This design comes from an exercise in tuning for small area on the open sky130 flow, not from production work.
Where RTL was checked, it was by simulation tests only, not by an equivalence proof against the original.
The series may have gaps, and a smaller design here may also do less where the tests do not look.
For runs 2, 3 and 9 to 14, only the layout was checked, not whether the RTL still works.
Power and IR drop assume default switching activity. The flow treats the clock pin as an ideal source, which a real chip does not have.

==> flow/design.v <==
module conv(
  input clk,
  input reset,
  input [15:0] pxl_in,
  output [15:0] pxl_out,
  output [9:0] count,
  output valid
);
  reg [15:0] r00;
  reg [15:0] r01;
  reg p_r01_13_1;
  reg p_r01_14_1;
  reg [15:0] r02;
  reg p_r02_13_1;
  reg p_r02_13_2;
  reg p_r02_14_1;
  reg [15:0] r10;
  reg p_r10_14_1;
  reg p_r10_14_2;
  reg [15:0] r11;
  reg [15:0] r12;
  reg [15:0] r20;
  reg [15:0] r21;
  reg [15:0] r22;
  reg p_r22_12_1;
  reg p_r22_13_1;
  reg p_r22_13_2;
  reg [25*16-1:0] line1;
  wire [15:0] line1_o = line1[25*16-1:24*16];
  reg [25*16-1:0] line2;
  wire [15:0] line2_o = line2[25*16-1:24*16];
  wire s1, c2;
  ha us1 (pxl_in[1], pxl_in[0], s1, c2);
  wire s3, c4;
  fa us3 (pxl_in[2], pxl_in[1], c2, s3, c4);
  wire s5, c6;
  fa us5 (pxl_in[3], pxl_in[2], c4, s5, c6);
  wire s7, c8;
  fa us7 (pxl_in[4], pxl_in[3], c6, s7, c8);
  wire s9, c10;
  fa us9 (pxl_in[5], pxl_in[4], c8, s9, c10);
  wire s11, c12;
  fa us11 (pxl_in[6], pxl_in[5], c10, s11, c12);
  wire s13, c14;
  fa us13 (pxl_in[7], pxl_in[6], c12, s13, c14);
  wire s15, c16;
  fa us15 (pxl_in[8], pxl_in[7], c14, s15, c16);
  wire s17, c18;
  fa us17 (pxl_in[9], pxl_in[8], c16, s17, c18);
  wire s19, c20;
  fa us19 (pxl_in[10], pxl_in[9], c18, s19, c20);
  wire s21, c22;
  fa us21 (pxl_in[11], pxl_in[10], c20, s21, c22);
  wire s23, c24;
  ha us23 (pxl_in[12], pxl_in[11], s23, c24);
  wire s25, c26;
  fa us25 (pxl_in[13], pxl_in[12], c24, s25, c26);
  wire s27, c28;
  fa us27 (pxl_in[14], pxl_in[13], c26, s27, c28);
  wire x29 = pxl_in[15] ^ pxl_in[14];
  wire x30 = x29 ^ c28;
  wire s31, c32;
  ha us31 (pxl_in[2], pxl_in[0], s31, c32);
  wire s33, c34;
  fa us33 (pxl_in[3], pxl_in[1], c32, s33, c34);
  wire s35, c36;
  fa us35 (pxl_in[4], pxl_in[2], c34, s35, c36);
  wire s37, c38;
  fa us37 (pxl_in[5], pxl_in[3], c36, s37, c38);
  wire s39, c40;
  fa us39 (pxl_in[6], pxl_in[4], c38, s39, c40);
  wire s41, c42;
  fa us41 (pxl_in[7], pxl_in[5], c40, s41, c42);
  wire s43, c44;
  fa us43 (pxl_in[8], pxl_in[6], c42, s43, c44);
  wire s45, c46;
  fa us45 (pxl_in[9], pxl_in[7], c44, s45, c46);
  wire s47, c48;
  fa us47 (pxl_in[10], pxl_in[8], c46, s47, c48);
  wire s49, c50;
  fa us49 (pxl_in[11], pxl_in[9], c48, s49, c50);
  wire s51, c52;
  fa us51 (pxl_in[12], pxl_in[10], c50, s51, c52);
  wire s53, c54;
  ha us53 (pxl_in[13], pxl_in[11], s53, c54);
  wire s55, c56;
  fa us55 (pxl_in[14], pxl_in[12], c54, s55, c56);
  wire x57 = pxl_in[15] ^ pxl_in[13];
  wire x58 = x57 ^ c56;
  wire s59, c60;
  ha us59 (pxl_in[3], pxl_in[0], s59, c60);
  wire s61, c62;
  fa us61 (pxl_in[4], pxl_in[1], c60, s61, c62);
  wire s63, c64;
  fa us63 (pxl_in[5], pxl_in[2], c62, s63, c64);
  wire s65, c66;
  fa us65 (pxl_in[6], pxl_in[3], c64, s65, c66);
  wire s67, c68;
  fa us67 (pxl_in[7], pxl_in[4], c66, s67, c68);
  wire s69, c70;
  fa us69 (pxl_in[8], pxl_in[5], c68, s69, c70);
  wire s71, c72;
  fa us71 (pxl_in[9], pxl_in[6], c70, s71, c72);
  wire s73, c74;
  fa us73 (pxl_in[10], pxl_in[7], c72, s73, c74);
  wire s75, c76;
  fa us75 (pxl_in[11], pxl_in[8], c74, s75, c76);
  wire s77, c78;
  fa us77 (pxl_in[12], pxl_in[9], c76, s77, c78);
  wire s79, c80;
  fa us79 (pxl_in[13], pxl_in[10], c78, s79, c80);
  wire s81, c82;
  ha us81 (pxl_in[14], pxl_in[11], s81, c82);
  wire x83 = pxl_in[15] ^ pxl_in[12];
  wire x84 = x83 ^ c82;
  wire s85, c86;
  ha us85 (pxl_in[0], s5, s85, c86);
  wire s87, c88;
  fa us87 (pxl_in[1], c86, s7, s87, c88);
  wire s89, c90;
  fa us89 (pxl_in[2], s9, c88, s89, c90);
  wire s91, c92;
  fa us91 (s59, s11, c90, s91, c92);
  wire s93, c94;
  fa us93 (s61, s13, c92, s93, c94);
  wire s95, c96;
  fa us95 (s63, s15, c94, s95, c96);
  wire s97, c98;
  fa us97 (s65, s17, c96, s97, c98);
  wire s99, c100;
  fa us99 (s67, s19, c98, s99, c100);
  wire s101, c102;
  fa us101 (s69, s21, c100, s101, c102);
  wire s103, c104;
  fa us103 (s23, s71, c22, s103, c104);
  wire s105, c106;
  ha us105 (s103, c102, s105, c106);
  wire s107, c108;
  fa us107 (s25, s73, c104, s107, c108);
  wire s109, c110;
  ha us109 (c106, s107, s109, c110);
  wire s111, c112;
  fa us111 (s27, s75, c108, s111, c112);
  wire s113, c114;
  ha us113 (c110, s111, s113, c114);
  wire x115 = x30 ^ s77;
  wire x116 = x115 ^ c112;
  wire x117 = x116 ^ c114;
  wire s118, c119;
  ha us118 (r00[0], pxl_in[0], s118, c119);
  wire s120, c121;
  fa us120 (r00[1], pxl_in[1], c119, s120, c121);
  wire s122, c123;
  fa us122 (r00[2], pxl_in[2], c121, s122, c123);
  wire s124, c125;
  fa us124 (r00[3], s59, c123, s124, c125);
  wire s126, c127;
  fa us126 (r00[4], s61, c125, s126, c127);
  wire s128, c129;
  fa us128 (r00[5], s63, c127, s128, c129);
  wire i130 = ~s128;
  wire s131, c132;
  ha us131 (pxl_in[0], i130, s131, c132);
  wire s133, c134;
  fa us133 (r00[6], s65, c129, s133, c134);
  wire i135 = ~s133;
  wire s136, c137;
  fa us136 (s1, c132, i135, s136, c137);
  wire s138, c139;
  fa us138 (r00[7], s67, c134, s138, c139);
  wire i140 = ~s138;
  wire s141, c142;
  fa us141 (s3, c137, i140, s141, c142);
  wire s143, c144;
  fa us143 (r00[8], s69, c139, s143, c144);
  wire i145 = ~s143;
  wire s146, c147;
  fa us146 (s5, i145, c142, s146, c147);
  wire s148, c149;
  fa us148 (r00[9], s71, c144, s148, c149);
  wire i150 = ~s148;
  wire s151, c152;
  fa us151 (s7, i150, c147, s151, c152);
  wire s153, c154;
  fa us153 (r00[10], s73, c149, s153, c154);
  wire i155 = ~s153;
  wire s156, c157;
  fa us156 (s9, i155, c152, s156, c157);
  wire s158, c159;
  fa us158 (r00[11], s75, c154, s158, c159);
  wire i160 = ~s158;
  wire s161, c162;
  fa us161 (s11, i160, c157, s161, c162);
  wire s163, c164;
  fa us163 (r00[12], s77, c159, s163, c164);
  wire i165 = ~s163;
  wire s166, c167;
  fa us166 (s13, i165, c162, s166, c167);
  wire s168, c169;
  fa us168 (r00[13], s79, c164, s168, c169);
  wire i170 = ~s168;
  wire s171, c172;
  ha us171 (s15, i170, s171, c172);
  wire s173, c174;
  fa us173 (r00[14], s81, c80, s173, c174);
  wire i175 = ~s17;
  wire s176, c177;
  fa us176 (i175, s173, c169, s176, c177);
  wire x178 = r00[15] ^ x84;
  wire x179 = x178 ^ s19;
  wire x180 = x179 ^ c174;
  wire x181 = x180 ^ c177;
  wire s182, c183;
  ha us182 (r01[0], pxl_in[0], s182, c183);
  wire s184, c185;
  fa us184 (r01[1], c183, s1, s184, c185);
  wire s186, c187;
  fa us186 (r01[2], s3, c185, s186, c187);
  wire s188, c189;
  fa us188 (r01[3], s5, c187, s188, c189);
  wire s190, c191;
  fa us190 (r01[4], s7, c189, s190, c191);
  wire s192, c193;
  fa us192 (pxl_in[0], s9, c191, s192, c193);
  wire i194 = ~s192;
  wire s195, c196;
  ha us195 (r01[5], i194, s195, c196);
  wire s197, c198;
  fa us197 (pxl_in[1], s11, c193, s197, c198);
  wire i199 = ~s197;
  wire s200, c201;
  fa us200 (r01[6], c196, i199, s200, c201);
  wire s202, c203;
  fa us202 (pxl_in[2], s13, c198, s202, c203);
  wire i204 = ~s202;
  wire s205, c206;
  fa us205 (r01[7], c201, i204, s205, c206);
  wire s207, c208;
  fa us207 (pxl_in[3], s15, c203, s207, c208);
  wire i209 = ~s207;
  wire s210, c211;
  fa us210 (r01[8], i209, c206, s210, c211);
  wire s212, c213;
  fa us212 (pxl_in[4], s17, c208, s212, c213);
  wire i214 = ~s212;
  wire s215, c216;
  fa us215 (r01[9], i214, c211, s215, c216);
  wire s217, c218;
  fa us217 (pxl_in[5], s19, c213, s217, c218);
  wire i219 = ~s217;
  wire s220, c221;
  fa us220 (r01[10], i219, c216, s220, c221);
  wire s222, c223;
  fa us222 (pxl_in[6], s21, c218, s222, c223);
  wire i224 = ~s222;
  wire s225, c226;
  fa us225 (r01[11], i224, c221, s225, c226);
  wire s227, c228;
  fa us227 (pxl_in[7], s23, c22, s227, c228);
  wire i229 = ~s227;
  wire s230, c231;
  fa us230 (r01[12], i229, c226, s230, c231);
  wire i232 = ~c223;
  wire s233, c234;
  ha us233 (i232, s230, s233, c234);
  wire s235, c236;
  fa us235 (pxl_in[8], s25, c228, s235, c236);
  wire i237 = ~s235;
  wire s238, c239;
  fa us238 (r01[13], p_r01_13_1, i237, s238, c239);
  wire s240, c241;
  fa us240 (r01[14], pxl_in[9], s27, s240, c241);
  wire i242 = ~p_r01_14_1;
  wire s243, c244;
  fa us243 (i242, s240, c236, s243, c244);
  wire x245 = r01[15] ^ pxl_in[10];
  wire x246 = x245 ^ x30;
  wire x247 = x246 ^ c241;
  wire x248 = x247 ^ c244;
  wire s249, c250;
  fa us249 (r02[13], p_r02_13_1, p_r02_13_2, s249, c250);
  wire i251 = ~r02[14];
  wire s252, c253;
  fa us252 (p_r02_14_1, i251, c250, s252, c253);
  wire x254 = r02[15] ^ c253;
  wire i255 = ~line1_o[0];
  wire s256, c257;
  ha us256 (i255, pxl_in[0], s256, c257);
  wire i258 = ~line1_o[1];
  wire s259, c260;
  fa us259 (i258, c257, s1, s259, c260);
  wire i261 = ~line1_o[2];
  wire s262, c263;
  fa us262 (i261, s3, c260, s262, c263);
  wire i264 = ~line1_o[3];
  wire s265, c266;
  fa us265 (i264, s5, c263, s265, c266);
  wire s267, c268;
  fa us267 (pxl_in[0], s7, c266, s267, c268);
  wire i269 = ~line1_o[4];
  wire s270, c271;
  ha us270 (i269, s267, s270, c271);
  wire s272, c273;
  fa us272 (line1_o[5], s1, s9, s272, c273);
  wire s274, c275;
  fa us274 (c268, c271, s272, s274, c275);
  wire s276, c277;
  fa us276 (line1_o[6], s3, s11, s276, c277);
  wire s278, c279;
  fa us278 (c273, c275, s276, s278, c279);
  wire s280, c281;
  fa us280 (line1_o[7], s5, s13, s280, c281);
  wire s282, c283;
  fa us282 (c277, s280, c279, s282, c283);
  wire s284, c285;
  fa us284 (line1_o[8], s7, c281, s284, c285);
  wire s286, c287;
  fa us286 (s15, s284, c283, s286, c287);
  wire s288, c289;
  fa us288 (line1_o[9], s9, c285, s288, c289);
  wire s290, c291;
  fa us290 (s17, s288, c287, s290, c291);
  wire s292, c293;
  fa us292 (line1_o[10], s11, c289, s292, c293);
  wire s294, c295;
  fa us294 (s19, s292, c291, s294, c295);
  wire s296, c297;
  fa us296 (line1_o[11], s13, c293, s296, c297);
  wire s298, c299;
  fa us298 (s21, s296, c295, s298, c299);
  wire s300, c301;
  fa us300 (line1_o[12], s23, s15, s300, c301);
  wire s302, c303;
  fa us302 (s300, c22, c297, s302, c303);
  wire s304, c305;
  ha us304 (s302, c299, s304, c305);
  wire s306, c307;
  fa us306 (line1_o[13], s25, s17, s306, c307);
  wire s308, c309;
  fa us308 (c301, s306, c303, s308, c309);
  wire s310, c311;
  ha us310 (c305, s308, s310, c311);
  wire s312, c313;
  fa us312 (line1_o[14], s27, s19, s312, c313);
  wire s314, c315;
  ha us314 (c307, s312, s314, c315);
  wire x316 = line1_o[15] ^ x30;
  wire x317 = x316 ^ s21;
  wire x318 = c313 ^ x317;
  wire x319 = c315 ^ x318;
  wire s320, c321;
  ha us320 (r10[0], pxl_in[0], s320, c321);
  wire s322, c323;
  fa us322 (r10[1], pxl_in[1], c321, s322, c323);
  wire s324, c325;
  fa us324 (r10[2], s31, c323, s324, c325);
  wire s326, c327;
  fa us326 (r10[3], s33, c325, s326, c327);
  wire s328, c329;
  fa us328 (r10[4], pxl_in[0], s35, s328, c329);
  wire s330, c331;
  ha us330 (c327, s328, s330, c331);
  wire s332, c333;
  fa us332 (r10[5], pxl_in[1], s37, s332, c333);
  wire s334, c335;
  fa us334 (c329, c331, s332, s334, c335);
  wire s336, c337;
  fa us336 (r10[6], pxl_in[2], s39, s336, c337);
  wire s338, c339;
  fa us338 (c333, s336, c335, s338, c339);
  wire s340, c341;
  fa us340 (r10[7], pxl_in[3], s41, s340, c341);
  wire s342, c343;
  fa us342 (c337, s340, c339, s342, c343);
  wire s344, c345;
  fa us344 (r10[8], pxl_in[4], s43, s344, c345);
  wire s346, c347;
  fa us346 (c341, s344, c343, s346, c347);
  wire s348, c349;
  fa us348 (r10[9], pxl_in[5], c345, s348, c349);
  wire s350, c351;
  fa us350 (s45, s348, c347, s350, c351);
  wire s352, c353;
  fa us352 (r10[10], pxl_in[6], c349, s352, c353);
  wire s354, c355;
  fa us354 (s47, s352, c351, s354, c355);
  wire s356, c357;
  fa us356 (r10[11], pxl_in[7], c353, s356, c357);
  wire s358, c359;
  fa us358 (s49, s356, c355, s358, c359);
  wire s360, c361;
  fa us360 (r10[12], pxl_in[8], c357, s360, c361);
  wire s362, c363;
  fa us362 (s51, s360, c359, s362, c363);
  wire s364, c365;
  fa us364 (r10[13], pxl_in[9], s53, s364, c365);
  wire s366, c367;
  fa us366 (s364, c52, c361, s366, c367);
  wire s368, c369;
  ha us368 (s366, c363, s368, c369);
  wire s370, c371;
  fa us370 (r10[14], p_r10_14_1, p_r10_14_2, s370, c371);
  wire s372, c373;
  fa us372 (s370, pxl_in[10], s55, s372, c373);
  wire s374, c375;
  fa us374 (c365, s372, c367, s374, c375);
  wire s376, c377;
  ha us376 (c369, s374, s376, c377);
  wire x378 = r10[15] ^ c371;
  wire x379 = x378 ^ pxl_in[11];
  wire x380 = x379 ^ x58;
  wire x381 = x380 ^ c373;
  wire x382 = x381 ^ c375;
  wire x383 = x382 ^ c377;
  wire s384, c385;
  ha us384 (r11[0], pxl_in[0], s384, c385);
  wire s386, c387;
  fa us386 (r11[1], pxl_in[1], c385, s386, c387);
  wire s388, c389;
  fa us388 (r11[2], s31, c387, s388, c389);
  wire s390, c391;
  fa us390 (r11[3], pxl_in[0], s33, s390, c391);
  wire s392, c393;
  ha us392 (c389, s390, s392, c393);
  wire s394, c395;
  fa us394 (r11[4], s1, s35, s394, c395);
  wire s396, c397;
  fa us396 (c391, c393, s394, s396, c397);
  wire s398, c399;
  fa us398 (r11[5], s3, s37, s398, c399);
  wire s400, c401;
  fa us400 (c395, c397, s398, s400, c401);
  wire s402, c403;
  fa us402 (r11[6], s5, s39, s402, c403);
  wire s404, c405;
  fa us404 (c399, s402, c401, s404, c405);
  wire s406, c407;
  fa us406 (r11[7], s7, s41, s406, c407);
  wire s408, c409;
  fa us408 (c403, s406, c405, s408, c409);
  wire s410, c411;
  fa us410 (r11[8], s9, s43, s410, c411);
  wire s412, c413;
  fa us412 (c407, s410, c409, s412, c413);
  wire s414, c415;
  fa us414 (r11[9], s11, c411, s414, c415);
  wire s416, c417;
  fa us416 (s45, s414, c413, s416, c417);
  wire s418, c419;
  fa us418 (r11[10], s13, c415, s418, c419);
  wire s420, c421;
  fa us420 (s47, s418, c417, s420, c421);
  wire s422, c423;
  fa us422 (r11[11], s15, c419, s422, c423);
  wire s424, c425;
  fa us424 (s49, s422, c421, s424, c425);
  wire s426, c427;
  fa us426 (r11[12], s17, c423, s426, c427);
  wire s428, c429;
  fa us428 (s51, s426, c425, s428, c429);
  wire s430, c431;
  fa us430 (r11[13], s53, s19, s430, c431);
  wire s432, c433;
  fa us432 (c52, s430, c427, s432, c433);
  wire s434, c435;
  ha us434 (s432, c429, s434, c435);
  wire s436, c437;
  fa us436 (r11[14], s55, s21, s436, c437);
  wire s438, c439;
  fa us438 (c431, s436, c433, s438, c439);
  wire s440, c441;
  ha us440 (c435, s438, s440, c441);
  wire x442 = r11[15] ^ s23;
  wire x443 = x442 ^ x58;
  wire x444 = x443 ^ c22;
  wire x445 = x444 ^ c437;
  wire x446 = x445 ^ c439;
  wire x447 = x446 ^ c441;
  wire i448 = ~pxl_in[0];
  wire s449, c450;
  ha us449 (line2_o[3], i448, s449, c450);
  wire i451 = ~pxl_in[1];
  wire s452, c453;
  fa us452 (line2_o[4], i451, c450, s452, c453);
  wire i454 = ~s31;
  wire s455, c456;
  fa us455 (line2_o[5], i454, c453, s455, c456);
  wire i457 = ~s33;
  wire s458, c459;
  fa us458 (line2_o[6], i457, c456, s458, c459);
  wire i460 = ~s35;
  wire s461, c462;
  fa us461 (line2_o[7], i460, c459, s461, c462);
  wire i463 = ~s37;
  wire s464, c465;
  fa us464 (line2_o[8], i463, c462, s464, c465);
  wire i466 = ~s39;
  wire s467, c468;
  fa us467 (line2_o[9], i466, c465, s467, c468);
  wire i469 = ~s41;
  wire s470, c471;
  fa us470 (line2_o[10], i469, c468, s470, c471);
  wire i472 = ~s43;
  wire s473, c474;
  fa us473 (line2_o[11], i472, c471, s473, c474);
  wire i475 = ~s45;
  wire s476, c477;
  fa us476 (line2_o[12], i475, c474, s476, c477);
  wire i478 = ~s47;
  wire s479, c480;
  fa us479 (line2_o[13], i478, c477, s479, c480);
  wire i481 = ~s49;
  wire s482, c483;
  fa us482 (line2_o[14], i481, c480, s482, c483);
  wire x484 = line2_o[15] ^ s51;
  wire x485 = x484 ^ c483;
  wire s486, c487;
  ha us486 (r20[0], pxl_in[0], s486, c487);
  wire s488, c489;
  fa us488 (r20[1], pxl_in[1], c487, s488, c489);
  wire s490, c491;
  fa us490 (r20[2], pxl_in[2], c489, s490, c491);
  wire s492, c493;
  fa us492 (r20[3], s59, c491, s492, c493);
  wire s494, c495;
  fa us494 (r20[4], pxl_in[0], s61, s494, c495);
  wire s496, c497;
  ha us496 (s494, c493, s496, c497);
  wire s498, c499;
  fa us498 (r20[5], pxl_in[1], s63, s498, c499);
  wire s500, c501;
  fa us500 (c495, s498, c497, s500, c501);
  wire s502, c503;
  fa us502 (r20[6], s31, s65, s502, c503);
  wire s504, c505;
  fa us504 (c499, s502, c501, s504, c505);
  wire s506, c507;
  fa us506 (r20[7], s33, s67, s506, c507);
  wire s508, c509;
  fa us508 (c503, s506, c505, s508, c509);
  wire s510, c511;
  fa us510 (r20[8], s35, s69, s510, c511);
  wire s512, c513;
  fa us512 (c507, s510, c509, s512, c513);
  wire s514, c515;
  fa us514 (r20[9], s37, s71, s514, c515);
  wire s516, c517;
  fa us516 (c511, s514, c513, s516, c517);
  wire s518, c519;
  fa us518 (r20[10], s39, c515, s518, c519);
  wire s520, c521;
  fa us520 (s73, s518, c517, s520, c521);
  wire s522, c523;
  fa us522 (r20[11], s41, c519, s522, c523);
  wire s524, c525;
  fa us524 (s75, s522, c521, s524, c525);
  wire s526, c527;
  fa us526 (r20[12], s43, c523, s526, c527);
  wire s528, c529;
  fa us528 (s77, s526, c525, s528, c529);
  wire s530, c531;
  fa us530 (r20[13], s45, c527, s530, c531);
  wire s532, c533;
  fa us532 (s79, s530, c529, s532, c533);
  wire s534, c535;
  fa us534 (r20[14], s81, s47, s534, c535);
  wire s536, c537;
  fa us536 (s534, c80, c531, s536, c537);
  wire s538, c539;
  ha us538 (s536, c533, s538, c539);
  wire x540 = r20[15] ^ x84;
  wire x541 = x540 ^ s49;
  wire x542 = c535 ^ x541;
  wire x543 = x542 ^ c537;
  wire x544 = x543 ^ c539;
  wire s545, c546;
  ha us545 (r21[1], i448, s545, c546);
  wire i547 = ~s1;
  wire s548, c549;
  fa us548 (r21[2], c546, i547, s548, c549);
  wire i550 = ~s3;
  wire s551, c552;
  fa us551 (r21[3], i550, c549, s551, c552);
  wire s553, c554;
  fa us553 (r21[4], i448, c552, s553, c554);
  wire i555 = ~s5;
  wire s556, c557;
  ha us556 (i555, s553, s556, c557);
  wire s558, c559;
  fa us558 (r21[5], c554, c557, s558, c559);
  wire i560 = ~s558;
  wire s561, c562;
  fa us561 (pxl_in[1], s7, i560, s561, c562);
  wire s563, c564;
  fa us563 (pxl_in[2], s9, c562, s563, c564);
  wire i565 = ~s563;
  wire s566, c567;
  fa us566 (r21[6], c559, i565, s566, c567);
  wire s568, c569;
  fa us568 (pxl_in[3], s11, c564, s568, c569);
  wire i570 = ~s568;
  wire s571, c572;
  fa us571 (r21[7], c567, i570, s571, c572);
  wire s573, c574;
  fa us573 (pxl_in[4], s13, c569, s573, c574);
  wire i575 = ~s573;
  wire s576, c577;
  fa us576 (r21[8], i575, c572, s576, c577);
  wire s578, c579;
  fa us578 (pxl_in[5], s15, c574, s578, c579);
  wire i580 = ~s578;
  wire s581, c582;
  fa us581 (r21[9], i580, c577, s581, c582);
  wire s583, c584;
  fa us583 (pxl_in[6], s17, c579, s583, c584);
  wire i585 = ~s583;
  wire s586, c587;
  fa us586 (r21[10], i585, c582, s586, c587);
  wire s588, c589;
  fa us588 (pxl_in[7], s19, c584, s588, c589);
  wire i590 = ~s588;
  wire s591, c592;
  fa us591 (r21[11], i590, c587, s591, c592);
  wire s593, c594;
  fa us593 (pxl_in[8], s21, c589, s593, c594);
  wire i595 = ~s593;
  wire s596, c597;
  ha us596 (r21[12], i595, s596, c597);
  wire s598, c599;
  fa us598 (pxl_in[9], s23, c22, s598, c599);
  wire i600 = ~s598;
  wire s601, c602;
  ha us601 (r21[13], i600, s601, c602);
  wire s603, c604;
  fa us603 (pxl_in[10], s25, c599, s603, c604);
  wire i605 = ~s603;
  wire s606, c607;
  fa us606 (r21[14], c602, i605, s606, c607);
  wire x608 = r21[15] ^ pxl_in[11];
  wire x609 = x608 ^ s27;
  wire x610 = x609 ^ c604;
  wire x611 = x610 ^ c607;
  wire i612 = ~r22[5];
  wire i613 = ~p_r22_13_1;
  wire i614 = ~r22[0];
  wire s615 = ~(r22[1] ^ r22[0]);
  wire c616 = r22[1] | r22[0];
  wire s617, c618;
  ha us617 (r22[2], c616, s617, c618);
  wire s619 = ~(r22[3] ^ c618);
  wire c620 = r22[3] | c618;
  wire s621 = ~(r22[4] ^ c620);
  wire c622 = r22[4] | c620;
  wire s623 = ~(i612 ^ c622);
  wire c624 = i612 | c622;
  wire s625, c626;
  ha us625 (r22[6], c624, s625, c626);
  wire s627, c628;
  ha us627 (r22[7], c626, s627, c628);
  wire s629, c630;
  ha us629 (r22[8], c628, s629, c630);
  wire s631, c632;
  ha us631 (r22[9], c630, s631, c632);
  wire s633, c634;
  ha us633 (r22[10], c632, s633, c634);
  wire s635, c636;
  ha us635 (r22[11], c634, s635, c636);
  wire s637, c638;
  fa us637 (r22[12], p_r22_12_1, c636, s637, c638);
  wire i639 = ~s637;
  wire s640, c641;
  fa us640 (r22[13], p_r22_13_2, i613, s640, c641);
  wire s642, c643;
  fa us642 (s640, c638, s637, s642, c643);
  wire s644, c645;
  fa us644 (r22[14], c641, c643, s644, c645);
  wire x646 = r22[15] ^ c645;
  wire i647 = ~x646;
  wire [15:0] line1_i = {x254, s252, s249, r02[12], r02[11], r02[10], r02[9], r02[8], r02[7], r02[6], r02[5], r02[4], r02[3], r02[2], r02[1], r02[0]};
  wire [15:0] line2_i = {r12[15], r12[14], r12[13], r12[12], r12[11], r12[10], r12[9], r12[8], r12[7], r12[6], r12[5], r12[4], r12[3], r12[2], r12[1], r12[0]};
  assign pxl_out = {i647, s644, s642, i639, s635, s633, s631, s629, s627, s625, s623, s621, s619, s617, s615, i614};
  always @(posedge clk) begin
    r00 <= {x117, s113, s109, s105, s101, s99, s97, s95, s93, s91, s89, s87, s85, s3, s1, pxl_in[0]};
    r01 <= {x181, s176, s171, s166, s161, s156, s151, s146, s141, s136, s131, s126, s124, s122, s120, s118};
    p_r01_13_1 <= c167;
    p_r01_14_1 <= c172;
    r02 <= {x248, s243, s238, s233, s225, s220, s215, s210, s205, s200, s195, s190, s188, s186, s184, s182};
    p_r02_13_1 <= c231;
    p_r02_13_2 <= c234;
    p_r02_14_1 <= c239;
    r10 <= {x319, s314, s310, s304, s298, s294, s290, s286, s282, s278, s274, s270, s265, s262, s259, s256};
    p_r10_14_1 <= c309;
    p_r10_14_2 <= c311;
    r11 <= {x383, s376, s368, s362, s358, s354, s350, s346, s342, s338, s334, s330, s326, s324, s322, s320};
    r12 <= {x447, s440, s434, s428, s424, s420, s416, s412, s408, s404, s400, s396, s392, s388, s386, s384};
    r20 <= {x485, s482, s479, s476, s473, s470, s467, s464, s461, s458, s455, s452, s449, line2_o[2], line2_o[1], line2_o[0]};
    r21 <= {x544, s538, s532, s528, s524, s520, s516, s512, s508, s504, s500, s496, s492, s490, s488, s486};
    r22 <= {x611, s606, s601, s596, s591, s586, s581, s576, s571, s566, s561, s556, s551, s548, s545, r21[0]};
    p_r22_12_1 <= c592;
    p_r22_13_1 <= c594;
    p_r22_13_2 <= c597;
    line1 <= {line1[24*16-1:0], line1_i};
    line2 <= {line2[24*16-1:0], line2_i};
  end
  reg [9:0] counter;
  wire [10:0] cy;
  wire [9:0] cn;
  assign cy[0] = 1'b1;
  genvar gi;
  generate for (gi = 0; gi < 10; gi = gi + 1) begin : inc
    assign cn[gi] = counter[gi] ^ cy[gi];
    assign cy[gi+1] = counter[gi] & cy[gi];
  end endgenerate
  always @(posedge clk) begin
    if (reset) counter <= 10'd0;
    else counter <= cn;
  end
  assign count = counter;
  wire [7:0] ce = counter[9:2];
  wire [4:0] m7 = ce[2:0] + ce[5:3] + ce[7:6];
  wire col_bad = counter[1] & (m7 == 5'd0 || m7 == 5'd7 || m7 == 5'd14);
  wire in_rng = (counter >= 10'd59) && (counter <= 10'd785);
  assign valid = in_rng & ~col_bad;
endmodule
module fa(input a, input b, input c, output s, output co);
  assign s = a ^ b ^ c;
  assign co = (a & b) | (c & (a ^ b));
endmodule
module ha(input a, input b, output s, output co);
  assign s = a ^ b;
  assign co = a & b;
endmodule
==> flow/run.sh <==
#!/bin/bash
# synth_recipe.tcl (not shown) runs the flow's synth.tcl, then flattens the netlist and writes it again
# the make line also repeats each setting of config.mk as NAME=value (left out here)
make -C /OpenROAD-flow-scripts/flow DESIGN_CONFIG=/design/flow/config.mk WORK_HOME=/design/flow/orfs CLKGATE_MAP_FILE= SYNTH_SCRIPT=/design/flow/synth_recipe.tcl finish
==> flow/config.mk <==
export PLATFORM = sky130hd
export DESIGN_NAME = conv
export DESIGN_NICKNAME = conv
export VERILOG_FILES = /design/flow/design.v
export SDC_FILE = /design/flow/constraint.sdc
export NUM_CORES = 4
export LEC_CHECK = 0
export ABC_AREA = 1
export CAP_MARGIN = 0
export CORE_MARGIN = 2
export CORE_UTILIZATION = 40
export CTS_CLUSTER_DIAMETER = 150
export CTS_CLUSTER_SIZE = 25
export GPL_TIMING_DRIVEN = 0
export SLEW_MARGIN = 0
export SYNTH_HIERARCHICAL = 1
==> flow/constraint.sdc <==
create_clock -name core_clock -period 7.5 [get_ports {clk}]
set_input_delay 1.5000 -clock core_clock [delete_from_list [all_inputs] [get_ports {clk}]]
set_output_delay 1.5000 -clock core_clock [all_outputs]
set_load 0.01 [all_outputs]
Run 1, routed metal, one color a layer:
Bar = 100 um. Only two layers are drawn.
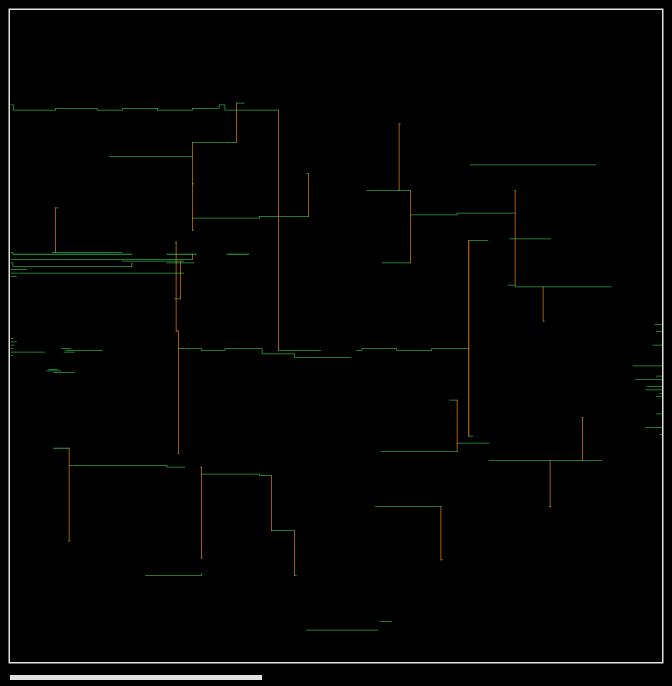
[orange] M4 | wire length: 656 um
[green] M3 | wire length: 1,250 um

Run 1, placed standard cells:
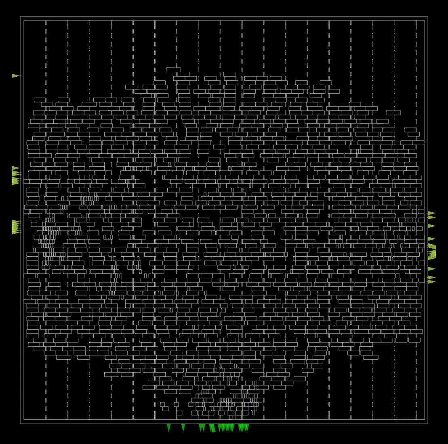
number of sequential cells: 964
area of the core region: 0.0642 sq mm
core occupancy in the finished layout: 0.447
number of tap instances: 855

Run 1, M2 wires:
Bar = 100 um.
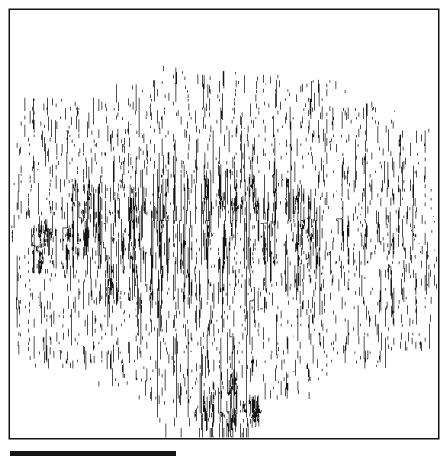
longest straight run: 59.8 um
nets with wire on the layer: 1,698
wire length on this layer: 14,400 um
main direction: vertical
share of all routed wire: 44%

==> Implementation_results.wiki, run 1 <==
{| class="wikitable"
! Metric !! Value
|-
| Outcome || no timing/DRC/antenna violations
|-
| Multi-input gate area || 0.00611 sq mm
|-
| Share of the final layout cell area in multi-input gates || 0.213
|-
| Pleak || 12.1 nW
|-
| Total power per unit cell area || 500 mW/mm^2
|-
| Source of the worst register-to-register timing path || r00[0]$_DFF_P_
|-
| DR vias || 9,800
|-
| Chain of cells forming the critical path || buf_8 -> ha_4 -> fa_2 -> inv_1 -> fa_1 -> fa_1 -> ha_1 -> fa_1 -> inv_1 -> fa_1 -> fa_1 -> fa_1 -> fa_1 -> fa_1 -> fa_1 -> fa_1 -> fa_1 -> inv_1 -> ha_1
|-
| Power attributed to combinational cells || 3.31 mW
|-
| Fill cells || about 5,700
|-
| Startpoint of the most critical hold path || line1[175]$_DFF_P_
|-
| Clock transition time at the flip-flop clock pins of the worst setup and hold paths || roughly 0.1 ns
|-
| Latest clock arrival within the worst-skew pair || 0.60 ns
|-
| Max layer used || met5
|-
| Flop and latch count out of synthesis || just under 1,000
|-
| Post-synthesis cell type with the largest combined area || sky130_fd_sc_hd__dfxtp_1
|-
| Initial Util || 0.403
|-
| Met3 Usage GRT || 0.0237
|-
| Worst Reg-to-Reg Cells || 20
|-
| Dominant combinational cell family by area after synthesis || adder cells
|-
| Bufs on Longest Clock Path || 3
|-
| Busiest metal layer after global routing || met2
|-
| Clock distribution area overhead in the final layout || 0.0404
|-
| Cell with the most instances after synthesis || sky130_fd_sc_hd__dfxtp_1
|-
| Internal power || 10.5 mW
|-
| Post-detailed-route via-to-cell ratio || about 4
|-
| Total of clock buffers placed in the layout || 45
|-
| CP Capture Type || register
|-
| Number of logic inverters in the finished layout || 116
|-
| CP Launch Type || input pin
|-
| CTS Hold Bufs || 0
|-
| GR Layer Usage met1 || 0.150
|-
| Share of cells above drive strength 1 || 0.0684
|-
| Total power draw || 14.3 mW
|-
| Sum of met3 wire segment lengths after detailed routing || ~1.3 mm
|-
| Highest attainable clock frequency || roughly 140 MHz
|-
| Sum of routed wire segments on met1 || approximately 16 mm
|-
| Placement Setup Slack || -1.91 ns
|-
| Number of instances in the synthesized netlist || 1,520
|-
| Endpoint of the lowest-slack register-to-register path || r01[15]$_DFF_P_
|-
| Met2 demand-to-capacity share in global routing || 0.159
|-
| I/O pin total || 45
|-
| Final critical-path required period || between 7 and 8 ns
|-
| Transition time of the tightest slew-check pin || around 0.84 ns
|-
| Clk_skew || approximately 0.026 ns
|-
| Number of library cell types mapped by synthesis || 16
|-
| Count of placed standard cells in the final layout, fillers left out || 2,478
|-
| Multi-input combinational cell count || 423
|-
| Antenna violation net count after detailed routing || 0
|-
| Register-to-register setup slack || 0.98 ns
|-
| Die X-Extent || 258 um
|-
| Top cell types by occurrence after synthesis || sky130_fd_sc_hd__dfxtp_1, sky130_fd_sc_hd__fa_1, sky130_fd_sc_hd__inv_1
|-
| Fraction of area in registers || 0.672
|-
| Routed wl met2 || about 14 mm
|-
| EDFF count, synth || 0
|-
| Cell type with the highest occurrence count on the critical path || sky130_fd_sc_hd__fa_1
|}
Run 1, a small window of the routed layout:
Bar = 5 um. Region (119, 119) to (139, 139) um. Cells in gray, sequential cells in the stronger gray; small squares are vias.
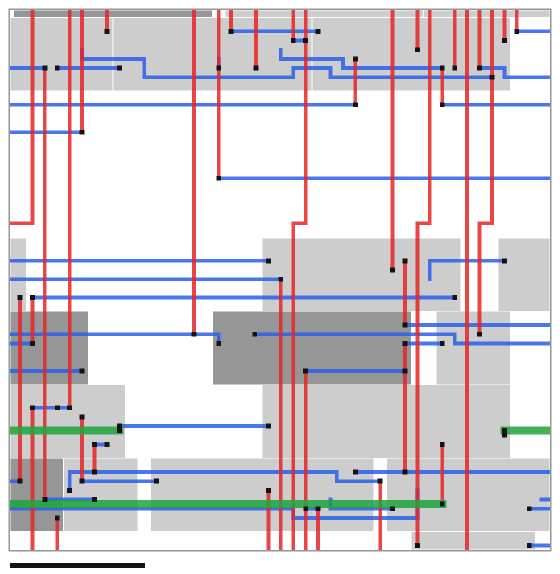

## Run 2: what changed since run 1
--- a/flow/design.v
+++ b/flow/design.v
@@ -57,8 +57,10 @@
   fa us25 (pxl_in[13], pxl_in[12], c24, s25, c26);
   wire s27, c28;
   fa us27 (pxl_in[14], pxl_in[13], c26, s27, c28);
-  wire x29 = pxl_in[15] ^ pxl_in[14];
-  wire x30 = x29 ^ c28;
+  wire x29;
+  xo ux29 (pxl_in[15], pxl_in[14], x29);
+  wire x30;
+  xo ux30 (x29, c28, x30);
   wire s31, c32;
   ha us31 (pxl_in[2], pxl_in[0], s31, c32);
   wire s33, c34;
@@ -85,8 +87,10 @@
   ha us53 (pxl_in[13], pxl_in[11], s53, c54);
   wire s55, c56;
   fa us55 (pxl_in[14], pxl_in[12], c54, s55, c56);
-  wire x57 = pxl_in[15] ^ pxl_in[13];
-  wire x58 = x57 ^ c56;
+  wire x57;
+  xo ux57 (pxl_in[15], pxl_in[13], x57);
+  wire x58;
+  xo ux58 (x57, c56, x58);
   wire s59, c60;
   ha us59 (pxl_in[3], pxl_in[0], s59, c60);
   wire s61, c62;
@@ -111,8 +115,10 @@
   fa us79 (pxl_in[13], pxl_in[10], c78, s79, c80);
   wire s81, c82;
   ha us81 (pxl_in[14], pxl_in[11], s81, c82);
-  wire x83 = pxl_in[15] ^ pxl_in[12];
-  wire x84 = x83 ^ c82;
+  wire x83;
+  xo ux83 (pxl_in[15], pxl_in[12], x83);
+  wire x84;
+  xo ux84 (x83, c82, x84);
   wire s85, c86;
   ha us85 (pxl_in[0], s5, s85, c86);
   wire s87, c88;
@@ -143,9 +149,12 @@
   fa us111 (s27, s75, c108, s111, c112);
   wire s113, c114;
   ha us113 (c110, s111, s113, c114);
-  wire x115 = x30 ^ s77;
-  wire x116 = x115 ^ c112;
-  wire x117 = x116 ^ c114;
+  wire x115;
+  xo ux115 (x30, s77, x115);
+  wire x116;
+  xo ux116 (x115, c112, x116);
+  wire x117;
+  xo ux117 (x116, c114, x117);
   wire s118, c119;
   ha us118 (r00[0], pxl_in[0], s118, c119);
   wire s120, c121;
@@ -206,10 +215,14 @@
   wire i175 = ~s17;
   wire s176, c177;
   fa us176 (i175, s173, c169, s176, c177);
-  wire x178 = r00[15] ^ x84;
-  wire x179 = x178 ^ s19;
-  wire x180 = x179 ^ c174;
-  wire x181 = x180 ^ c177;
+  wire x178;
+  xo ux178 (r00[15], x84, x178);
+  wire x179;
+  xo ux179 (x178, s19, x179);
+  wire x180;
+  xo ux180 (x179, c174, x180);
+  wire x181;
+  xo ux181 (x180, c177, x181);
   wire s182, c183;
   ha us182 (r01[0], pxl_in[0], s182, c183);
   wire s184, c185;
@@ -273,16 +286,21 @@
   wire i242 = ~p_r01_14_1;
   wire s243, c244;
   fa us243 (i242, s240, c236, s243, c244);
-  wire x245 = r01[15] ^ pxl_in[10];
-  wire x246 = x245 ^ x30;
-  wire x247 = x246 ^ c241;
-  wire x248 = x247 ^ c244;
+  wire x245;
+  xo ux245 (r01[15], pxl_in[10], x245);
+  wire x246;
+  xo ux246 (x245, x30, x246);
+  wire x247;
+  xo ux247 (x246, c241, x247);
+  wire x248;
+  xo ux248 (x247, c244, x248);
   wire s249, c250;
   fa us249 (r02[13], p_r02_13_1, p_r02_13_2, s249, c250);
   wire i251 = ~r02[14];
   wire s252, c253;
   fa us252 (p_r02_14_1, i251, c250, s252, c253);
-  wire x254 = r02[15] ^ c253;
+  wire x254;
+  xo ux254 (r02[15], c253, x254);
   wire i255 = ~line1_o[0];
   wire s256, c257;
   ha us256 (i255, pxl_in[0], s256, c257);
@@ -344,10 +362,14 @@
   fa us312 (line1_o[14], s27, s19, s312, c313);
   wire s314, c315;
   ha us314 (c307, s312, s314, c315);
-  wire x316 = line1_o[15] ^ x30;
-  wire x317 = x316 ^ s21;
-  wire x318 = c313 ^ x317;
-  wire x319 = c315 ^ x318;
+  wire x316;
+  xo ux316 (line1_o[15], x30, x316);
+  wire x317;
+  xo ux317 (x316, s21, x317);
+  wire x318;
+  xo ux318 (c313, x317, x318);
+  wire x319;
+  xo ux319 (c315, x318, x319);
   wire s320, c321;
   ha us320 (r10[0], pxl_in[0], s320, c321);
   wire s322, c323;
@@ -406,12 +428,18 @@
   fa us374 (c365, s372, c367, s374, c375);
   wire s376, c377;
   ha us376 (c369, s374, s376, c377);
-  wire x378 = r10[15] ^ c371;
-  wire x379 = x378 ^ pxl_in[11];
-  wire x380 = x379 ^ x58;
-  wire x381 = x380 ^ c373;
-  wire x382 = x381 ^ c375;
-  wire x383 = x382 ^ c377;
+  wire x378;
+  xo ux378 (r10[15], c371, x378);
+  wire x379;
+  xo ux379 (x378, pxl_in[11], x379);
+  wire x380;
+  xo ux380 (x379, x58, x380);
+  wire x381;
+  xo ux381 (x380, c373, x381);
+  wire x382;
+  xo ux382 (x381, c375, x382);
+  wire x383;
+  xo ux383 (x382, c377, x383);
   wire s384, c385;
   ha us384 (r11[0], pxl_in[0], s384, c385);
   wire s386, c387;
@@ -470,12 +498,18 @@
   fa us438 (c431, s436, c433, s438, c439);
   wire s440, c441;
   ha us440 (c435, s438, s440, c441);
-  wire x442 = r11[15] ^ s23;
-  wire x443 = x442 ^ x58;
-  wire x444 = x443 ^ c22;
-  wire x445 = x444 ^ c437;
-  wire x446 = x445 ^ c439;
-  wire x447 = x446 ^ c441;
+  wire x442;
+  xo ux442 (r11[15], s23, x442);
+  wire x443;
+  xo ux443 (x442, x58, x443);
+  wire x444;
+  xo ux444 (x443, c22, x444);
+  wire x445;
+  xo ux445 (x444, c437, x445);
+  wire x446;
+  xo ux446 (x445, c439, x446);
+  wire x447;
+  xo ux447 (x446, c441, x447);
   wire i448 = ~pxl_in[0];
   wire s449, c450;
   ha us449 (line2_o[3], i448, s449, c450);
@@ -512,8 +546,10 @@
   wire i481 = ~s49;
   wire s482, c483;
   fa us482 (line2_o[14], i481, c480, s482, c483);
-  wire x484 = line2_o[15] ^ s51;
-  wire x485 = x484 ^ c483;
+  wire x484;
+  xo ux484 (line2_o[15], s51, x484);
+  wire x485;
+  xo ux485 (x484, c483, x485);
   wire s486, c487;
   ha us486 (r20[0], pxl_in[0], s486, c487);
   wire s488, c489;
@@ -568,11 +604,16 @@
   fa us536 (s534, c80, c531, s536, c537);
   wire s538, c539;
   ha us538 (s536, c533, s538, c539);
-  wire x540 = r20[15] ^ x84;
-  wire x541 = x540 ^ s49;
-  wire x542 = c535 ^ x541;
-  wire x543 = x542 ^ c537;
-  wire x544 = x543 ^ c539;
+  wire x540;
+  xo ux540 (r20[15], x84, x540);
+  wire x541;
+  xo ux541 (x540, s49, x541);
+  wire x542;
+  xo ux542 (c535, x541, x542);
+  wire x543;
+  xo ux543 (x542, c537, x543);
+  wire x544;
+  xo ux544 (x543, c539, x544);
   wire s545, c546;
   ha us545 (r21[1], i448, s545, c546);
   wire i547 = ~s1;
@@ -636,23 +677,31 @@
   wire i605 = ~s603;
   wire s606, c607;
   fa us606 (r21[14], c602, i605, s606, c607);
-  wire x608 = r21[15] ^ pxl_in[11];
-  wire x609 = x608 ^ s27;
-  wire x610 = x609 ^ c604;
-  wire x611 = x610 ^ c607;
+  wire x608;
+  xo ux608 (r21[15], pxl_in[11], x608);
+  wire x609;
+  xo ux609 (x608, s27, x609);
+  wire x610;
+  xo ux610 (x609, c604, x610);
+  wire x611;
+  xo ux611 (x610, c607, x611);
   wire i612 = ~r22[5];
   wire i613 = ~p_r22_13_1;
   wire i614 = ~r22[0];
-  wire s615 = ~(r22[1] ^ r22[0]);
-  wire c616 = r22[1] | r22[0];
+  wire s615, c616;
+  xn us615 (r22[1], r22[0], s615);
+  o2 uc616 (r22[1], r22[0], c616);
   wire s617, c618;
   ha us617 (r22[2], c616, s617, c618);
-  wire s619 = ~(r22[3] ^ c618);
-  wire c620 = r22[3] | c618;
-  wire s621 = ~(r22[4] ^ c620);
-  wire c622 = r22[4] | c620;
-  wire s623 = ~(i612 ^ c622);
-  wire c624 = i612 | c622;
+  wire s619, c620;
+  xn us619 (r22[3], c618, s619);
+  o2 uc620 (r22[3], c618, c620);
+  wire s621, c622;
+  xn us621 (r22[4], c620, s621);
+  o2 uc622 (r22[4], c620, c622);
+  wire s623, c624;
+  xn us623 (i612, c622, s623);
+  o2 uc624 (i612, c622, c624);
   wire s625, c626;
   ha us625 (r22[6], c624, s625, c626);
   wire s627, c628;
@@ -674,7 +723,8 @@
   fa us642 (s640, c638, s637, s642, c643);
   wire s644, c645;
   fa us644 (r22[14], c641, c643, s644, c645);
-  wire x646 = r22[15] ^ c645;
+  wire x646;
+  xo ux646 (r22[15], c645, x646);
   wire i647 = ~x646;
   wire [15:0] line1_i = {x254, s252, s249, r02[12], r02[11], r02[10], r02[9], r02[8], r02[7], r02[6], r02[5], r02[4], r02[3], r02[2], r02[1], r02[0]};
   wire [15:0] line2_i = {r12[15], r12[14], r12[13], r12[12], r12[11], r12[10], r12[9], r12[8], r12[7], r12[6], r12[5], r12[4], r12[3], r12[2], r12[1], r12[0]};
@@ -730,3 +780,12 @@
   assign s = a ^ b;
   assign co = a & b;
 endmodule
+module xo(input a, input b, output s);
+  assign s = a ^ b;
+endmodule
+module xn(input a, input b, output s);
+  assign s = ~(a ^ b);
+endmodule
+module o2(input a, input b, output s);
+  assign s = a | b;
+endmodule
--- a/flow/config.mk
+++ b/flow/config.mk
@@ -5,7 +5,7 @@
 export SDC_FILE = /design/flow/constraint.sdc
 export NUM_CORES = 4
 export LEC_CHECK = 0
-export ABC_AREA = 1
+export ABC_AREA = 0
 export CAP_MARGIN = 0
 export CORE_MARGIN = 2
 export CORE_UTILIZATION = 40
Run 2, a small window of the routed layout:
Bar = 5 um. Region (118, 118) to (138, 138) um. Cells in gray, sequential cells in the stronger gray; small squares are vias.
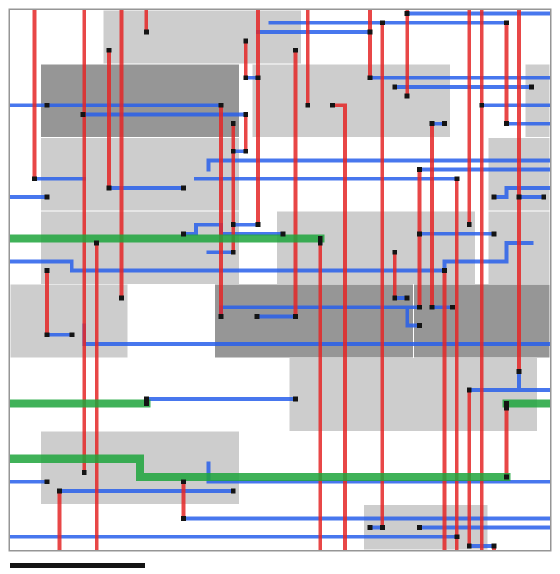
[green] M3
[red] M2
[blue] M1
sequential cells in the window: 3
most frequent: fa_1 (7), dfxtp_1 (3)
cells with their middle in the window: 12
netlist names of flops here include: r00 (3)

Run 2, placed standard cells:
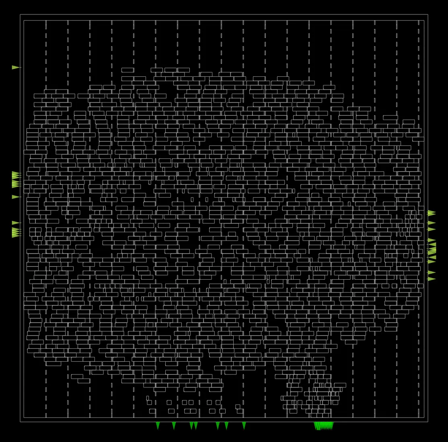
Fill cells: 5,533
number of tap instances: 846
fraction of area in registers: 0.683

==> Implementation_results.wiki, run 2 <==
{| class="wikitable"
! Metric !! Value
|-
| Endpoint of the lowest-slack register-to-register path || r02[12]$_DFF_P_
|-
| CP Launch Type || input pin
|-
| Highest attainable clock frequency || 136 MHz (-0.43%)
|-
| Source of the worst register-to-register timing path || r01[0]$_DFF_P_
|-
| Count of synthesis-stage warnings from yosys || 7
|-
| Count of placed standard cells in the final layout, fillers left out || 2,350 (-5.2%)
|-
| Outcome || no timing/DRC/antenna violations
|-
| Number of library cell types mapped by synthesis || 22 (+6)
|-
| Cell type with the highest occurrence count on the critical path || sky130_fd_sc_hd__fa_1
|-
| DR vias || 9,135 (-6.8%)
|-
| Clock transition time at the flip-flop clock pins of the worst setup and hold paths || 0.10 ns (about the same)
|-
| Worst Reg-to-Reg Cells || 16 (-20%)
|-
| Number of instances in the synthesized netlist || 1,409 (-7.3%)
|-
| Internal power || 10.4 mW (-1.1%)
|-
| Number of logic inverters in the finished layout || 65 (-44%)
|-
| Total power per unit cell area || 498 mW/mm^2 (-0.29%)
|-
| Dominant combinational cell family by area after synthesis || adder cells
|-
| Final critical-path required period || 7.34 ns (+0.0314 ns)
|-
| CP Capture Type || register
|-
| Area of the core region || 0.0631 sq mm (-1.8%)
|-
| Bufs on Longest Clock Path || 3 (unchanged)
|-
| Prevailing post-synth register cell || sky130_fd_sc_hd__dfxtp_1
|-
| Antenna violation net count after detailed routing || 0 (unchanged)
|-
| Latest clock arrival within the worst-skew pair || 0.60 ns (about the same)
|-
| Sum of routed wire segments on met1 || 15.9 mm (-1.5%)
|-
| GR Layer Usage met1 || 0.149 (-0.00114)
|-
| Transition time of the tightest slew-check pin || 0.844 ns (-0.000730 ns)
|-
| Power attributed to combinational cells || 3.02 mW (-8.8%)
|-
| Busiest metal layer after global routing || met2
|-
| Core occupancy in the finished layout || 0.448 (+0.00110)
|-
| Cell with the most instances after synthesis || sky130_fd_sc_hd__dfxtp_1
|-
| CTS buffer count || between 40 and 50
|-
| Top cell types by occurrence after synthesis || sky130_fd_sc_hd__dfxtp_1, sky130_fd_sc_hd__fa_1, sky130_fd_sc_hd__inv_1
|-
| Share of the final layout cell area in multi-input gates || 0.210 (-0.00320)
|-
| Global-route congestion overflow total || 0
|-
| Total power draw || 14.1 mW (-1.8%)
|-
| Pleak || 11.7 nW (-3.1%)
|-
| TNS Setup || 0 ns
|-
| Startpoint of the most critical hold path || line2[381]$_DFF_P_
|-
| Share of cells above drive strength 1 || 0.0532 (-0.0152)
|-
| Multi-input combinational cell count || 364 (-14%)
|-
| Routed wl met2 || 13.5 mm (-5.7%)
|-
| EDFF count, synth || 0 (unchanged)
|-
| Post-detailed-route via-to-cell ratio || 3.89 (-1.7%)
|-
| Register-to-register setup slack || 1.25 ns (+0.27 ns)
|-
| Initial Util || 0.405 (+0.00262)
|-
| Placement Setup Slack || -1.94 ns (-0.0346 ns)
|-
| Post-synthesis cell type with the largest combined area || sky130_fd_sc_hd__dfxtp_1
|-
| Chain of cells forming the critical path || clkbuf_4 -> ha_1 -> fa_1 -> fa_1 -> fa_1 -> fa_1 -> fa_1 -> fa_1 -> fa_1 -> fa_1 -> fa_1 -> fa_1 -> fa_1 -> fa_1 -> ha_1 -> ha_1 -> xor2_1
|}
Run 2, routed metal, one color a layer:
Bar = 100 um. Only two layers are drawn.
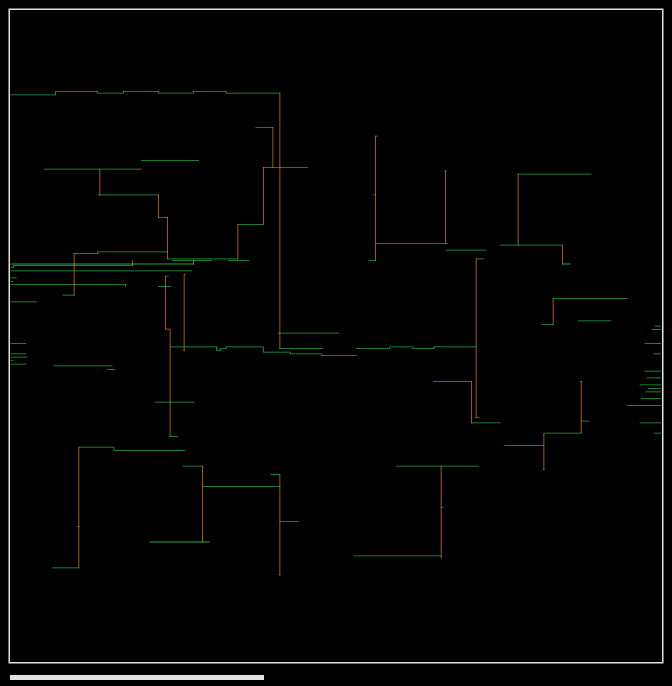

## Run 3: what changed since run 2
==> flow/flow/run.sh (new file) <==
#!/bin/bash
# The standard layout (standard.sh), with the port buffers made from the
# smallest buffer cell instead of the default choice.  ORFS writes each
# step's full log under orfs/logs/; make's own output goes to standard.log.
set -euo pipefail
export BUFFER_PORTS_ARGS="-buffer_cell sky130_fd_sc_hd__buf_1"
bash standard.sh > standard.log 2>&1
==> flow/standard.sh (new file) <==
#!/bin/bash
# synth_recipe.tcl (not shown) runs the flow's synth.tcl, then flattens the netlist and writes it again
# the make line also repeats each setting of config.mk as NAME=value (left out here)
make -C /OpenROAD-flow-scripts/flow DESIGN_CONFIG=/design/flow/config.mk WORK_HOME=/design/flow/orfs CLKGATE_MAP_FILE= SYNTH_SCRIPT=/design/flow/synth_recipe.tcl "${@:-finish}"
removed: flow/run.sh
Run 3, routed metal, one color a layer:
Bar = 100 um. Only two layers are drawn.
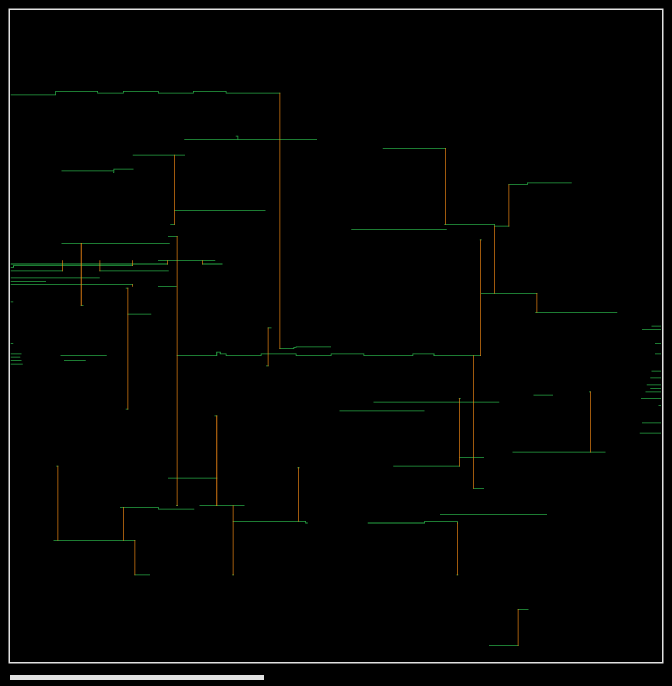
total routing usage reported by global routing: 0.103
routed len/inst: 13.5 um
DR vias: 9,164

==> Implementation_results.wiki, run 3 <==
{| class="wikitable"
! Metric !! Value
|-
| Latest clock arrival within the worst-skew pair || 0.60 ns (about the same)
|-
| Antenna violation net count after detailed routing || 0 (unchanged)
|-
| Total power per unit cell area || 498 mW/mm^2 (-0.12%)
|-
| Final critical-path required period || 7.32 ns (-0.0221 ns)
|-
| Endpoint of the lowest-slack register-to-register path || r02[12]$_DFF_P_
|-
| Share of the final layout cell area in multi-input gates || 0.212 (+0.00209)
|-
| Internal power || 10.3 mW (-1.2%)
|-
| Post-detailed-route via-to-cell ratio || 3.90 (+0.23%)
|-
| Source of the worst register-to-register timing path || r01[0]$_DFF_P_
|-
| Outcome || no timing/DRC/antenna violations
|-
| Core occupancy in the finished layout || 0.445 (-0.00349)
|-
| Bufs on Longest Clock Path || 3 (unchanged)
|-
| Post-synthesis cell type with the largest combined area || sky130_fd_sc_hd__dfxtp_1
|-
| Fill cells || 5,623 (+1.6%)
|-
| Register-to-register setup slack || 1.26 ns (about the same)
|-
| CP Capture Type || register
|-
| Count of placed standard cells in the final layout, fillers left out || 2,352 (+0.085%)
|-
| Top cell types by occurrence after synthesis || sky130_fd_sc_hd__dfxtp_1, sky130_fd_sc_hd__fa_1, sky130_fd_sc_hd__inv_1
|-
| TNS Setup || 0 ns (unchanged)
|-
| CP Launch Type || input pin
|-
| Transition time of the tightest slew-check pin || 0.976 ns (+0.132 ns)
|-
| Highest attainable clock frequency || 137 MHz (+0.30%)
|-
| Prevailing post-synth register cell || sky130_fd_sc_hd__dfxtp_1
|-
| Total power draw || 14.0 mW (-0.90%)
|-
| Share of cells above drive strength 1 || 0.0584 (+0.00521)
|-
| Number of logic inverters in the finished layout || 65 (unchanged)
|-
| Cell type with the highest occurrence count on the critical path || sky130_fd_sc_hd__fa_1
|-
| Number of tap instances || 846 (unchanged)
|-
| Number of library cell types mapped by synthesis || 22 (unchanged)
|-
| Area of the core region || 0.0631 sq mm (unchanged)
|}
Run 3, M2 wires:
Bar = 100 um.
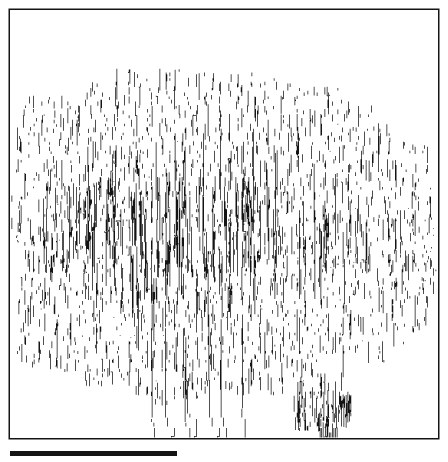
longest straight run: 62.6 um
main direction: vertical
share of all routed wire: 43%

Run 3, ports around the boundary:
Pins as bars across the die edge, other pins in gray.
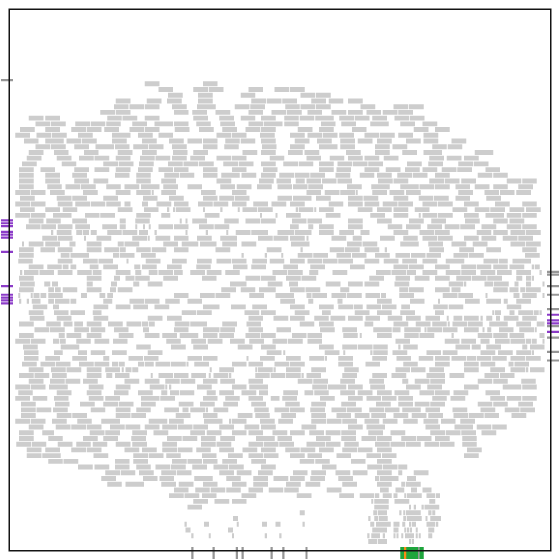

## Run 4: what changed since run 3
--- a/flow/design.v
+++ b/flow/design.v
@@ -767,10 +767,14 @@
   end
   assign count = counter;
   wire [7:0] ce = counter[9:2];
-  wire [4:0] m7 = ce[2:0] + ce[5:3] + ce[7:6];
-  wire col_bad = counter[1] & (m7 == 5'd0 || m7 == 5'd7 || m7 == 5'd14);
-  wire in_rng = (counter >= 10'd59) && (counter <= 10'd785);
-  assign valid = in_rng & ~col_bad;
+  wire [1:0] w1 = ce[0] + ce[3] + ce[6];
+  wire [1:0] w2 = ce[1] + ce[4] + ce[7];
+  wire [1:0] w4 = ce[2] + ce[5];
+  wire [4:0] vs7 = w1 + {w2, 1'b0} + {w4, 2'b0};
+  wire m0 = (vs7 == 5'd0) | (vs7 == 5'd7) | (vs7 == 5'd14);
+  wire ge = (|ce[7:4]) | (&ce[3:0]);
+  wire le = (ce <= 8'd196);
+  assign valid = ge & le & ~(counter[1] & m0);
 endmodule
 module fa(input a, input b, input c, output s, output co);
   assign s = a ^ b ^ c;
==> flow/run.sh (new file) <==
#!/bin/bash
# synth_recipe.tcl (not shown) runs the flow's synth.tcl, then flattens the netlist and writes it again
# the make line also repeats each setting of config.mk as NAME=value (left out here)
make -C /OpenROAD-flow-scripts/flow DESIGN_CONFIG=/design/flow/config.mk WORK_HOME=/design/flow/orfs CLKGATE_MAP_FILE= SYNTH_SCRIPT=/design/flow/synth_recipe.tcl finish
removed: flow/flow/run.sh
removed: flow/standard.sh
Run 4, ports around the boundary:
Pins as bars across the die edge, other pins in gray.
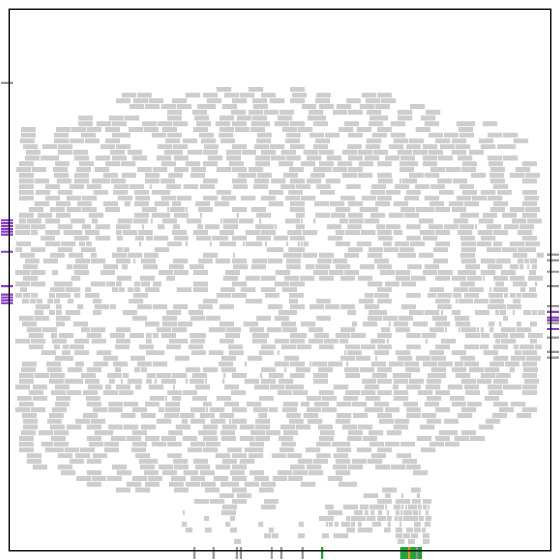
[orange] reset | pins: 1 | direction: input | edge: bottom
[purple] pxl_in | pins: 16 | direction: input | edge: 12 left, 4 right
[green] count | pins: 10 | direction: output | edge: bottom

Run 4, routed metal, one color a layer:
Bar = 100 um. Only two layers are drawn.
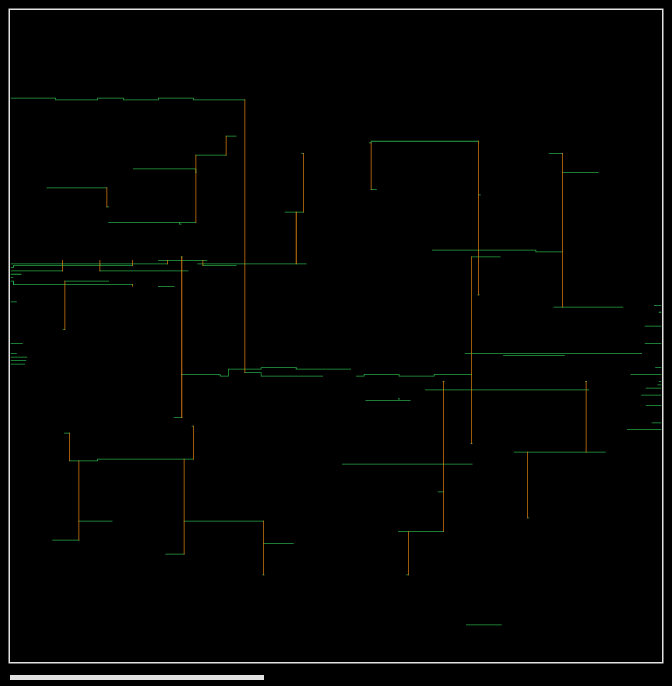
[green] M3 | wire length: 1,350 um
[orange] M4 | wire length: 745 um

==> Implementation_results.wiki, run 4 <==
{| class="wikitable"
! Metric !! Value
|-
| Prevailing post-synth register cell || sky130_fd_sc_hd__dfxtp_1
|-
| Area of the core region || 0.0631 sq mm (unchanged)
|-
| Endpoint of the lowest-slack register-to-register path || r02[12]$_DFF_P_
|-
| Transition time of the tightest slew-check pin || 0.866 ns (-0.111 ns)
|-
| CP Launch Type || input pin
|-
| DR vias || 9,275 (+1.2%)
|-
| Top cell types by occurrence after synthesis || sky130_fd_sc_hd__dfxtp_1, sky130_fd_sc_hd__fa_1, sky130_fd_sc_hd__inv_1
|-
| CP Capture Type || register
|-
| Latest clock arrival within the worst-skew pair || 0.59 ns (about the same)
|-
| Worst path top cell family by delay || adder cells
|-
| Post-detailed-route via-to-cell ratio || 3.95 (+1.3%)
|-
| Source of the worst register-to-register timing path || r01[0]$_DFF_P_
|-
| Number of library cell types mapped by synthesis || 24 (+9.1%)
|-
| Count of placed standard cells in the final layout, fillers left out || 2,349 (-0.13%)
|-
| Share of cells above drive strength 1 || 0.0552 (-0.00321)
|-
| Outcome || no timing/DRC/antenna violations
|-
| Final critical-path required period || 7.30 ns (-0.0186 ns)
|-
| Total power draw || 14.0 mW (+0.55%)
|-
| Antenna violation net count after detailed routing || 0 (unchanged)
|-
| Total routing usage reported by global routing || 0.103 (about the same)
|-
| Total power per unit cell area || 497 mW/mm^2 (-0.18%)
|-
| Number of tap instances || 846 (unchanged)
|-
| Fill cells || 5,567 (-1.0%)
|-
| Register-to-register setup slack || 1.26 ns (about the same)
|-
| Core occupancy in the finished layout || 0.448 (+0.00323)
|-
| TNS Setup || 0 ns (unchanged)
|-
| Routed len/inst || 13.5 um (+0.25%)
|-
| Share of the final layout cell area in multi-input gates || 0.210 (-0.00184)
|}
Run 4, a small window of the routed layout:
Bar = 5 um. Region (118, 118) to (138, 138) um. Cells in gray, sequential cells in the stronger gray; small squares are vias.
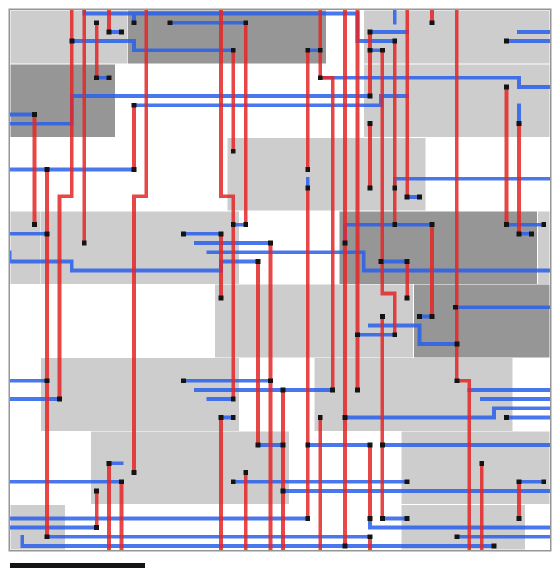

## Run 5: what changed since run 4
==> flow/flow/run.sh (new file) <==
#!/bin/bash
# The standard layout (standard.sh) with two changes: the port buffers are
# the smallest buffer cell, and clock tree synthesis puts up to 35 flip-flops
# (within 90 um) on one leaf buffer and adds no dummy loads.
# ORFS writes each step's full log under orfs/logs/; make's output goes to
# standard.log.
set -euo pipefail
export BUFFER_PORTS_ARGS="-buffer_cell sky130_fd_sc_hd__buf_1"
export CTS_ARGS="-sink_clustering_enable -repair_clock_nets -dont_use_dummy_load -sink_clustering_size 35 -sink_clustering_max_diameter 90"
bash standard.sh > standard.log 2>&1
==> flow/standard.sh (new file) <==
#!/bin/bash
# synth_recipe.tcl (not shown) runs the flow's synth.tcl, then flattens the netlist and writes it again
# the make line also repeats each setting of config.mk as NAME=value (left out here)
make -C /OpenROAD-flow-scripts/flow DESIGN_CONFIG=/design/flow/config.mk WORK_HOME=/design/flow/orfs CLKGATE_MAP_FILE= SYNTH_SCRIPT=/design/flow/synth_recipe.tcl "${@:-finish}"
removed: flow/run.sh
Run 5, a small window of the routed layout:
Bar = 5 um. Region (118, 118) to (138, 138) um. Cells in gray, sequential cells in the stronger gray; small squares are vias.
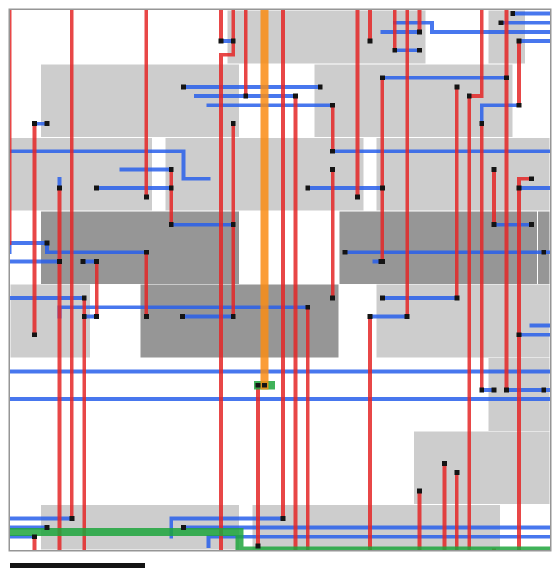
[orange] M4
[green] M3
[blue] M1
[red] M2
netlist names of flops here include: r00 (3)
most frequent: fa_1 (9), dfxtp_1 (3)
sequential cells in the window: 3
cells with their middle in the window: 14

==> Implementation_results.wiki, run 5 <==
{| class="wikitable"
! Metric !! Value
|-
| Antenna violation net count after detailed routing || 0 (unchanged)
|-
| Clk_skew || 0.0474 ns
|-
| CP Depth || 18
|-
| Part of the Yosys area used for sequential elements || 0.756
|-
| Latest clock arrival within the worst-skew pair || 0.59 ns (about the same)
|-
| Fill cells || 5,613 (+0.83%)
|-
| Count of placed standard cells in the final layout, fillers left out || 2,349 (unchanged)
|-
| Total power per unit cell area || 490 mW/mm^2 (-1.3%)
|-
| DR vias || 9,219 (-0.60%)
|-
| Number of tap instances || 846 (unchanged)
|-
| Endpoint of the lowest-slack register-to-register path || r02[12]$_DFF_P_
|-
| Core occupancy in the finished layout || 0.441 (-0.00674)
|-
| Post-detailed-route via-to-cell ratio || 3.92 (-0.60%)
|-
| Share of cells above drive strength 1 || 0.0592 (+0.00399)
|-
| Worst path top cell family by delay || adder cells
|-
| Outcome || no timing/DRC/antenna violations
|-
| Startpoint of the most critical hold path || line1[338]$_DFF_P_
|-
| # rows || 92
|-
| Total of clock buffers placed in the layout || 34
|-
| Register-to-register setup slack || 1.17 ns (-0.09 ns)
|-
| Routed len/inst || 13.8 um (+2.1%)
|-
| Total power draw || 13.6 mW (-2.8%)
|-
| Final critical-path required period || 7.31 ns (+0.0147 ns)
|-
| Count of final max-slew check failures || 0
|-
| TNS Setup || 0 ns (unchanged)
|-
| Share of the final layout cell area in multi-input gates || 0.214 (+0.00375)
|-
| CP Capture Type || register
|-
| Transition time of the tightest slew-check pin || 0.983 ns (+0.117 ns)
|-
| Area of the core region || 0.0631 sq mm (unchanged)
|-
| CP Launch Type || input pin
|-
| Number of library cell types mapped by synthesis || 24 (unchanged)
|}
Run 5, routed metal, one color a layer:
Bar = 100 um. Only two layers are drawn.
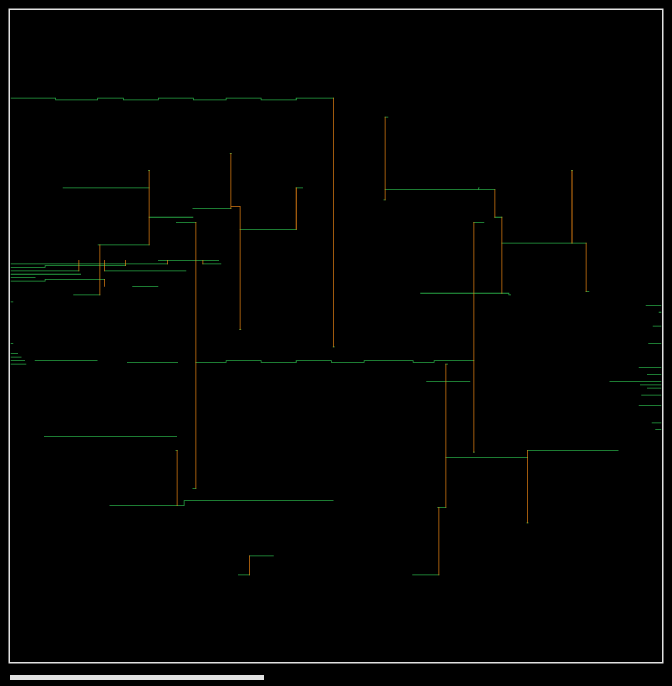
[green] M3 | wire length: 1,180 um
[orange] M4 | wire length: 710 um

Run 5, placed standard cells:
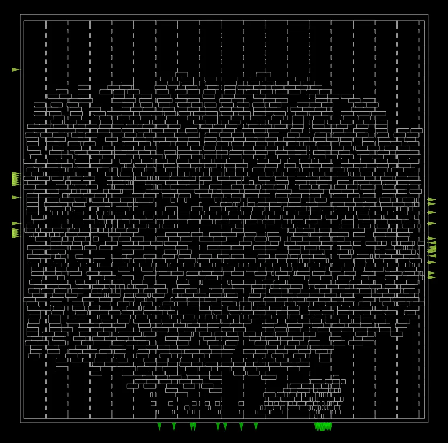

## Run 6: what changed since run 5
==> flow/flow/run.sh (replaced) <==
#!/bin/bash
# The standard layout (standard.sh) with two changes: the port buffers are
# the two-strength buffer cell, and clock tree synthesis puts up to 33 flip-flops
# (within 90 um) on one leaf buffer and adds no dummy loads.
# ORFS writes each step's full log under orfs/logs/; make's output goes to
# standard.log.
set -euo pipefail
export BUFFER_PORTS_ARGS="-buffer_cell sky130_fd_sc_hd__buf_2"
export CTS_ARGS="-sink_clustering_enable -repair_clock_nets -dont_use_dummy_load -sink_clustering_size 33 -sink_clustering_max_diameter 90"
bash standard.sh > standard.log 2>&1
Run 6, placed standard cells:
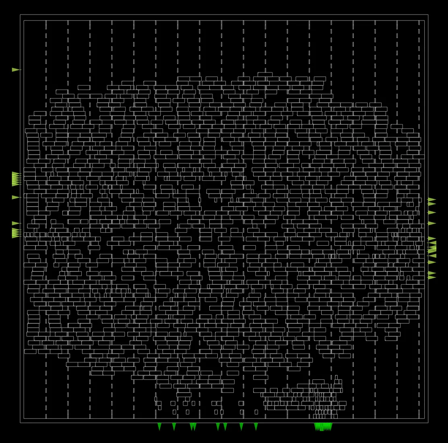
# rows: 92
core occupancy in the finished layout: 0.441

Run 6, M2 wires:
Bar = 100 um.
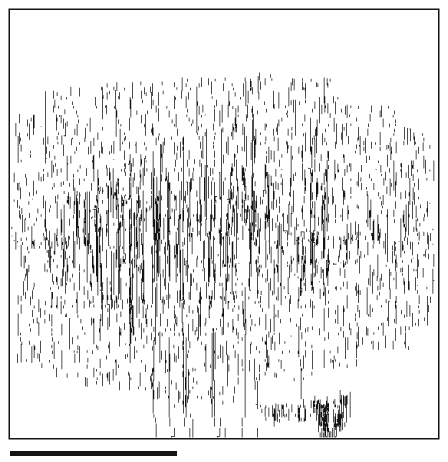
DR vias: 9,199
routed wire length: 31.6 mm

==> Implementation_results.wiki, run 6 <==
{| class="wikitable"
! Metric !! Value
|-
| Outcome || no timing/DRC/antenna violations
|-
| Part of the Yosys area used for sequential elements || 0.756 (unchanged)
|-
| Clk_skew || 0.0558 ns (+0.00835 ns)
|-
| Fill cells || 5,600 (-0.23%)
|-
| Startpoint of the most critical hold path || line2[345]$_DFF_P_
|-
| Total of clock buffers placed in the layout || 36 (+5.9%)
|-
| Total power per unit cell area || 492 mW/mm^2 (+0.38%)
|-
| Bufs on Longest Clock Path || 3
|-
| Sum of met3 wire segment lengths after detailed routing || 1.50 mm
|-
| Endpoint of the lowest-slack register-to-register path || r01[15]$_DFF_P_
|-
| Area of the core region || 0.0631 sq mm (unchanged)
|-
| Prevailing post-synth register cell || sky130_fd_sc_hd__dfxtp_1
|-
| Number of tap instances || 846 (unchanged)
|-
| CP Launch Type || input pin
|-
| Count of final max-slew check failures || 0 (unchanged)
|-
| # Max-Cap Violations || 0
|-
| Ys async rst share || 0
|-
| Global-route wire length before repair || 54.3 mm
|-
| Multiplexer share of the synthesized area || 0
|-
| Transition time of the tightest slew-check pin || 0.645 ns (-0.338 ns)
|-
| Share of the final layout cell area in multi-input gates || 0.213 (-0.000381)
|-
| Clock distribution area overhead in the final layout || 0.0324
|-
| Antenna violation net count after detailed routing || 0 (unchanged)
|-
| Kind of critical path || in2reg
|-
| Biggest cell delay along the critical path || between 0.5 and 0.6 ns
|-
| Count of placed standard cells in the final layout, fillers left out || 2,338 (-0.47%)
|-
| Busiest metal layer after global routing || met2
|-
| Chip height || 257 um
|-
| Routed len/inst || 13.5 um (-1.8%)
|-
| Final critical-path required period || 7.31 ns (+0.000291 ns)
|-
| Internal power || 10.1 mW
|-
| Worst path top cell family by delay || adder cells
|-
| CP Depth || 17 (-1)
|-
| Initial Util || 0.405
|-
| Vias in the first global route || 10,128
|-
| Area share of the leading cell type in the synthesized netlist || 0.756
|-
| Global-route congestion overflow total || 0
|-
| Number of buffers outside the clock class in the layout || slightly above 60
|-
| Register-to-register setup slack || 1.20 ns (+0.03 ns)
|-
| Signal arrival time at the worst endpoint || 7.77 ns
|-
| CTS H-tree lvls || 2
|-
| Final-report setup violation count || 0
|-
| Sum of routed wire segments on met1 || 15.7 mm
|-
| Total power draw || 13.7 mW (+0.27%)
|-
| Share of synthesized cell area in and, or, nand and nor gates || 0.00696
|-
| Latest clock arrival within the worst-skew pair || 0.59 ns (about the same)
|-
| Routed wl met2 || 13.6 mm
|-
| TNS Setup || 0 ns (unchanged)
|-
| Post-detailed-route via-to-cell ratio || 3.93 (+0.25%)
|-
| Crit path to || r02[12]$_DFF_P_
|-
| Clock network power || between 2 and 2.5 mW
|-
| Power attributed to combinational cells || 2.91 mW
|-
| Compound-Gate Fraction of Synth Area || 0.00176
|-
| CP Capture Type || register
|-
| Buffers and inverters on the worst path || 2
|-
| Number of library cell types mapped by synthesis || 24 (unchanged)
|-
| Portion of total power attributed to sequential cells || 0.624
|-
| Xor/xnor cell area share of the yosys netlist || 0.0178
|-
| Share of cells above drive strength 1 || 0.0738 (+0.0146)
|}
Run 6, ports around the boundary:
Pins as bars across the die edge, other pins in gray.
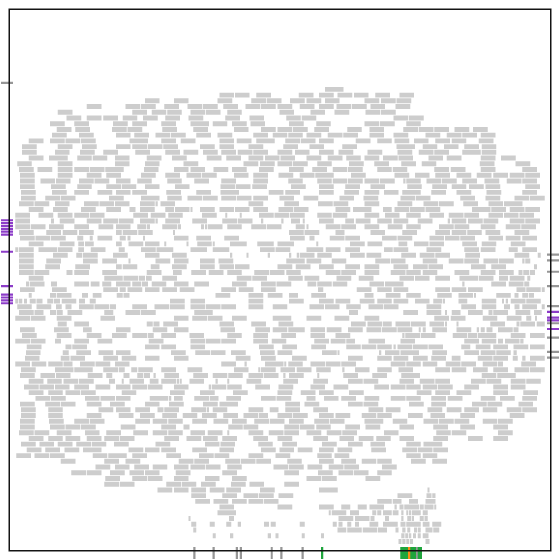

## Run 7: what changed since run 6
==> flow/flow/run.sh (replaced) <==
#!/bin/bash
# The standard layout (standard.sh) with two changes: the port buffers are
# the two-strength buffer cell, and clock tree synthesis puts up to 28 flip-flops
# (within 80 um) on one leaf buffer and adds no dummy loads.
# ORFS writes each step's full log under orfs/logs/; make's output goes to
# standard.log.
set -euo pipefail
export BUFFER_PORTS_ARGS="-buffer_cell sky130_fd_sc_hd__buf_2"
export CTS_ARGS="-sink_clustering_enable -repair_clock_nets -dont_use_dummy_load -sink_clustering_size 28 -sink_clustering_max_diameter 80"
bash standard.sh > standard.log 2>&1
--- a/flow/config.mk
+++ b/flow/config.mk
@@ -8,7 +8,7 @@
 export ABC_AREA = 0
 export CAP_MARGIN = 0
 export CORE_MARGIN = 2
-export CORE_UTILIZATION = 40
+export CORE_UTILIZATION = 55
 export CTS_CLUSTER_DIAMETER = 150
 export CTS_CLUSTER_SIZE = 25
 export GPL_TIMING_DRIVEN = 0
Run 7, ports around the boundary:
Pins as bars across the die edge, other pins in gray.
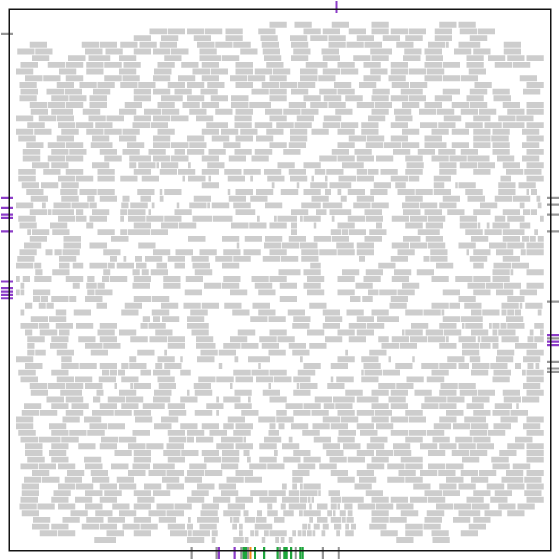
Die X-Extent: 220 um
chip height: 220 um
number of buffers inserted by port buffering: 44

==> Implementation_results.wiki, run 7 <==
{| class="wikitable"
! Metric !! Value
|-
| Prevailing post-synth register cell || sky130_fd_sc_hd__dfxtp_1
|-
| Startpoint of the most critical hold path || line2[20]$_DFF_P_
|-
| Kind of critical path || in2reg
|-
| Total of clock buffers placed in the layout || 43 (+19%)
|-
| Pleak || 11.7 nW
|-
| Area share of the leading cell type in the synthesized netlist || 0.756 (unchanged)
|-
| Part of the Yosys area used for sequential elements || 0.756 (unchanged)
|-
| # Max-Cap Violations || 0 (unchanged)
|-
| Count of final max-slew check failures || 0 (unchanged)
|-
| Total power per unit cell area || 502 mW/mm^2 (+1.9%)
|-
| Number of library cell types mapped by synthesis || 24 (unchanged)
|-
| Number of tap instances || 600 (-29%)
|-
| Post-detailed-route via-to-cell ratio || 4.35 (+11%)
|-
| Biggest cell delay along the critical path || 0.73 ns (+0.14 ns)
|-
| Final critical-path required period || 7.31 ns (-0.00656 ns)
|-
| Total power draw || 13.9 mW (+1.6%)
|-
| Number of buffers outside the clock class in the layout || 68 (+9.7%)
|-
| CTS H-tree lvls || 2 (unchanged)
|-
| CP Capture Type || register
|-
| Count of placed standard cells in the final layout, fillers left out || 2,104 (-10%)
|-
| Transition time of the tightest slew-check pin || 0.663 ns (+0.0187 ns)
|-
| Share of cells above drive strength 1 || 0.0805 (+0.00668)
|-
| Internal power || 10.3 mW (+1.7%)
|-
| Final-report setup violation count || 0 (unchanged)
|-
| Routed wire length || 31.8 mm (+0.48%)
|-
| Core occupancy in the finished layout || 0.608 (+0.167)
|-
| Sum of routed wire segments on met1 || 15.4 mm (-1.6%)
|-
| Clk_skew || 0.0395 ns (-0.0162 ns)
|-
| Global-route congestion overflow total || 0 (unchanged)
|-
| Ys async rst share || 0 (unchanged)
|-
| Routed wl met2 || 14.6 mm (+7.2%)
|-
| Initial Util || 0.560 (+0.156)
|-
| Bufs on Longest Clock Path || 3 (unchanged)
|-
| Xor/xnor cell area share of the yosys netlist || 0.0178 (unchanged)
|-
| CP Launch Type || input pin
|-
| Share of the final layout cell area in multi-input gates || 0.214 (+0.000552)
|-
| Routed len/inst || 15.1 um (+12%)
|-
| Clock distribution area overhead in the final layout || 0.0389 (+0.00644)
|-
| # rows || 78 (-15%)
|-
| Worst path top cell family by delay || adder cells
|-
| Power attributed to combinational cells || 2.91 mW (about the same)
|-
| Buffers and inverters on the worst path || 2 (unchanged)
|-
| Outcome || no timing/DRC/antenna violations
|-
| Multiplexer share of the synthesized area || 0 (unchanged)
|-
| Fill cells || 3,382 (-40%)
|-
| Global-route wire length before repair || 53.9 mm (-0.77%)
|-
| Clock network power || 2.43 mW (+8%)
|-
| Portion of total power attributed to sequential cells || 0.615 (-0.009)
|-
| Area of the core region || 0.0456 sq mm (-28%)
|-
| Compound-Gate Fraction of Synth Area || 0.00176 (unchanged)
|-
| Register-to-register setup slack || 1.23 ns (+0.03 ns)
|-
| Antenna violation net count after detailed routing || 0 (unchanged)
|}
Run 7, routed metal, one color a layer:
Bar = 50 um. Only two layers are drawn.
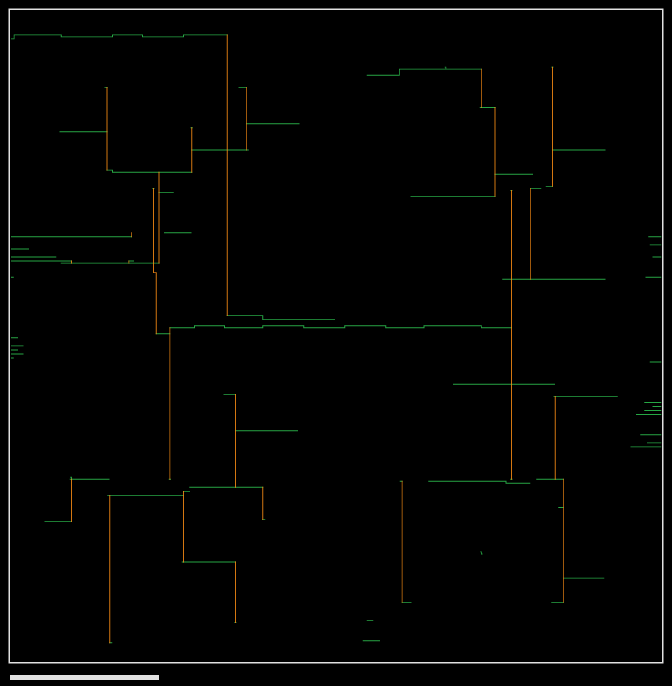
[green] M3 | wire length: 924 um
[orange] M4 | wire length: 764 um

Run 7, a small window of the routed layout:
Bar = 5 um. Region (100, 100) to (120, 120) um. Cells in gray, sequential cells in the stronger gray; small squares are vias.
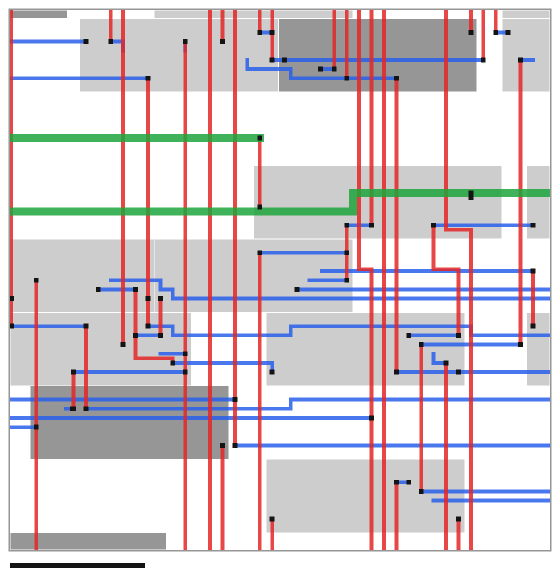

## Run 8: what changed since run 7
==> flow/flow/run.sh (replaced) <==
#!/bin/bash
# The standard layout (standard.sh) with two changes: the port buffers are
# the two-strength buffer cell, and clock tree synthesis puts up to 30 flip-flops
# (within 70 um) on one leaf buffer and adds no dummy loads.
# ORFS writes each step's full log under orfs/logs/; make's output goes to
# standard.log.
set -euo pipefail
export BUFFER_PORTS_ARGS="-buffer_cell sky130_fd_sc_hd__buf_2"
export CTS_ARGS="-sink_clustering_enable -repair_clock_nets -dont_use_dummy_load -sink_clustering_size 30 -sink_clustering_max_diameter 70"
bash standard.sh > standard.log 2>&1
--- a/flow/config.mk
+++ b/flow/config.mk
@@ -8,7 +8,7 @@
 export ABC_AREA = 0
 export CAP_MARGIN = 0
 export CORE_MARGIN = 2
-export CORE_UTILIZATION = 55
+export CORE_UTILIZATION = 45
 export CTS_CLUSTER_DIAMETER = 150
 export CTS_CLUSTER_SIZE = 25
 export GPL_TIMING_DRIVEN = 0
Run 8, a small window of the routed layout:
Bar = 5 um. Region (111, 111) to (131, 131) um. Cells in gray, sequential cells in the stronger gray; small squares are vias.
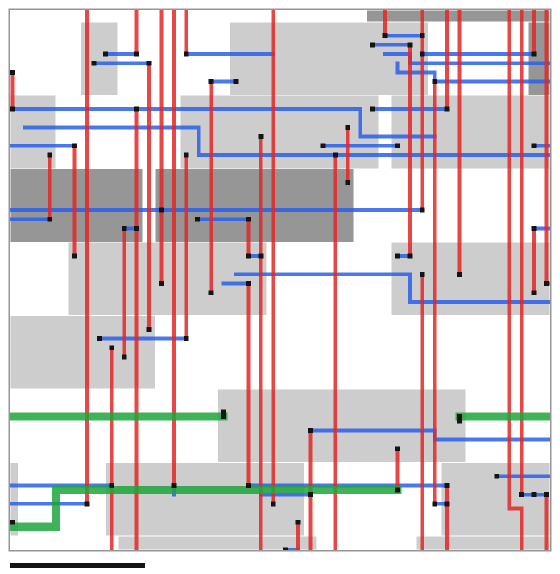

Run 8, ports around the boundary:
Pins as bars across the die edge, other pins in gray.
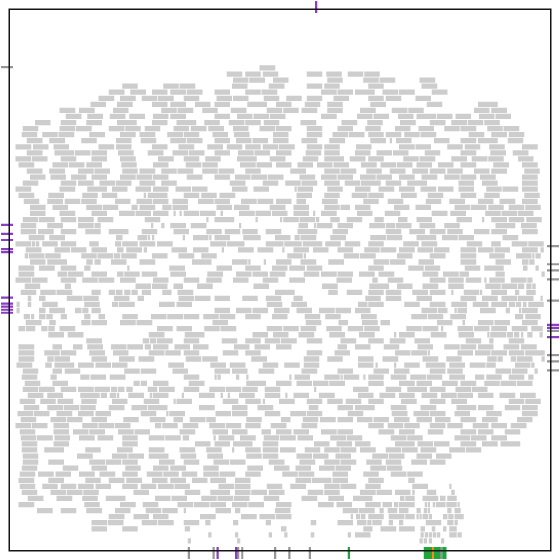
[orange] reset | pins: 1 | direction: input | edge: bottom
[green] count | pins: 10 | direction: output | edge: bottom
[purple] pxl_in | pins: 16 | direction: input | edge: 10 left, 3 right, 2 bottom, 1 top

==> Implementation_results.wiki, run 8 <==
{| class="wikitable"
! Metric !! Value
|-
| Prevailing post-synth register cell || sky130_fd_sc_hd__dfxtp_1
|-
| Biggest cell delay along the critical path || 0.58 ns (-0.15 ns)
|-
| Share of the final layout cell area in multi-input gates || 0.212 (-0.00139)
|-
| Buffers and inverters on the worst path || 1 (-1)
|-
| Routed wire length || 31.6 mm (-0.47%)
|-
| Transition time of the tightest slew-check pin || 0.649 ns (-0.0139 ns)
|-
| Core occupancy in the finished layout || 0.495 (-0.113)
|-
| Clk_skew || 0.0615 ns (+0.0220 ns)
|-
| Total power per unit cell area || 498 mW/mm^2 (-0.77%)
|-
| Global-route congestion overflow total || 0 (unchanged)
|-
| Count of final max-slew check failures || 0 (unchanged)
|-
| Kind of critical path || in2reg
|-
| Post-detailed-route via-to-cell ratio || 4.08 (-6.3%)
|-
| Antenna violation net count after detailed routing || 0 (unchanged)
|-
| Die X-Extent || 242 um (+10%)
|-
| Number of tap instances || 756 (+26%)
|-
| Outcome || no timing/DRC/antenna violations
|-
| Clock distribution area overhead in the final layout || 0.0386 (-0.000204)
|-
| Bufs on Longest Clock Path || 3 (unchanged)
|-
| Area of the core region || 0.0563 sq mm (+23%)
|-
| Total of clock buffers placed in the layout || 43 (unchanged)
|-
| Number of library cell types mapped by synthesis || 24 (unchanged)
|-
| Chip height || 242 um (+10%)
|-
| Power attributed to combinational cells || 2.89 mW (about the same)
|-
| Area share of the leading cell type in the synthesized netlist || 0.756 (unchanged)
|-
| Final-report setup violation count || 0 (unchanged)
|-
| Global-route wire length before repair || 53.9 mm (about the same)
|-
| Routed len/inst || 14.0 um (-7.1%)
|-
| Routed wl met2 || 14.2 mm (-3.0%)
|-
| Register-to-register setup slack || 1.12 ns (-0.11 ns)
|-
| Part of the Yosys area used for sequential elements || 0.756 (unchanged)
|-
| Compound-Gate Fraction of Synth Area || 0.00176 (unchanged)
|-
| CP Capture Type || register
|-
| Number of buffers outside the clock class in the layout || 62 (-8.8%)
|-
| Number of buffers inserted by port buffering || 44 (unchanged)
|-
| Multiplexer share of the synthesized area || 0 (unchanged)
|-
| Share of cells above drive strength 1 || 0.0748 (-0.00569)
|-
| Final critical-path required period || 7.31 ns (+0.00588 ns)
|-
| Internal power || 10.3 mW (-0.13%)
|-
| Portion of total power attributed to sequential cells || 0.617 (+0.002)
|-
| Ys async rst share || 0 (unchanged)
|-
| Clock network power || 2.42 mW (about the same)
|-
| Xor/xnor cell area share of the yosys netlist || 0.0178 (unchanged)
|}
Run 8, routed metal, one color a layer:
Bar = 50 um. Only two layers are drawn.
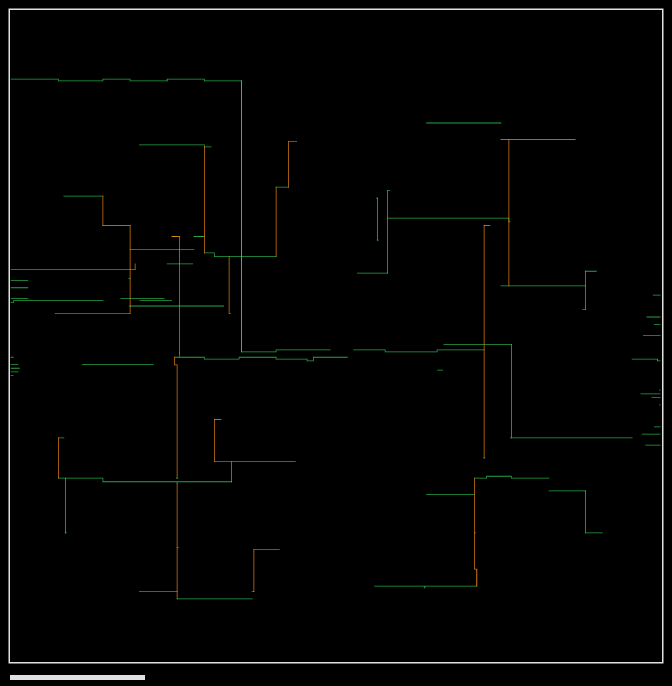

## Run 9: large edit since run 8, in outline
flow/design.v: 795 -> 677 lines; modules unchanged: 2
  conv: edited, 778 -> 669 lines
  removed: xo, xn, o2
==> flow/run.sh (new file) <==
#!/bin/bash
# synth_recipe.tcl (not shown) runs the flow's synth.tcl, then flattens the netlist and writes it again
# the make line also repeats each setting of config.mk as NAME=value (left out here)
make -C /OpenROAD-flow-scripts/flow DESIGN_CONFIG=/design/flow/config.mk WORK_HOME=/design/flow/orfs CLKGATE_MAP_FILE= SYNTH_SCRIPT=/design/flow/synth_recipe.tcl finish
==> flow/config.mk (replaced) <==
export PLATFORM = sky130hd
export DESIGN_NAME = conv
export DESIGN_NICKNAME = conv
export VERILOG_FILES = /design/flow/design.v
export SDC_FILE = /design/flow/constraint.sdc
export NUM_CORES = 4
export LEC_CHECK = 0
export ABC_AREA = 1
export CAP_MARGIN = 20
export CORE_MARGIN = 2
export CORE_UTILIZATION = 40
export SLEW_MARGIN = 20
export SYNTH_HIERARCHICAL = 1
removed: flow/flow/run.sh
removed: flow/standard.sh
Run 9, routed metal, one color a layer:
Bar = 100 um. Only two layers are drawn.
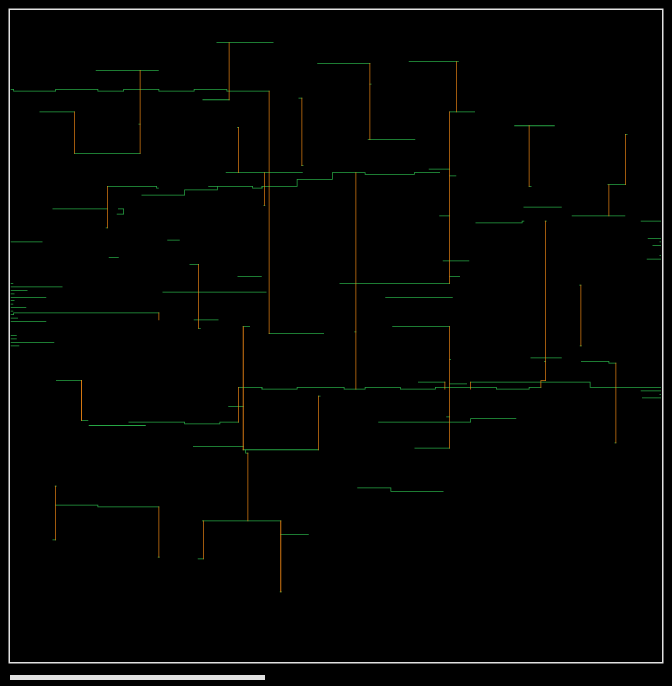
total routing usage reported by global routing: 0.119
routed len/inst: 13.6 um
routed wire length: 35.8 mm
DR vias: 10,208

Run 9, placed standard cells:
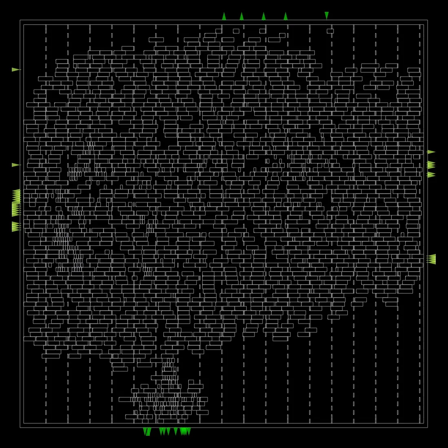
fraction of area in registers: 0.621
number of sequential cells: 954
area of the core region: 0.0629 sq mm
count of placed standard cells in the final layout, fillers left out: 2,623
core occupancy in the finished layout: 0.489

==> Implementation_results.wiki, run 9 <==
{| class="wikitable"
! Metric !! Value
|-
| Outcome || failed layout checks
|-
| Checks that blocked a clean result || setup timing
|-
| Final critical-path required period || 7.55 ns (+0.234 ns)
|-
| Buffers and inverters on the worst path || 3 (+2)
|-
| Power spent charging and discharging nets || 4.26 mW
|-
| Die X-Extent || 256 um (+5.6%)
|-
| Number of tap instances || 846 (+12%)
|-
| Antenna violations before repair || 2
|-
| Multiplexer share of the synthesized area || 0 (unchanged)
|-
| Worst Reg-to-Reg Cells || 23
|-
| Part of the Yosys area used for sequential elements || 0.753 (-0.00301)
|-
| Chip height || 256 um (+5.6%)
|-
| Share of cells above drive strength 1 || 0.194 (+0.119)
|-
| Sum of routed wire segments on met1 || between 15 and 20 mm
|-
| Register-to-register setup slack || 1.22 ns (+0.10 ns)
|-
| Post-detailed-route via-to-cell ratio || 3.89 (-4.5%)
|-
| Portion of total power attributed to sequential cells || 0.520 (-0.097)
|-
| Biggest cell delay along the critical path || 0.57 ns (about the same)
|-
| Prevailing post-synth register cell || sky130_fd_sc_hd__dfxtp_1
|-
| Bufs on Longest Clock Path || 3 (unchanged)
|-
| Number of library cell types mapped by synthesis || 17 (-29%)
|-
| Worst-case setup margin in the final layout || -0.0468 ns
|-
| Kind of critical path || in2reg
|-
| Count of final max-slew check failures || 0 (unchanged)
|-
| CP Capture Type || register
|-
| Xor/xnor cell area share of the yosys netlist || 0.00656 (-0.0113)
|-
| Clock network power || 4.48 mW (+85%)
|-
| Clock distribution area overhead in the final layout || 0.0965 (+0.0578)
|-
| Flop and latch count out of synthesis || around 950
|-
| Source of the worst register-to-register timing path || r20[0]$_DFF_P_
|-
| Ys async rst share || 0 (unchanged)
|-
| Met2 demand-to-capacity share in global routing || 0.176
|-
| Number of buffers outside the clock class in the layout || 119 (+92%)
|-
| Share of the final layout cell area in multi-input gates || 0.200 (-0.0125)
|-
| Power attributed to combinational cells || 3.40 mW (+18%)
|-
| Synth Area in Adders || 0.202
|-
| Area share of the leading cell type in the synthesized netlist || 0.753 (-0.00301)
|-
| Post-placement cell area || 0.0277 sq mm
|-
| Largest registers || line1 x400, line2 x400
|-
| Power of the sequential group || 8.53 mW
|-
| Internal power || 12.2 mW (+18%)
|-
| Final-report setup violation count || 2 (+2)
|-
| Transition time of the tightest slew-check pin || 0.812 ns (+0.163 ns)
|-
| Final hold vios || 0
|-
| Routed wl met2 || 15.8 mm (+12%)
|-
| Relative slew margins || 0.457
|-
| Global-route wire length before repair || 61.3 mm (+14%)
|-
| Clk_skew || 0.0239 ns (-0.0377 ns)
|-
| Placement Setup Slack || -1.22 ns
|-
| Antenna violation net count after detailed routing || 0 (unchanged)
|-
| Count of synthesis-stage warnings from yosys || 7
|-
| Number of buffers inserted by port buffering || 44 (unchanged)
|-
| Total of clock buffers placed in the layout || 122 (+180%)
|-
| Global-route congestion overflow total || 0 (unchanged)
|}
Run 9, M2 wires:
Bar = 100 um.
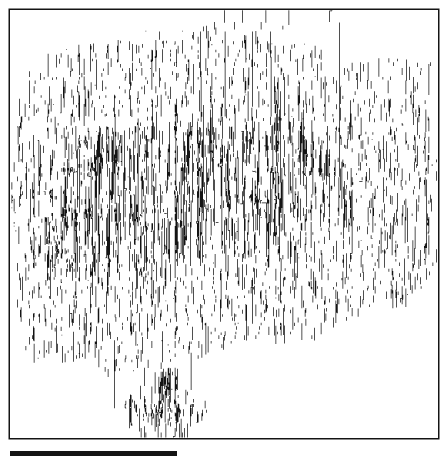

## Run 10: large edit since run 9, in outline
flow/design.v: 677 -> 785 lines; modules unchanged: 2
  conv: edited, 669 -> 777 lines
Run 10, M2 wires:
Bar = 100 um.
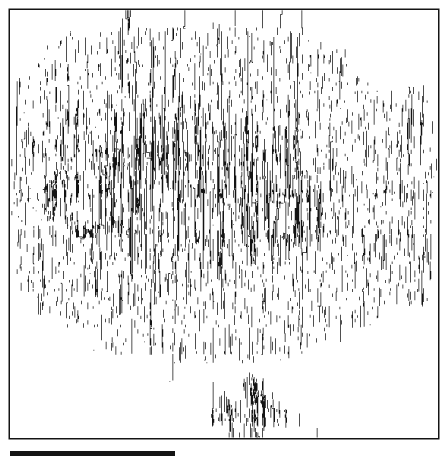
main direction: vertical
share of all routed wire: 44%
nets with wire on the layer: 1,785
longest straight run: 75.1 um

==> Implementation_results.wiki, run 10 <==
{| class="wikitable"
! Metric !! Value
|-
| Outcome || no timing/DRC/antenna violations
|-
| Worst Reg-to-Reg Cells || 18 (-22%)
|-
| Final-report setup violation count || 0 (-2)
|-
| Portion of total power attributed to sequential cells || 0.530 (+0.010)
|-
| CP Capture Type || register
|-
| Routed wire length || 36.0 mm (+0.71%)
|-
| Number of sequential cells || 973 (+2.0%)
|-
| Met2 demand-to-capacity share in global routing || 0.176 (about the same)
|-
| Largest registers || line1 x400, line2 x400
|-
| Count of final max-slew check failures || 0 (unchanged)
|-
| Fraction of area in registers || 0.627 (+0.00571)
|-
| Clock network power || 4.52 mW (+0.9%)
|-
| Relative slew margins || 0.479 (+0.0217)
|-
| Transition time of the tightest slew-check pin || 0.780 ns (-0.0324 ns)
|-
| Post-placement cell area || 0.0280 sq mm (+1.4%)
|-
| Prevailing post-synth register cell || sky130_fd_sc_hd__dfxtp_1
|-
| Synth Area in Adders || 0.203 (+0.00176)
|-
| Number of buffers outside the clock class in the layout || 121 (+1.7%)
|-
| Clock distribution area overhead in the final layout || 0.0967 (+0.000234)
|-
| Power of the sequential group || 8.71 mW (+2%)
|-
| Share of the final layout cell area in multi-input gates || 0.194 (-0.00617)
|-
| Final critical-path required period || 7.30 ns (-0.248 ns)
|-
| Number of library cell types mapped by synthesis || 22 (+5)
|-
| Flop and latch count out of synthesis || 973 (+2.0%)
|-
| Source of the worst register-to-register timing path || r00[0]$_DFF_P_
|-
| Die X-Extent || 259 um (+1.4%)
|-
| Count of synthesis-stage warnings from yosys || 7 (unchanged)
|-
| Area of the core region || 0.0645 sq mm (+2.6%)
|-
| Buffers and inverters on the worst path || 2 (-1)
|-
| Register-to-register setup slack || 1.55 ns (+0.33 ns)
|-
| Antenna violation net count after detailed routing || 0 (unchanged)
|-
| DR vias || 10,300 (+0.90%)
|-
| Number of tap instances || 855 (+1.1%)
|-
| Part of the Yosys area used for sequential elements || 0.747 (-0.00571)
|-
| Share of cells above drive strength 1 || 0.129 (-0.0648)
|-
| Sum of routed wire segments on met1 || 17.3 mm (-1.3%)
|-
| Antenna violations before repair || 1 (-1)
|-
| Chip height || 259 um (+1.4%)
|-
| Total routing usage reported by global routing || 0.118 (-0.00112)
|-
| Global-route congestion overflow total || 0 (unchanged)
|-
| Multiplexer share of the synthesized area || 0 (unchanged)
|-
| Xor/xnor cell area share of the yosys netlist || 0.0120 (+0.00548)
|-
| Worst-case setup margin in the final layout || 0.201 ns (+0.248 ns)
|-
| Biggest cell delay along the critical path || 0.47 ns (-0.10 ns)
|-
| Placement Setup Slack || -0.639 ns (+0.579 ns)
|-
| Final hold vios || 0 (unchanged)
|-
| Core occupancy in the finished layout || 0.482 (-0.00719)
|}
Run 10, ports around the boundary:
Pins as bars across the die edge, other pins in gray.
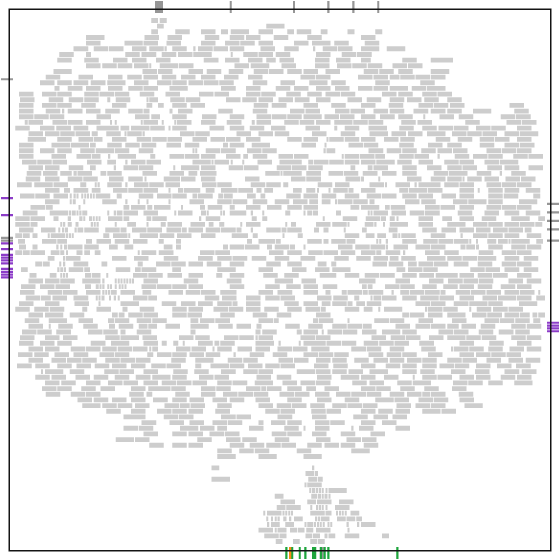
[purple] pxl_in | pins: 16 | direction: input | edge: 12 left, 4 right
[green] count | pins: 10 | direction: output | edge: bottom
[orange] reset | pins: 1 | direction: input | edge: bottom
all pins by edge: 15 left, 12 bottom, 9 right, 9 top

Run 10, placed standard cells:
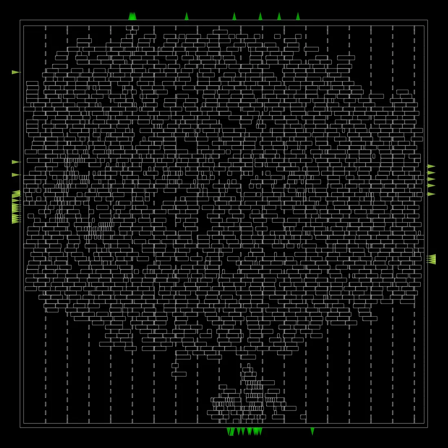

## Run 11: what changed since run 10
--- a/flow/config.mk
+++ b/flow/config.mk
@@ -9,5 +9,7 @@
 export CAP_MARGIN = 20
 export CORE_MARGIN = 2
 export CORE_UTILIZATION = 40
+export CTS_CLUSTER_DIAMETER = 100
+export CTS_CLUSTER_SIZE = 30
 export SLEW_MARGIN = 20
 export SYNTH_HIERARCHICAL = 1
Run 11, placed standard cells:
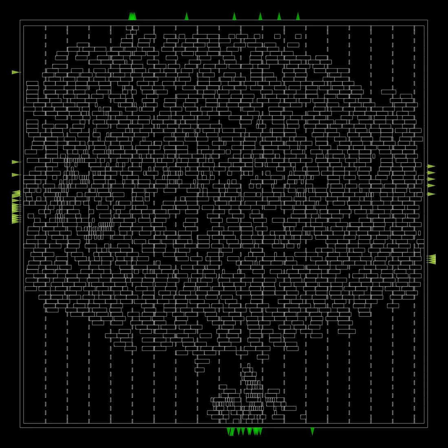
# rows: 93
Fill cells: 5,604
area of the core region: 0.0645 sq mm

==> Implementation_results.wiki, run 11 <==
{| class="wikitable"
! Metric !! Value
|-
| Power of the sequential group || 8.68 mW (about the same)
|-
| Worst Reg-to-Reg Cells || 18 (unchanged)
|-
| Multiplexer share of the synthesized area || 0 (unchanged)
|-
| Pleak || 12.5 nW
|-
| Initial DRC count || 393
|-
| Share of cells above drive strength 1 || 0.0854 (-0.0440)
|-
| Met2 demand-to-capacity share in global routing || 0.171 (-0.00533)
|-
| Transition time of the tightest slew-check pin || 0.784 ns (+0.00396 ns)
|-
| EDFF count, synth || 0
|-
| Sum of routed wire segments on met1 || 17.2 mm (-0.60%)
|-
| Clock distribution area overhead in the final layout || 0.0412 (-0.0555)
|-
| Chip height || 259 um (unchanged)
|-
| Synth Area in Adders || 0.203 (unchanged)
|-
| Xor/xnor cell area share of the yosys netlist || 0.0120 (unchanged)
|-
| I/O pin total || 45
|-
| Part of the Yosys area used for sequential elements || 0.747 (unchanged)
|-
| Final HPWL from detailed placement || between 20 and 25 mm
|-
| Top cell types by occurrence after synthesis || sky130_fd_sc_hd__dfxtp_1, sky130_fd_sc_hd__fa_1, sky130_fd_sc_hd__inv_1
|-
| Fraction of area in registers || 0.665 (+0.0385)
|-
| Number of logic inverters in the finished layout || 129
|-
| Number of buffers outside the clock class in the layout || 121 (unchanged)
|-
| Outcome || no timing/DRC/antenna violations
|-
| Worst-case setup margin in the final layout || 0.204 ns (+0.00333 ns)
|-
| Prevailing post-synth register cell || sky130_fd_sc_hd__dfxtp_1
|-
| Final hold vios || 0 (unchanged)
|-
| Max layer used || met4
|-
| Antenna violation net count after detailed routing || 0 (unchanged)
|-
| Register-to-register setup slack || 1.53 ns (-0.02 ns)
|-
| Largest registers || line1 x400, line2 x400
|-
| Share of the final layout cell area in multi-input gates || 0.206 (+0.0118)
|-
| Routed wire length || 34.6 mm (-3.9%)
|-
| Antenna violations before repair || 0 (-1)
|-
| CTS tree || yes
|-
| Post-placement cell area || 0.0280 sq mm (unchanged)
|-
| Placement Setup Slack || -0.639 ns (unchanged)
|-
| Count of final max-slew check failures || 0 (unchanged)
|-
| Total power per unit cell area || 494 mW/mm^2
|-
| WHS Path Cells || 0
|-
| Max VDD drop || between 0.0002 and 0.00025 V
|-
| Source of the worst register-to-register timing path || r00[0]$_DFF_P_
|-
| Clock network power || 2.59 mW (-43%)
|-
| Biggest cell delay along the critical path || 0.54 ns (+0.07 ns)
|-
| Buffers and inverters on the worst path || 4 (+2)
|-
| Core occupancy in the finished layout || 0.454 (-0.0279)
|-
| Die X-Extent || 259 um (unchanged)
|-
| Number of tap instances || 855 (unchanged)
|-
| Final-report setup violation count || 0 (unchanged)
|-
| Number of sequential cells || 973 (unchanged)
|-
| Count of synthesis-stage warnings from yosys || 7 (unchanged)
|-
| Final critical-path required period || 7.30 ns (-0.00333 ns)
|-
| Relative slew margins || 0.476 (-0.00265)
|-
| Flop and latch count out of synthesis || 973 (unchanged)
|-
| Global-route congestion overflow total || 0 (unchanged)
|-
| Portion of total power attributed to sequential cells || 0.600 (+0.070)
|-
| Number of library cell types mapped by synthesis || 22 (unchanged)
|}
Run 11, routed metal, one color a layer:
Bar = 100 um. Only two layers are drawn.
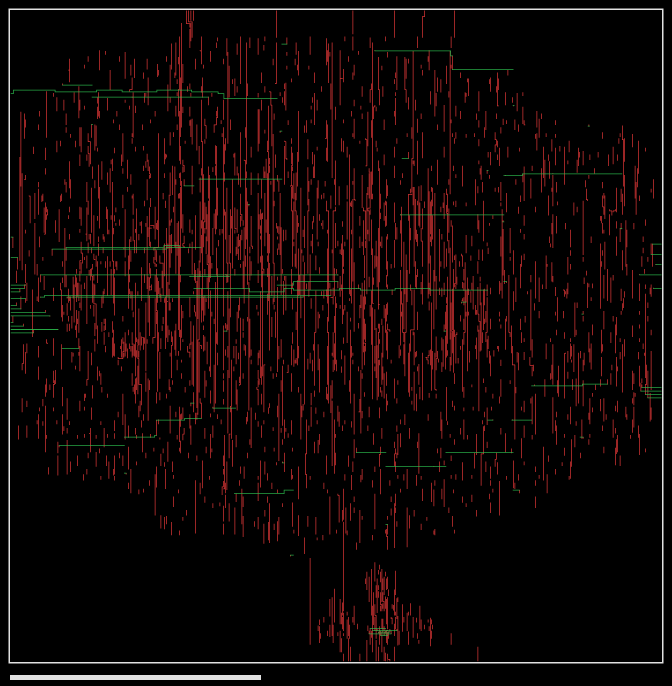
DR vias: 9,939
total routing usage reported by global routing: 0.112
routed len/inst: 13.6 um

Run 11, ports around the boundary:
Pins as bars across the die edge, other pins in gray.
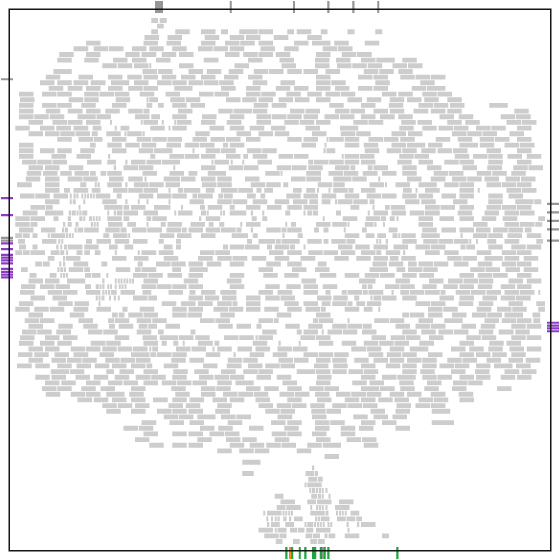

## Run 12: what changed since run 11
--- a/flow/config.mk
+++ b/flow/config.mk
@@ -9,7 +9,7 @@
 export CAP_MARGIN = 20
 export CORE_MARGIN = 2
 export CORE_UTILIZATION = 40
-export CTS_CLUSTER_DIAMETER = 100
-export CTS_CLUSTER_SIZE = 30
+export CTS_CLUSTER_DIAMETER = 150
+export CTS_CLUSTER_SIZE = 25
 export SLEW_MARGIN = 20
 export SYNTH_HIERARCHICAL = 1
Run 12, ports around the boundary:
Pins as bars across the die edge, other pins in gray.
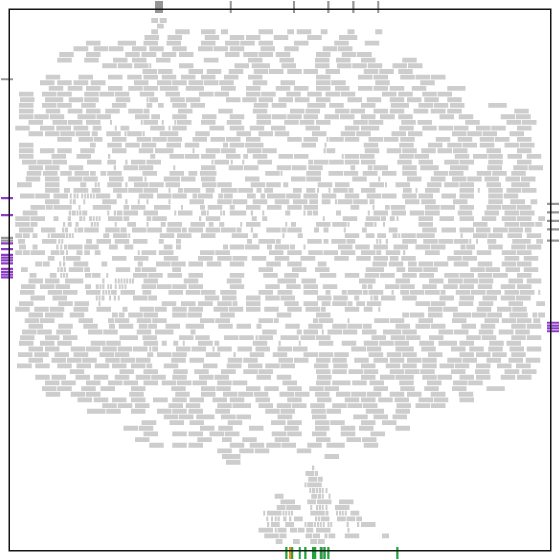
Die X-Extent: 259 um
chip height: 259 um

Run 12, placed standard cells:
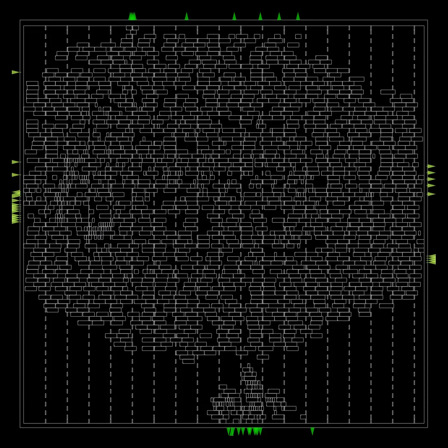
core occupancy in the finished layout: 0.454
number of sequential cells: 973
count of placed standard cells in the final layout, fillers left out: 2,538

==> Implementation_results.wiki, run 12 <==
{| class="wikitable"
! Metric !! Value
|-
| Largest registers || line1 x400, line2 x400
|-
| Total routing usage reported by global routing || 0.112 (+0.000224)
|-
| Share of cells above drive strength 1 || 0.0844 (-0.00104)
|-
| Routed len/inst || 13.7 um (+0.59%)
|-
| I/O pin total || 45 (unchanged)
|-
| Portion of total power attributed to sequential cells || 0.601 (about the same)
|-
| Max layer used || met4
|-
| DR vias || 9,912 (-0.27%)
|-
| Synth Area in Adders || 0.203 (unchanged)
|-
| Count of synthesis-stage warnings from yosys || 7 (unchanged)
|-
| Flop and latch count out of synthesis || 973 (unchanged)
|-
| Relative slew margins || 0.476 (about the same)
|-
| Post-placement cell area || 0.0280 sq mm (unchanged)
|-
| Number of buffers outside the clock class in the layout || 121 (unchanged)
|-
| Number of library cell types mapped by synthesis || 22 (unchanged)
|-
| Transition time of the tightest slew-check pin || 0.783 ns (-0.000483 ns)
|-
| Placement Setup Slack || -0.639 ns (unchanged)
|-
| Met2 demand-to-capacity share in global routing || 0.171 (about the same)
|-
| Multiplexer share of the synthesized area || 0 (unchanged)
|-
| Source of the worst register-to-register timing path || r00[0]$_DFF_P_
|-
| Area of the core region || 0.0645 sq mm (unchanged)
|-
| Prevailing post-synth register cell || sky130_fd_sc_hd__dfxtp_1
|-
| Biggest cell delay along the critical path || 0.47 ns (-0.07 ns)
|-
| Final HPWL from detailed placement || 24.5 mm (unchanged)
|-
| Power of the sequential group || 8.68 mW (about the same)
|-
| Number of tap instances || 855 (unchanged)
|-
| Antenna violations before repair || 0 (unchanged)
|-
| Max VDD drop || 0.000259 V (+19%)
|-
| WHS Path Cells || 0 (unchanged)
|-
| Register-to-register setup slack || 1.56 ns (+0.03 ns)
|-
| Initial DRC count || 352 (-10%)
|-
| Antenna violation net count after detailed routing || 0 (unchanged)
|-
| Count of final max-slew check failures || 0 (unchanged)
|-
| Worst-case setup margin in the final layout || 0.174 ns (-0.0299 ns)
|-
| Clock distribution area overhead in the final layout || 0.0404 (-0.000854)
|-
| Outcome || no timing/DRC/antenna violations
|-
| Routed wire length || 34.8 mm (+0.47%)
|-
| Xor/xnor cell area share of the yosys netlist || 0.0120 (unchanged)
|-
| Buffers and inverters on the worst path || 2 (-2)
|-
| Share of the final layout cell area in multi-input gates || 0.206 (+0.000306)
|}
Run 12, routed metal, one color a layer:
Bar = 100 um. Only two layers are drawn.
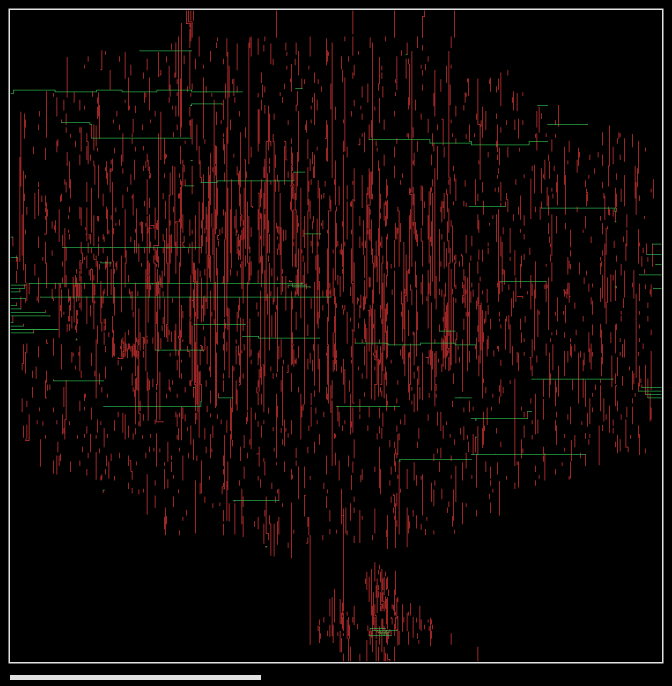

## Run 13: what changed since run 12
--- a/flow/config.mk
+++ b/flow/config.mk
@@ -6,10 +6,11 @@
 export NUM_CORES = 4
 export LEC_CHECK = 0
 export ABC_AREA = 1
-export CAP_MARGIN = 20
+export CAP_MARGIN = 0
 export CORE_MARGIN = 2
 export CORE_UTILIZATION = 40
 export CTS_CLUSTER_DIAMETER = 150
 export CTS_CLUSTER_SIZE = 25
-export SLEW_MARGIN = 20
+export GPL_TIMING_DRIVEN = 0
+export SLEW_MARGIN = 0
 export SYNTH_HIERARCHICAL = 1
Run 13, routed metal, one color a layer:
Bar = 100 um. Only two layers are drawn.
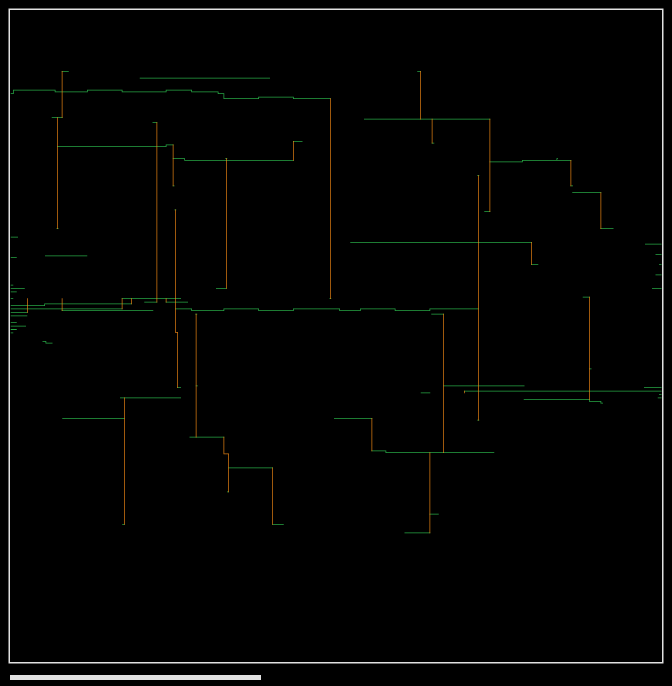
[orange] M4 | wire length: 861 um
[green] M3 | wire length: 1,170 um

==> Implementation_results.wiki, run 13 <==
{| class="wikitable"
! Metric !! Value
|-
| Flop and latch count out of synthesis || 973 (unchanged)
|-
| # rows || 93
|-
| Antenna violations before repair || 5 (+5)
|-
| Source of the worst register-to-register timing path || r00[0]$_DFF_P_
|-
| Chip height || 259 um (unchanged)
|-
| Share of the final layout cell area in multi-input gates || 0.209 (+0.00331)
|-
| Total routing usage reported by global routing || 0.108 (-0.00411)
|-
| WHS Path Cells || 0 (unchanged)
|-
| Register-to-register setup slack || 1.46 ns (-0.10 ns)
|-
| Number of instances in the synthesized netlist || roughly 1,500
|-
| Number of sequential cells || 973 (unchanged)
|-
| Die X-Extent || 259 um (unchanged)
|-
| DR vias || 9,736 (-1.8%)
|-
| Multiplexer share of the synthesized area || 0 (unchanged)
|-
| Prevailing post-synth register cell || sky130_fd_sc_hd__dfxtp_1
|-
| EDFF count, synth || 0
|-
| I/O pin total || 45 (unchanged)
|-
| Max VDD drop || 0.000251 V (-3.0%)
|-
| Initial DRC count || 350 (-0.57%)
|-
| Final HPWL from detailed placement || 22.9 mm (-6.5%)
|-
| Antenna violation net count after detailed routing || 0 (unchanged)
|-
| Number of library cell types mapped by synthesis || 22 (unchanged)
|-
| Buffers and inverters on the worst path || 3 (+1)
|-
| Cell types occupying the most area after synthesis || sky130_fd_sc_hd__dfxtp_1, sky130_fd_sc_hd__fa_1, sky130_fd_sc_hd__ha_1
|-
| Core occupancy in the finished layout || 0.446 (-0.00774)
|-
| Post-placement cell area || 0.0276 sq mm (-1.7%)
|-
| Area of the mapped netlist || 0.0261 sq mm
|-
| Count of final max-slew check failures || 0 (unchanged)
|-
| Largest registers || line1 x400, line2 x400
|-
| Relative slew margins || 0.472 (-0.00446)
|-
| Share of cells above drive strength 1 || 0.0523 (-0.0320)
|-
| Number of buffers outside the clock class in the layout || 62 (-49%)
|-
| Routed len/inst || 13.5 um (-1.6%)
|-
| Max layer used || met5
|-
| Count of synthesis-stage warnings from yosys || 7 (unchanged)
|-
| Post-synthesis cell type with the largest combined area || sky130_fd_sc_hd__dfxtp_1
|-
| Multi-input combinational cell count || around 410
|-
| Placement Setup Slack || -1.70 ns (-1.06 ns)
|-
| Area of the core region || 0.0645 sq mm (unchanged)
|-
| Outcome || no timing/DRC/antenna violations
|-
| Routed wire length || 33.4 mm (-3.8%)
|-
| Power of the sequential group || 8.68 mW (about the same)
|-
| Portion of total power attributed to sequential cells || 0.609 (+0.008)
|-
| Fraction of area in registers || 0.677
|-
| Xor/xnor cell area share of the yosys netlist || 0.0120 (unchanged)
|-
| Busiest metal layer after global routing || met2
|-
| Met2 demand-to-capacity share in global routing || 0.165 (-0.00615)
|-
| Biggest cell delay along the critical path || 0.60 ns (+0.13 ns)
|-
| CTS buffer count || 44
|-
| Kind of critical path || in2reg
|-
| Worst-case setup margin in the final layout || 0.317 ns (+0.143 ns)
|-
| Transition time of the tightest slew-check pin || 0.790 ns (+0.00666 ns)
|-
| Clock distribution area overhead in the final layout || 0.0402 (-0.000126)
|-
| Synth Area in Adders || 0.203 (unchanged)
|-
| Number of tap instances || 855 (unchanged)
|-
| Fill cells || 5,721
|}
Run 13, ports around the boundary:
Pins as bars across the die edge, other pins in gray.
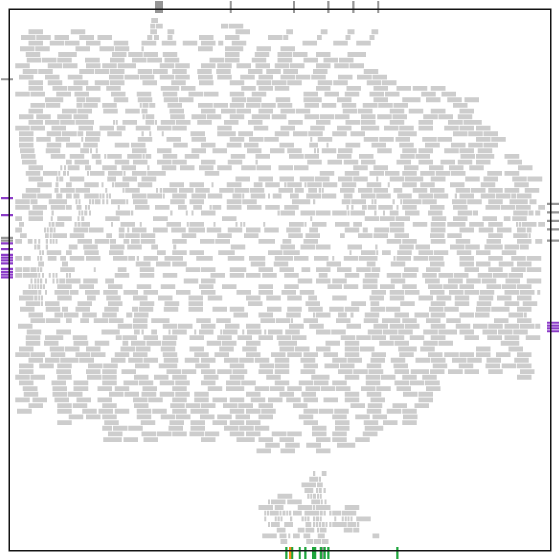
number of buffers inserted by port buffering: 43

Run 13, a small window of the routed layout:
Bar = 5 um. Region (120, 120) to (140, 140) um. Cells in gray, sequential cells in the stronger gray; small squares are vias.
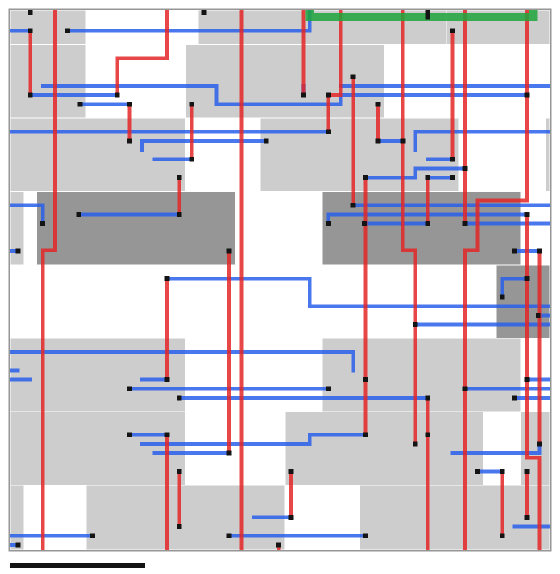

==> run 14: too many edits to list; what changed since run 13 <==
flow/design.v: 785 -> 724 lines; modules unchanged: 2
  conv: edited, 777 -> 707 lines
  xo: new, 3 lines
  xn: new, 3 lines
  o2: new, 3 lines
==> module xo as of run 14 <==
module xo(input a, input b, output s);
  assign s = a ^ b;
endmodule
==> module xn as of run 14 <==
module xn(input a, input b, output s);
  assign s = ~(a ^ b);
endmodule
==> module o2 as of run 14 <==
module o2(input a, input b, output s);
  assign s = a | b;
endmodule
--- a/flow/config.mk
+++ b/flow/config.mk
@@ -6,5 +6,5 @@
 export NUM_CORES = 4
 export LEC_CHECK = 0
-export ABC_AREA = 1
+export ABC_AREA = 0
 export CAP_MARGIN = 0
 export CORE_MARGIN = 2
Run 14, a small window of the routed layout:
Bar = 5 um. Region (117, 117) to (137, 137) um. Cells in gray, sequential cells in the stronger gray; small squares are vias.
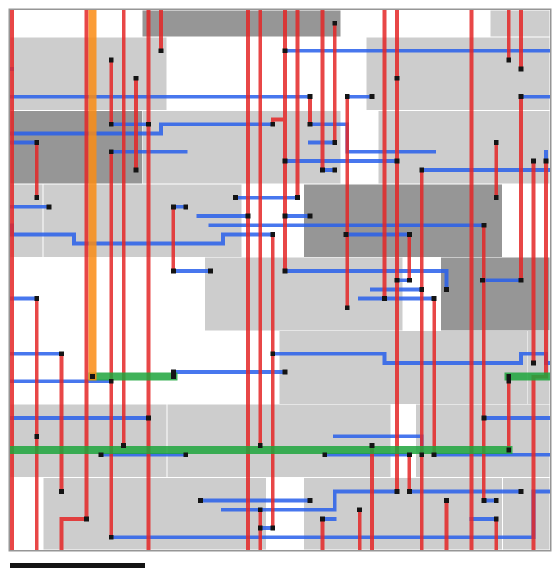
[orange] M4
[red] M2
[blue] M1
[green] M3
sequential cells in the window: 3
most frequent: fa_1 (7), fa_2 (4), dfxtp_1 (3)
netlist names of flops here include: r00 (3)
cells with their middle in the window: 15

Run 14, ports around the boundary:
Pins as bars across the die edge, other pins in gray.
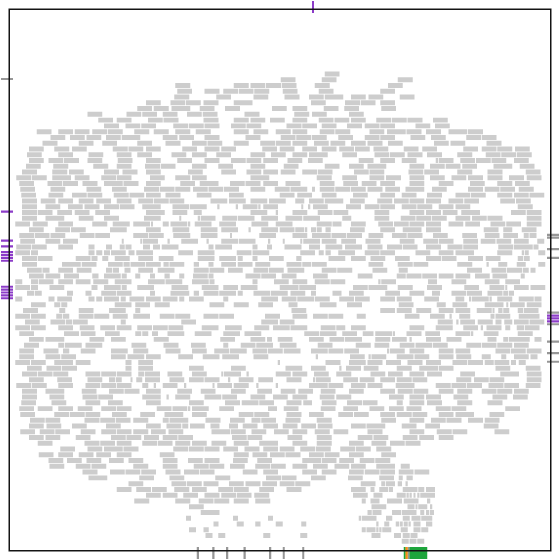
chip height: 255 um
number of buffers inserted by port buffering: 44
Die X-Extent: 255 um

==> Implementation_results.wiki, run 14 <==
{| class="wikitable"
! Metric !! Value
|-
| Final-report setup violation count || 3
|-
| Biggest cell delay along the critical path || 0.56 ns (-0.04 ns)
|-
| Share of synthesized cell area in and, or, nand and nor gates || 0.00483
|-
| Xor/xnor cell area share of the yosys netlist || 0.0157 (+0.00366)
|-
| Met2 demand-to-capacity share in global routing || 0.158 (-0.00656)
|-
| Area of the core region || 0.0619 sq mm (-3.9%)
|-
| WHS Path Cells || 0 (unchanged)
|-
| Antenna violation net count after detailed routing || 0 (unchanged)
|-
| Power attributed to combinational cells || slightly above 3 mW
|-
| Multi-input combinational cell count || 342 (-17%)
|-
| Initial DRC count || 343 (-2.0%)
|-
| Largest registers || line1 x400, line2 x400
|-
| Routed wire length || 31.5 mm (-6.0%)
|-
| Number of library cell types mapped by synthesis || 22 (unchanged)
|-
| Register-to-register setup slack || 0.90 ns (-0.56 ns)
|-
| Max layer used || met5
|-
| Outcome || failed layout checks
|-
| Post-placement cell area || 0.0268 sq mm (-2.8%)
|-
| Cell types occupying the most area after synthesis || sky130_fd_sc_hd__dfxtp_1, sky130_fd_sc_hd__fa_1, sky130_fd_sc_hd__ha_1
|-
| Total routing usage reported by global routing || 0.106 (-0.00259)
|-
| Internal power || 10.4 mW
|-
| Antenna violations before repair || 3 (-2)
|-
| Area of the mapped netlist || 0.0251 sq mm (-3.7%)
|-
| Checks that blocked a clean result || setup timing
|-
| Count of synthesis-stage warnings from yosys || 7 (unchanged)
|-
| Met3 Usage GRT || 0.0240
|-
| Synth Area in Adders || 0.202 (-0.00140)
|-
| I/O pin total || 45 (unchanged)
|-
| Core occupancy in the finished layout || 0.458 (+0.0120)
|-
| Clock distribution area overhead in the final layout || 0.0410 (+0.000765)
|-
| Post-synthesis average cell area || between 15 and 20 sq um
|-
| Kind of critical path || in2reg
|-
| EDFF count, synth || 0 (unchanged)
|-
| # rows || 91 (-2.2%)
|-
| Number of buffers outside the clock class in the layout || 99 (+60%)
|-
| Number of tap instances || 837 (-2.1%)
|-
| DR vias || 9,045 (-7.1%)
|-
| Prevailing post-synth register cell || sky130_fd_sc_hd__dfxtp_1
|-
| Number of sequential cells || 955 (-1.8%)
|-
| Power of the sequential group || 8.46 mW (-2.5%)
|-
| Number of instances in the synthesized netlist || 1,373 (-10%)
|-
| Relative slew margins || 0.443 (-0.0286)
|-
| Final worst path period share || 1.01
|-
| Flop and latch count out of synthesis || 955 (-1.8%)
|-
| Worst-case setup margin in the final layout || -0.0591 ns (-0.376 ns)
|-
| Fill cells || 5,339 (-6.7%)
|-
| Count of final max-slew check failures || 0 (unchanged)
|-
| Post-synthesis cell type with the largest combined area || sky130_fd_sc_hd__dfxtp_1
|-
| Routed len/inst || 13.4 um (-0.42%)
|-
| Fraction of area in registers || 0.674 (-0.00353)
|-
| Buffers and inverters on the worst path || 3 (unchanged)
|-
| Busiest metal layer after global routing || met2
|-
| CTS buffer count || 44 (unchanged)
|-
| Cell with the most instances after synthesis || sky130_fd_sc_hd__dfxtp_1
|-
| Multiplexer share of the synthesized area || 0 (unchanged)
|-
| Placement Setup Slack || -2.28 ns (-0.581 ns)
|-
| Source of the worst register-to-register timing path || r21[1]$_DFF_P_
|-
| Total number of clock tree sinks || 955
|-
| Final HPWL from detailed placement || 20.2 mm (-12%)
|}

## port drivers added, routing unchanged
How much do the figures lean on ideal ports? The routed layouts below were timed once more, with nothing changed but the port constraints. Step 1 assumes that a clkbuf_16 drives the clock port and a buf_2 every other input. Step 2 moves the port delays by t, midway between the first and last clock arrival at a register: inputs arrive t later, outputs are due t later. That takes back most of the time a late clock gives input paths. a / b / c = ideal ports / drivers / drivers and shift; a / b = the first two.
run	t (ns)	slack for setup (ns)	worst hold slack (ns)	clock arrival spread, ns
run 1	0.637	0.192 / 0.203 / -0.434	0.316 / 0.316 / 0.316	0.030 / 0.030
run 2	0.635	0.160 / 0.188 / -0.448	0.304 / 0.304 / 0.304	0.039 / 0.039
run 3	0.644	0.182 / 0.202 / -0.442	0.314 / 0.314 / 0.314	0.028 / 0.028
run 4	0.633	0.201 / 0.206 / -0.427	0.312 / 0.312 / 0.312	0.029 / 0.030
run 5	0.618	0.186 / 0.202 / -0.416	0.320 / 0.320 / 0.320	0.048 / 0.048
run 6	0.623	0.186 / 0.213 / -0.411	0.309 / 0.308 / 0.308	0.056 / 0.057
run 7	0.617	0.193 / 0.215 / -0.402	0.303 / 0.303 / 0.303	0.040 / 0.040
run 8	0.615	0.187 / 0.198 / -0.418	0.271 / 0.271 / 0.271	0.065 / 0.065
run 9	0.666	-0.047 / -0.037 / -0.703	0.310 / 0.310 / 0.310	0.026 / 0.026
run 10	0.676	0.201 / 0.236 / -0.440	0.312 / 0.312 / 0.312	0.024 / 0.024
run 11	0.642	0.204 / 0.229 / -0.413	0.316 / 0.316 / 0.316	0.032 / 0.032
run 12	0.649	0.174 / 0.208 / -0.441	0.310 / 0.310 / 0.310	0.040 / 0.039
run 13	0.643	0.317 / 0.316 / -0.327	0.315 / 0.315 / 0.315	0.033 / 0.034
run 14	0.638	-0.059 / -0.070 / -0.708	0.295 / 0.295 / 0.295	0.049 / 0.048
With both steps, setup timing fails in 12 of these runs, where it was met with ideal ports. The setup slack of run 9, which loses most, moves by +0.010 ns with the drivers and by -0.656 ns with both steps.
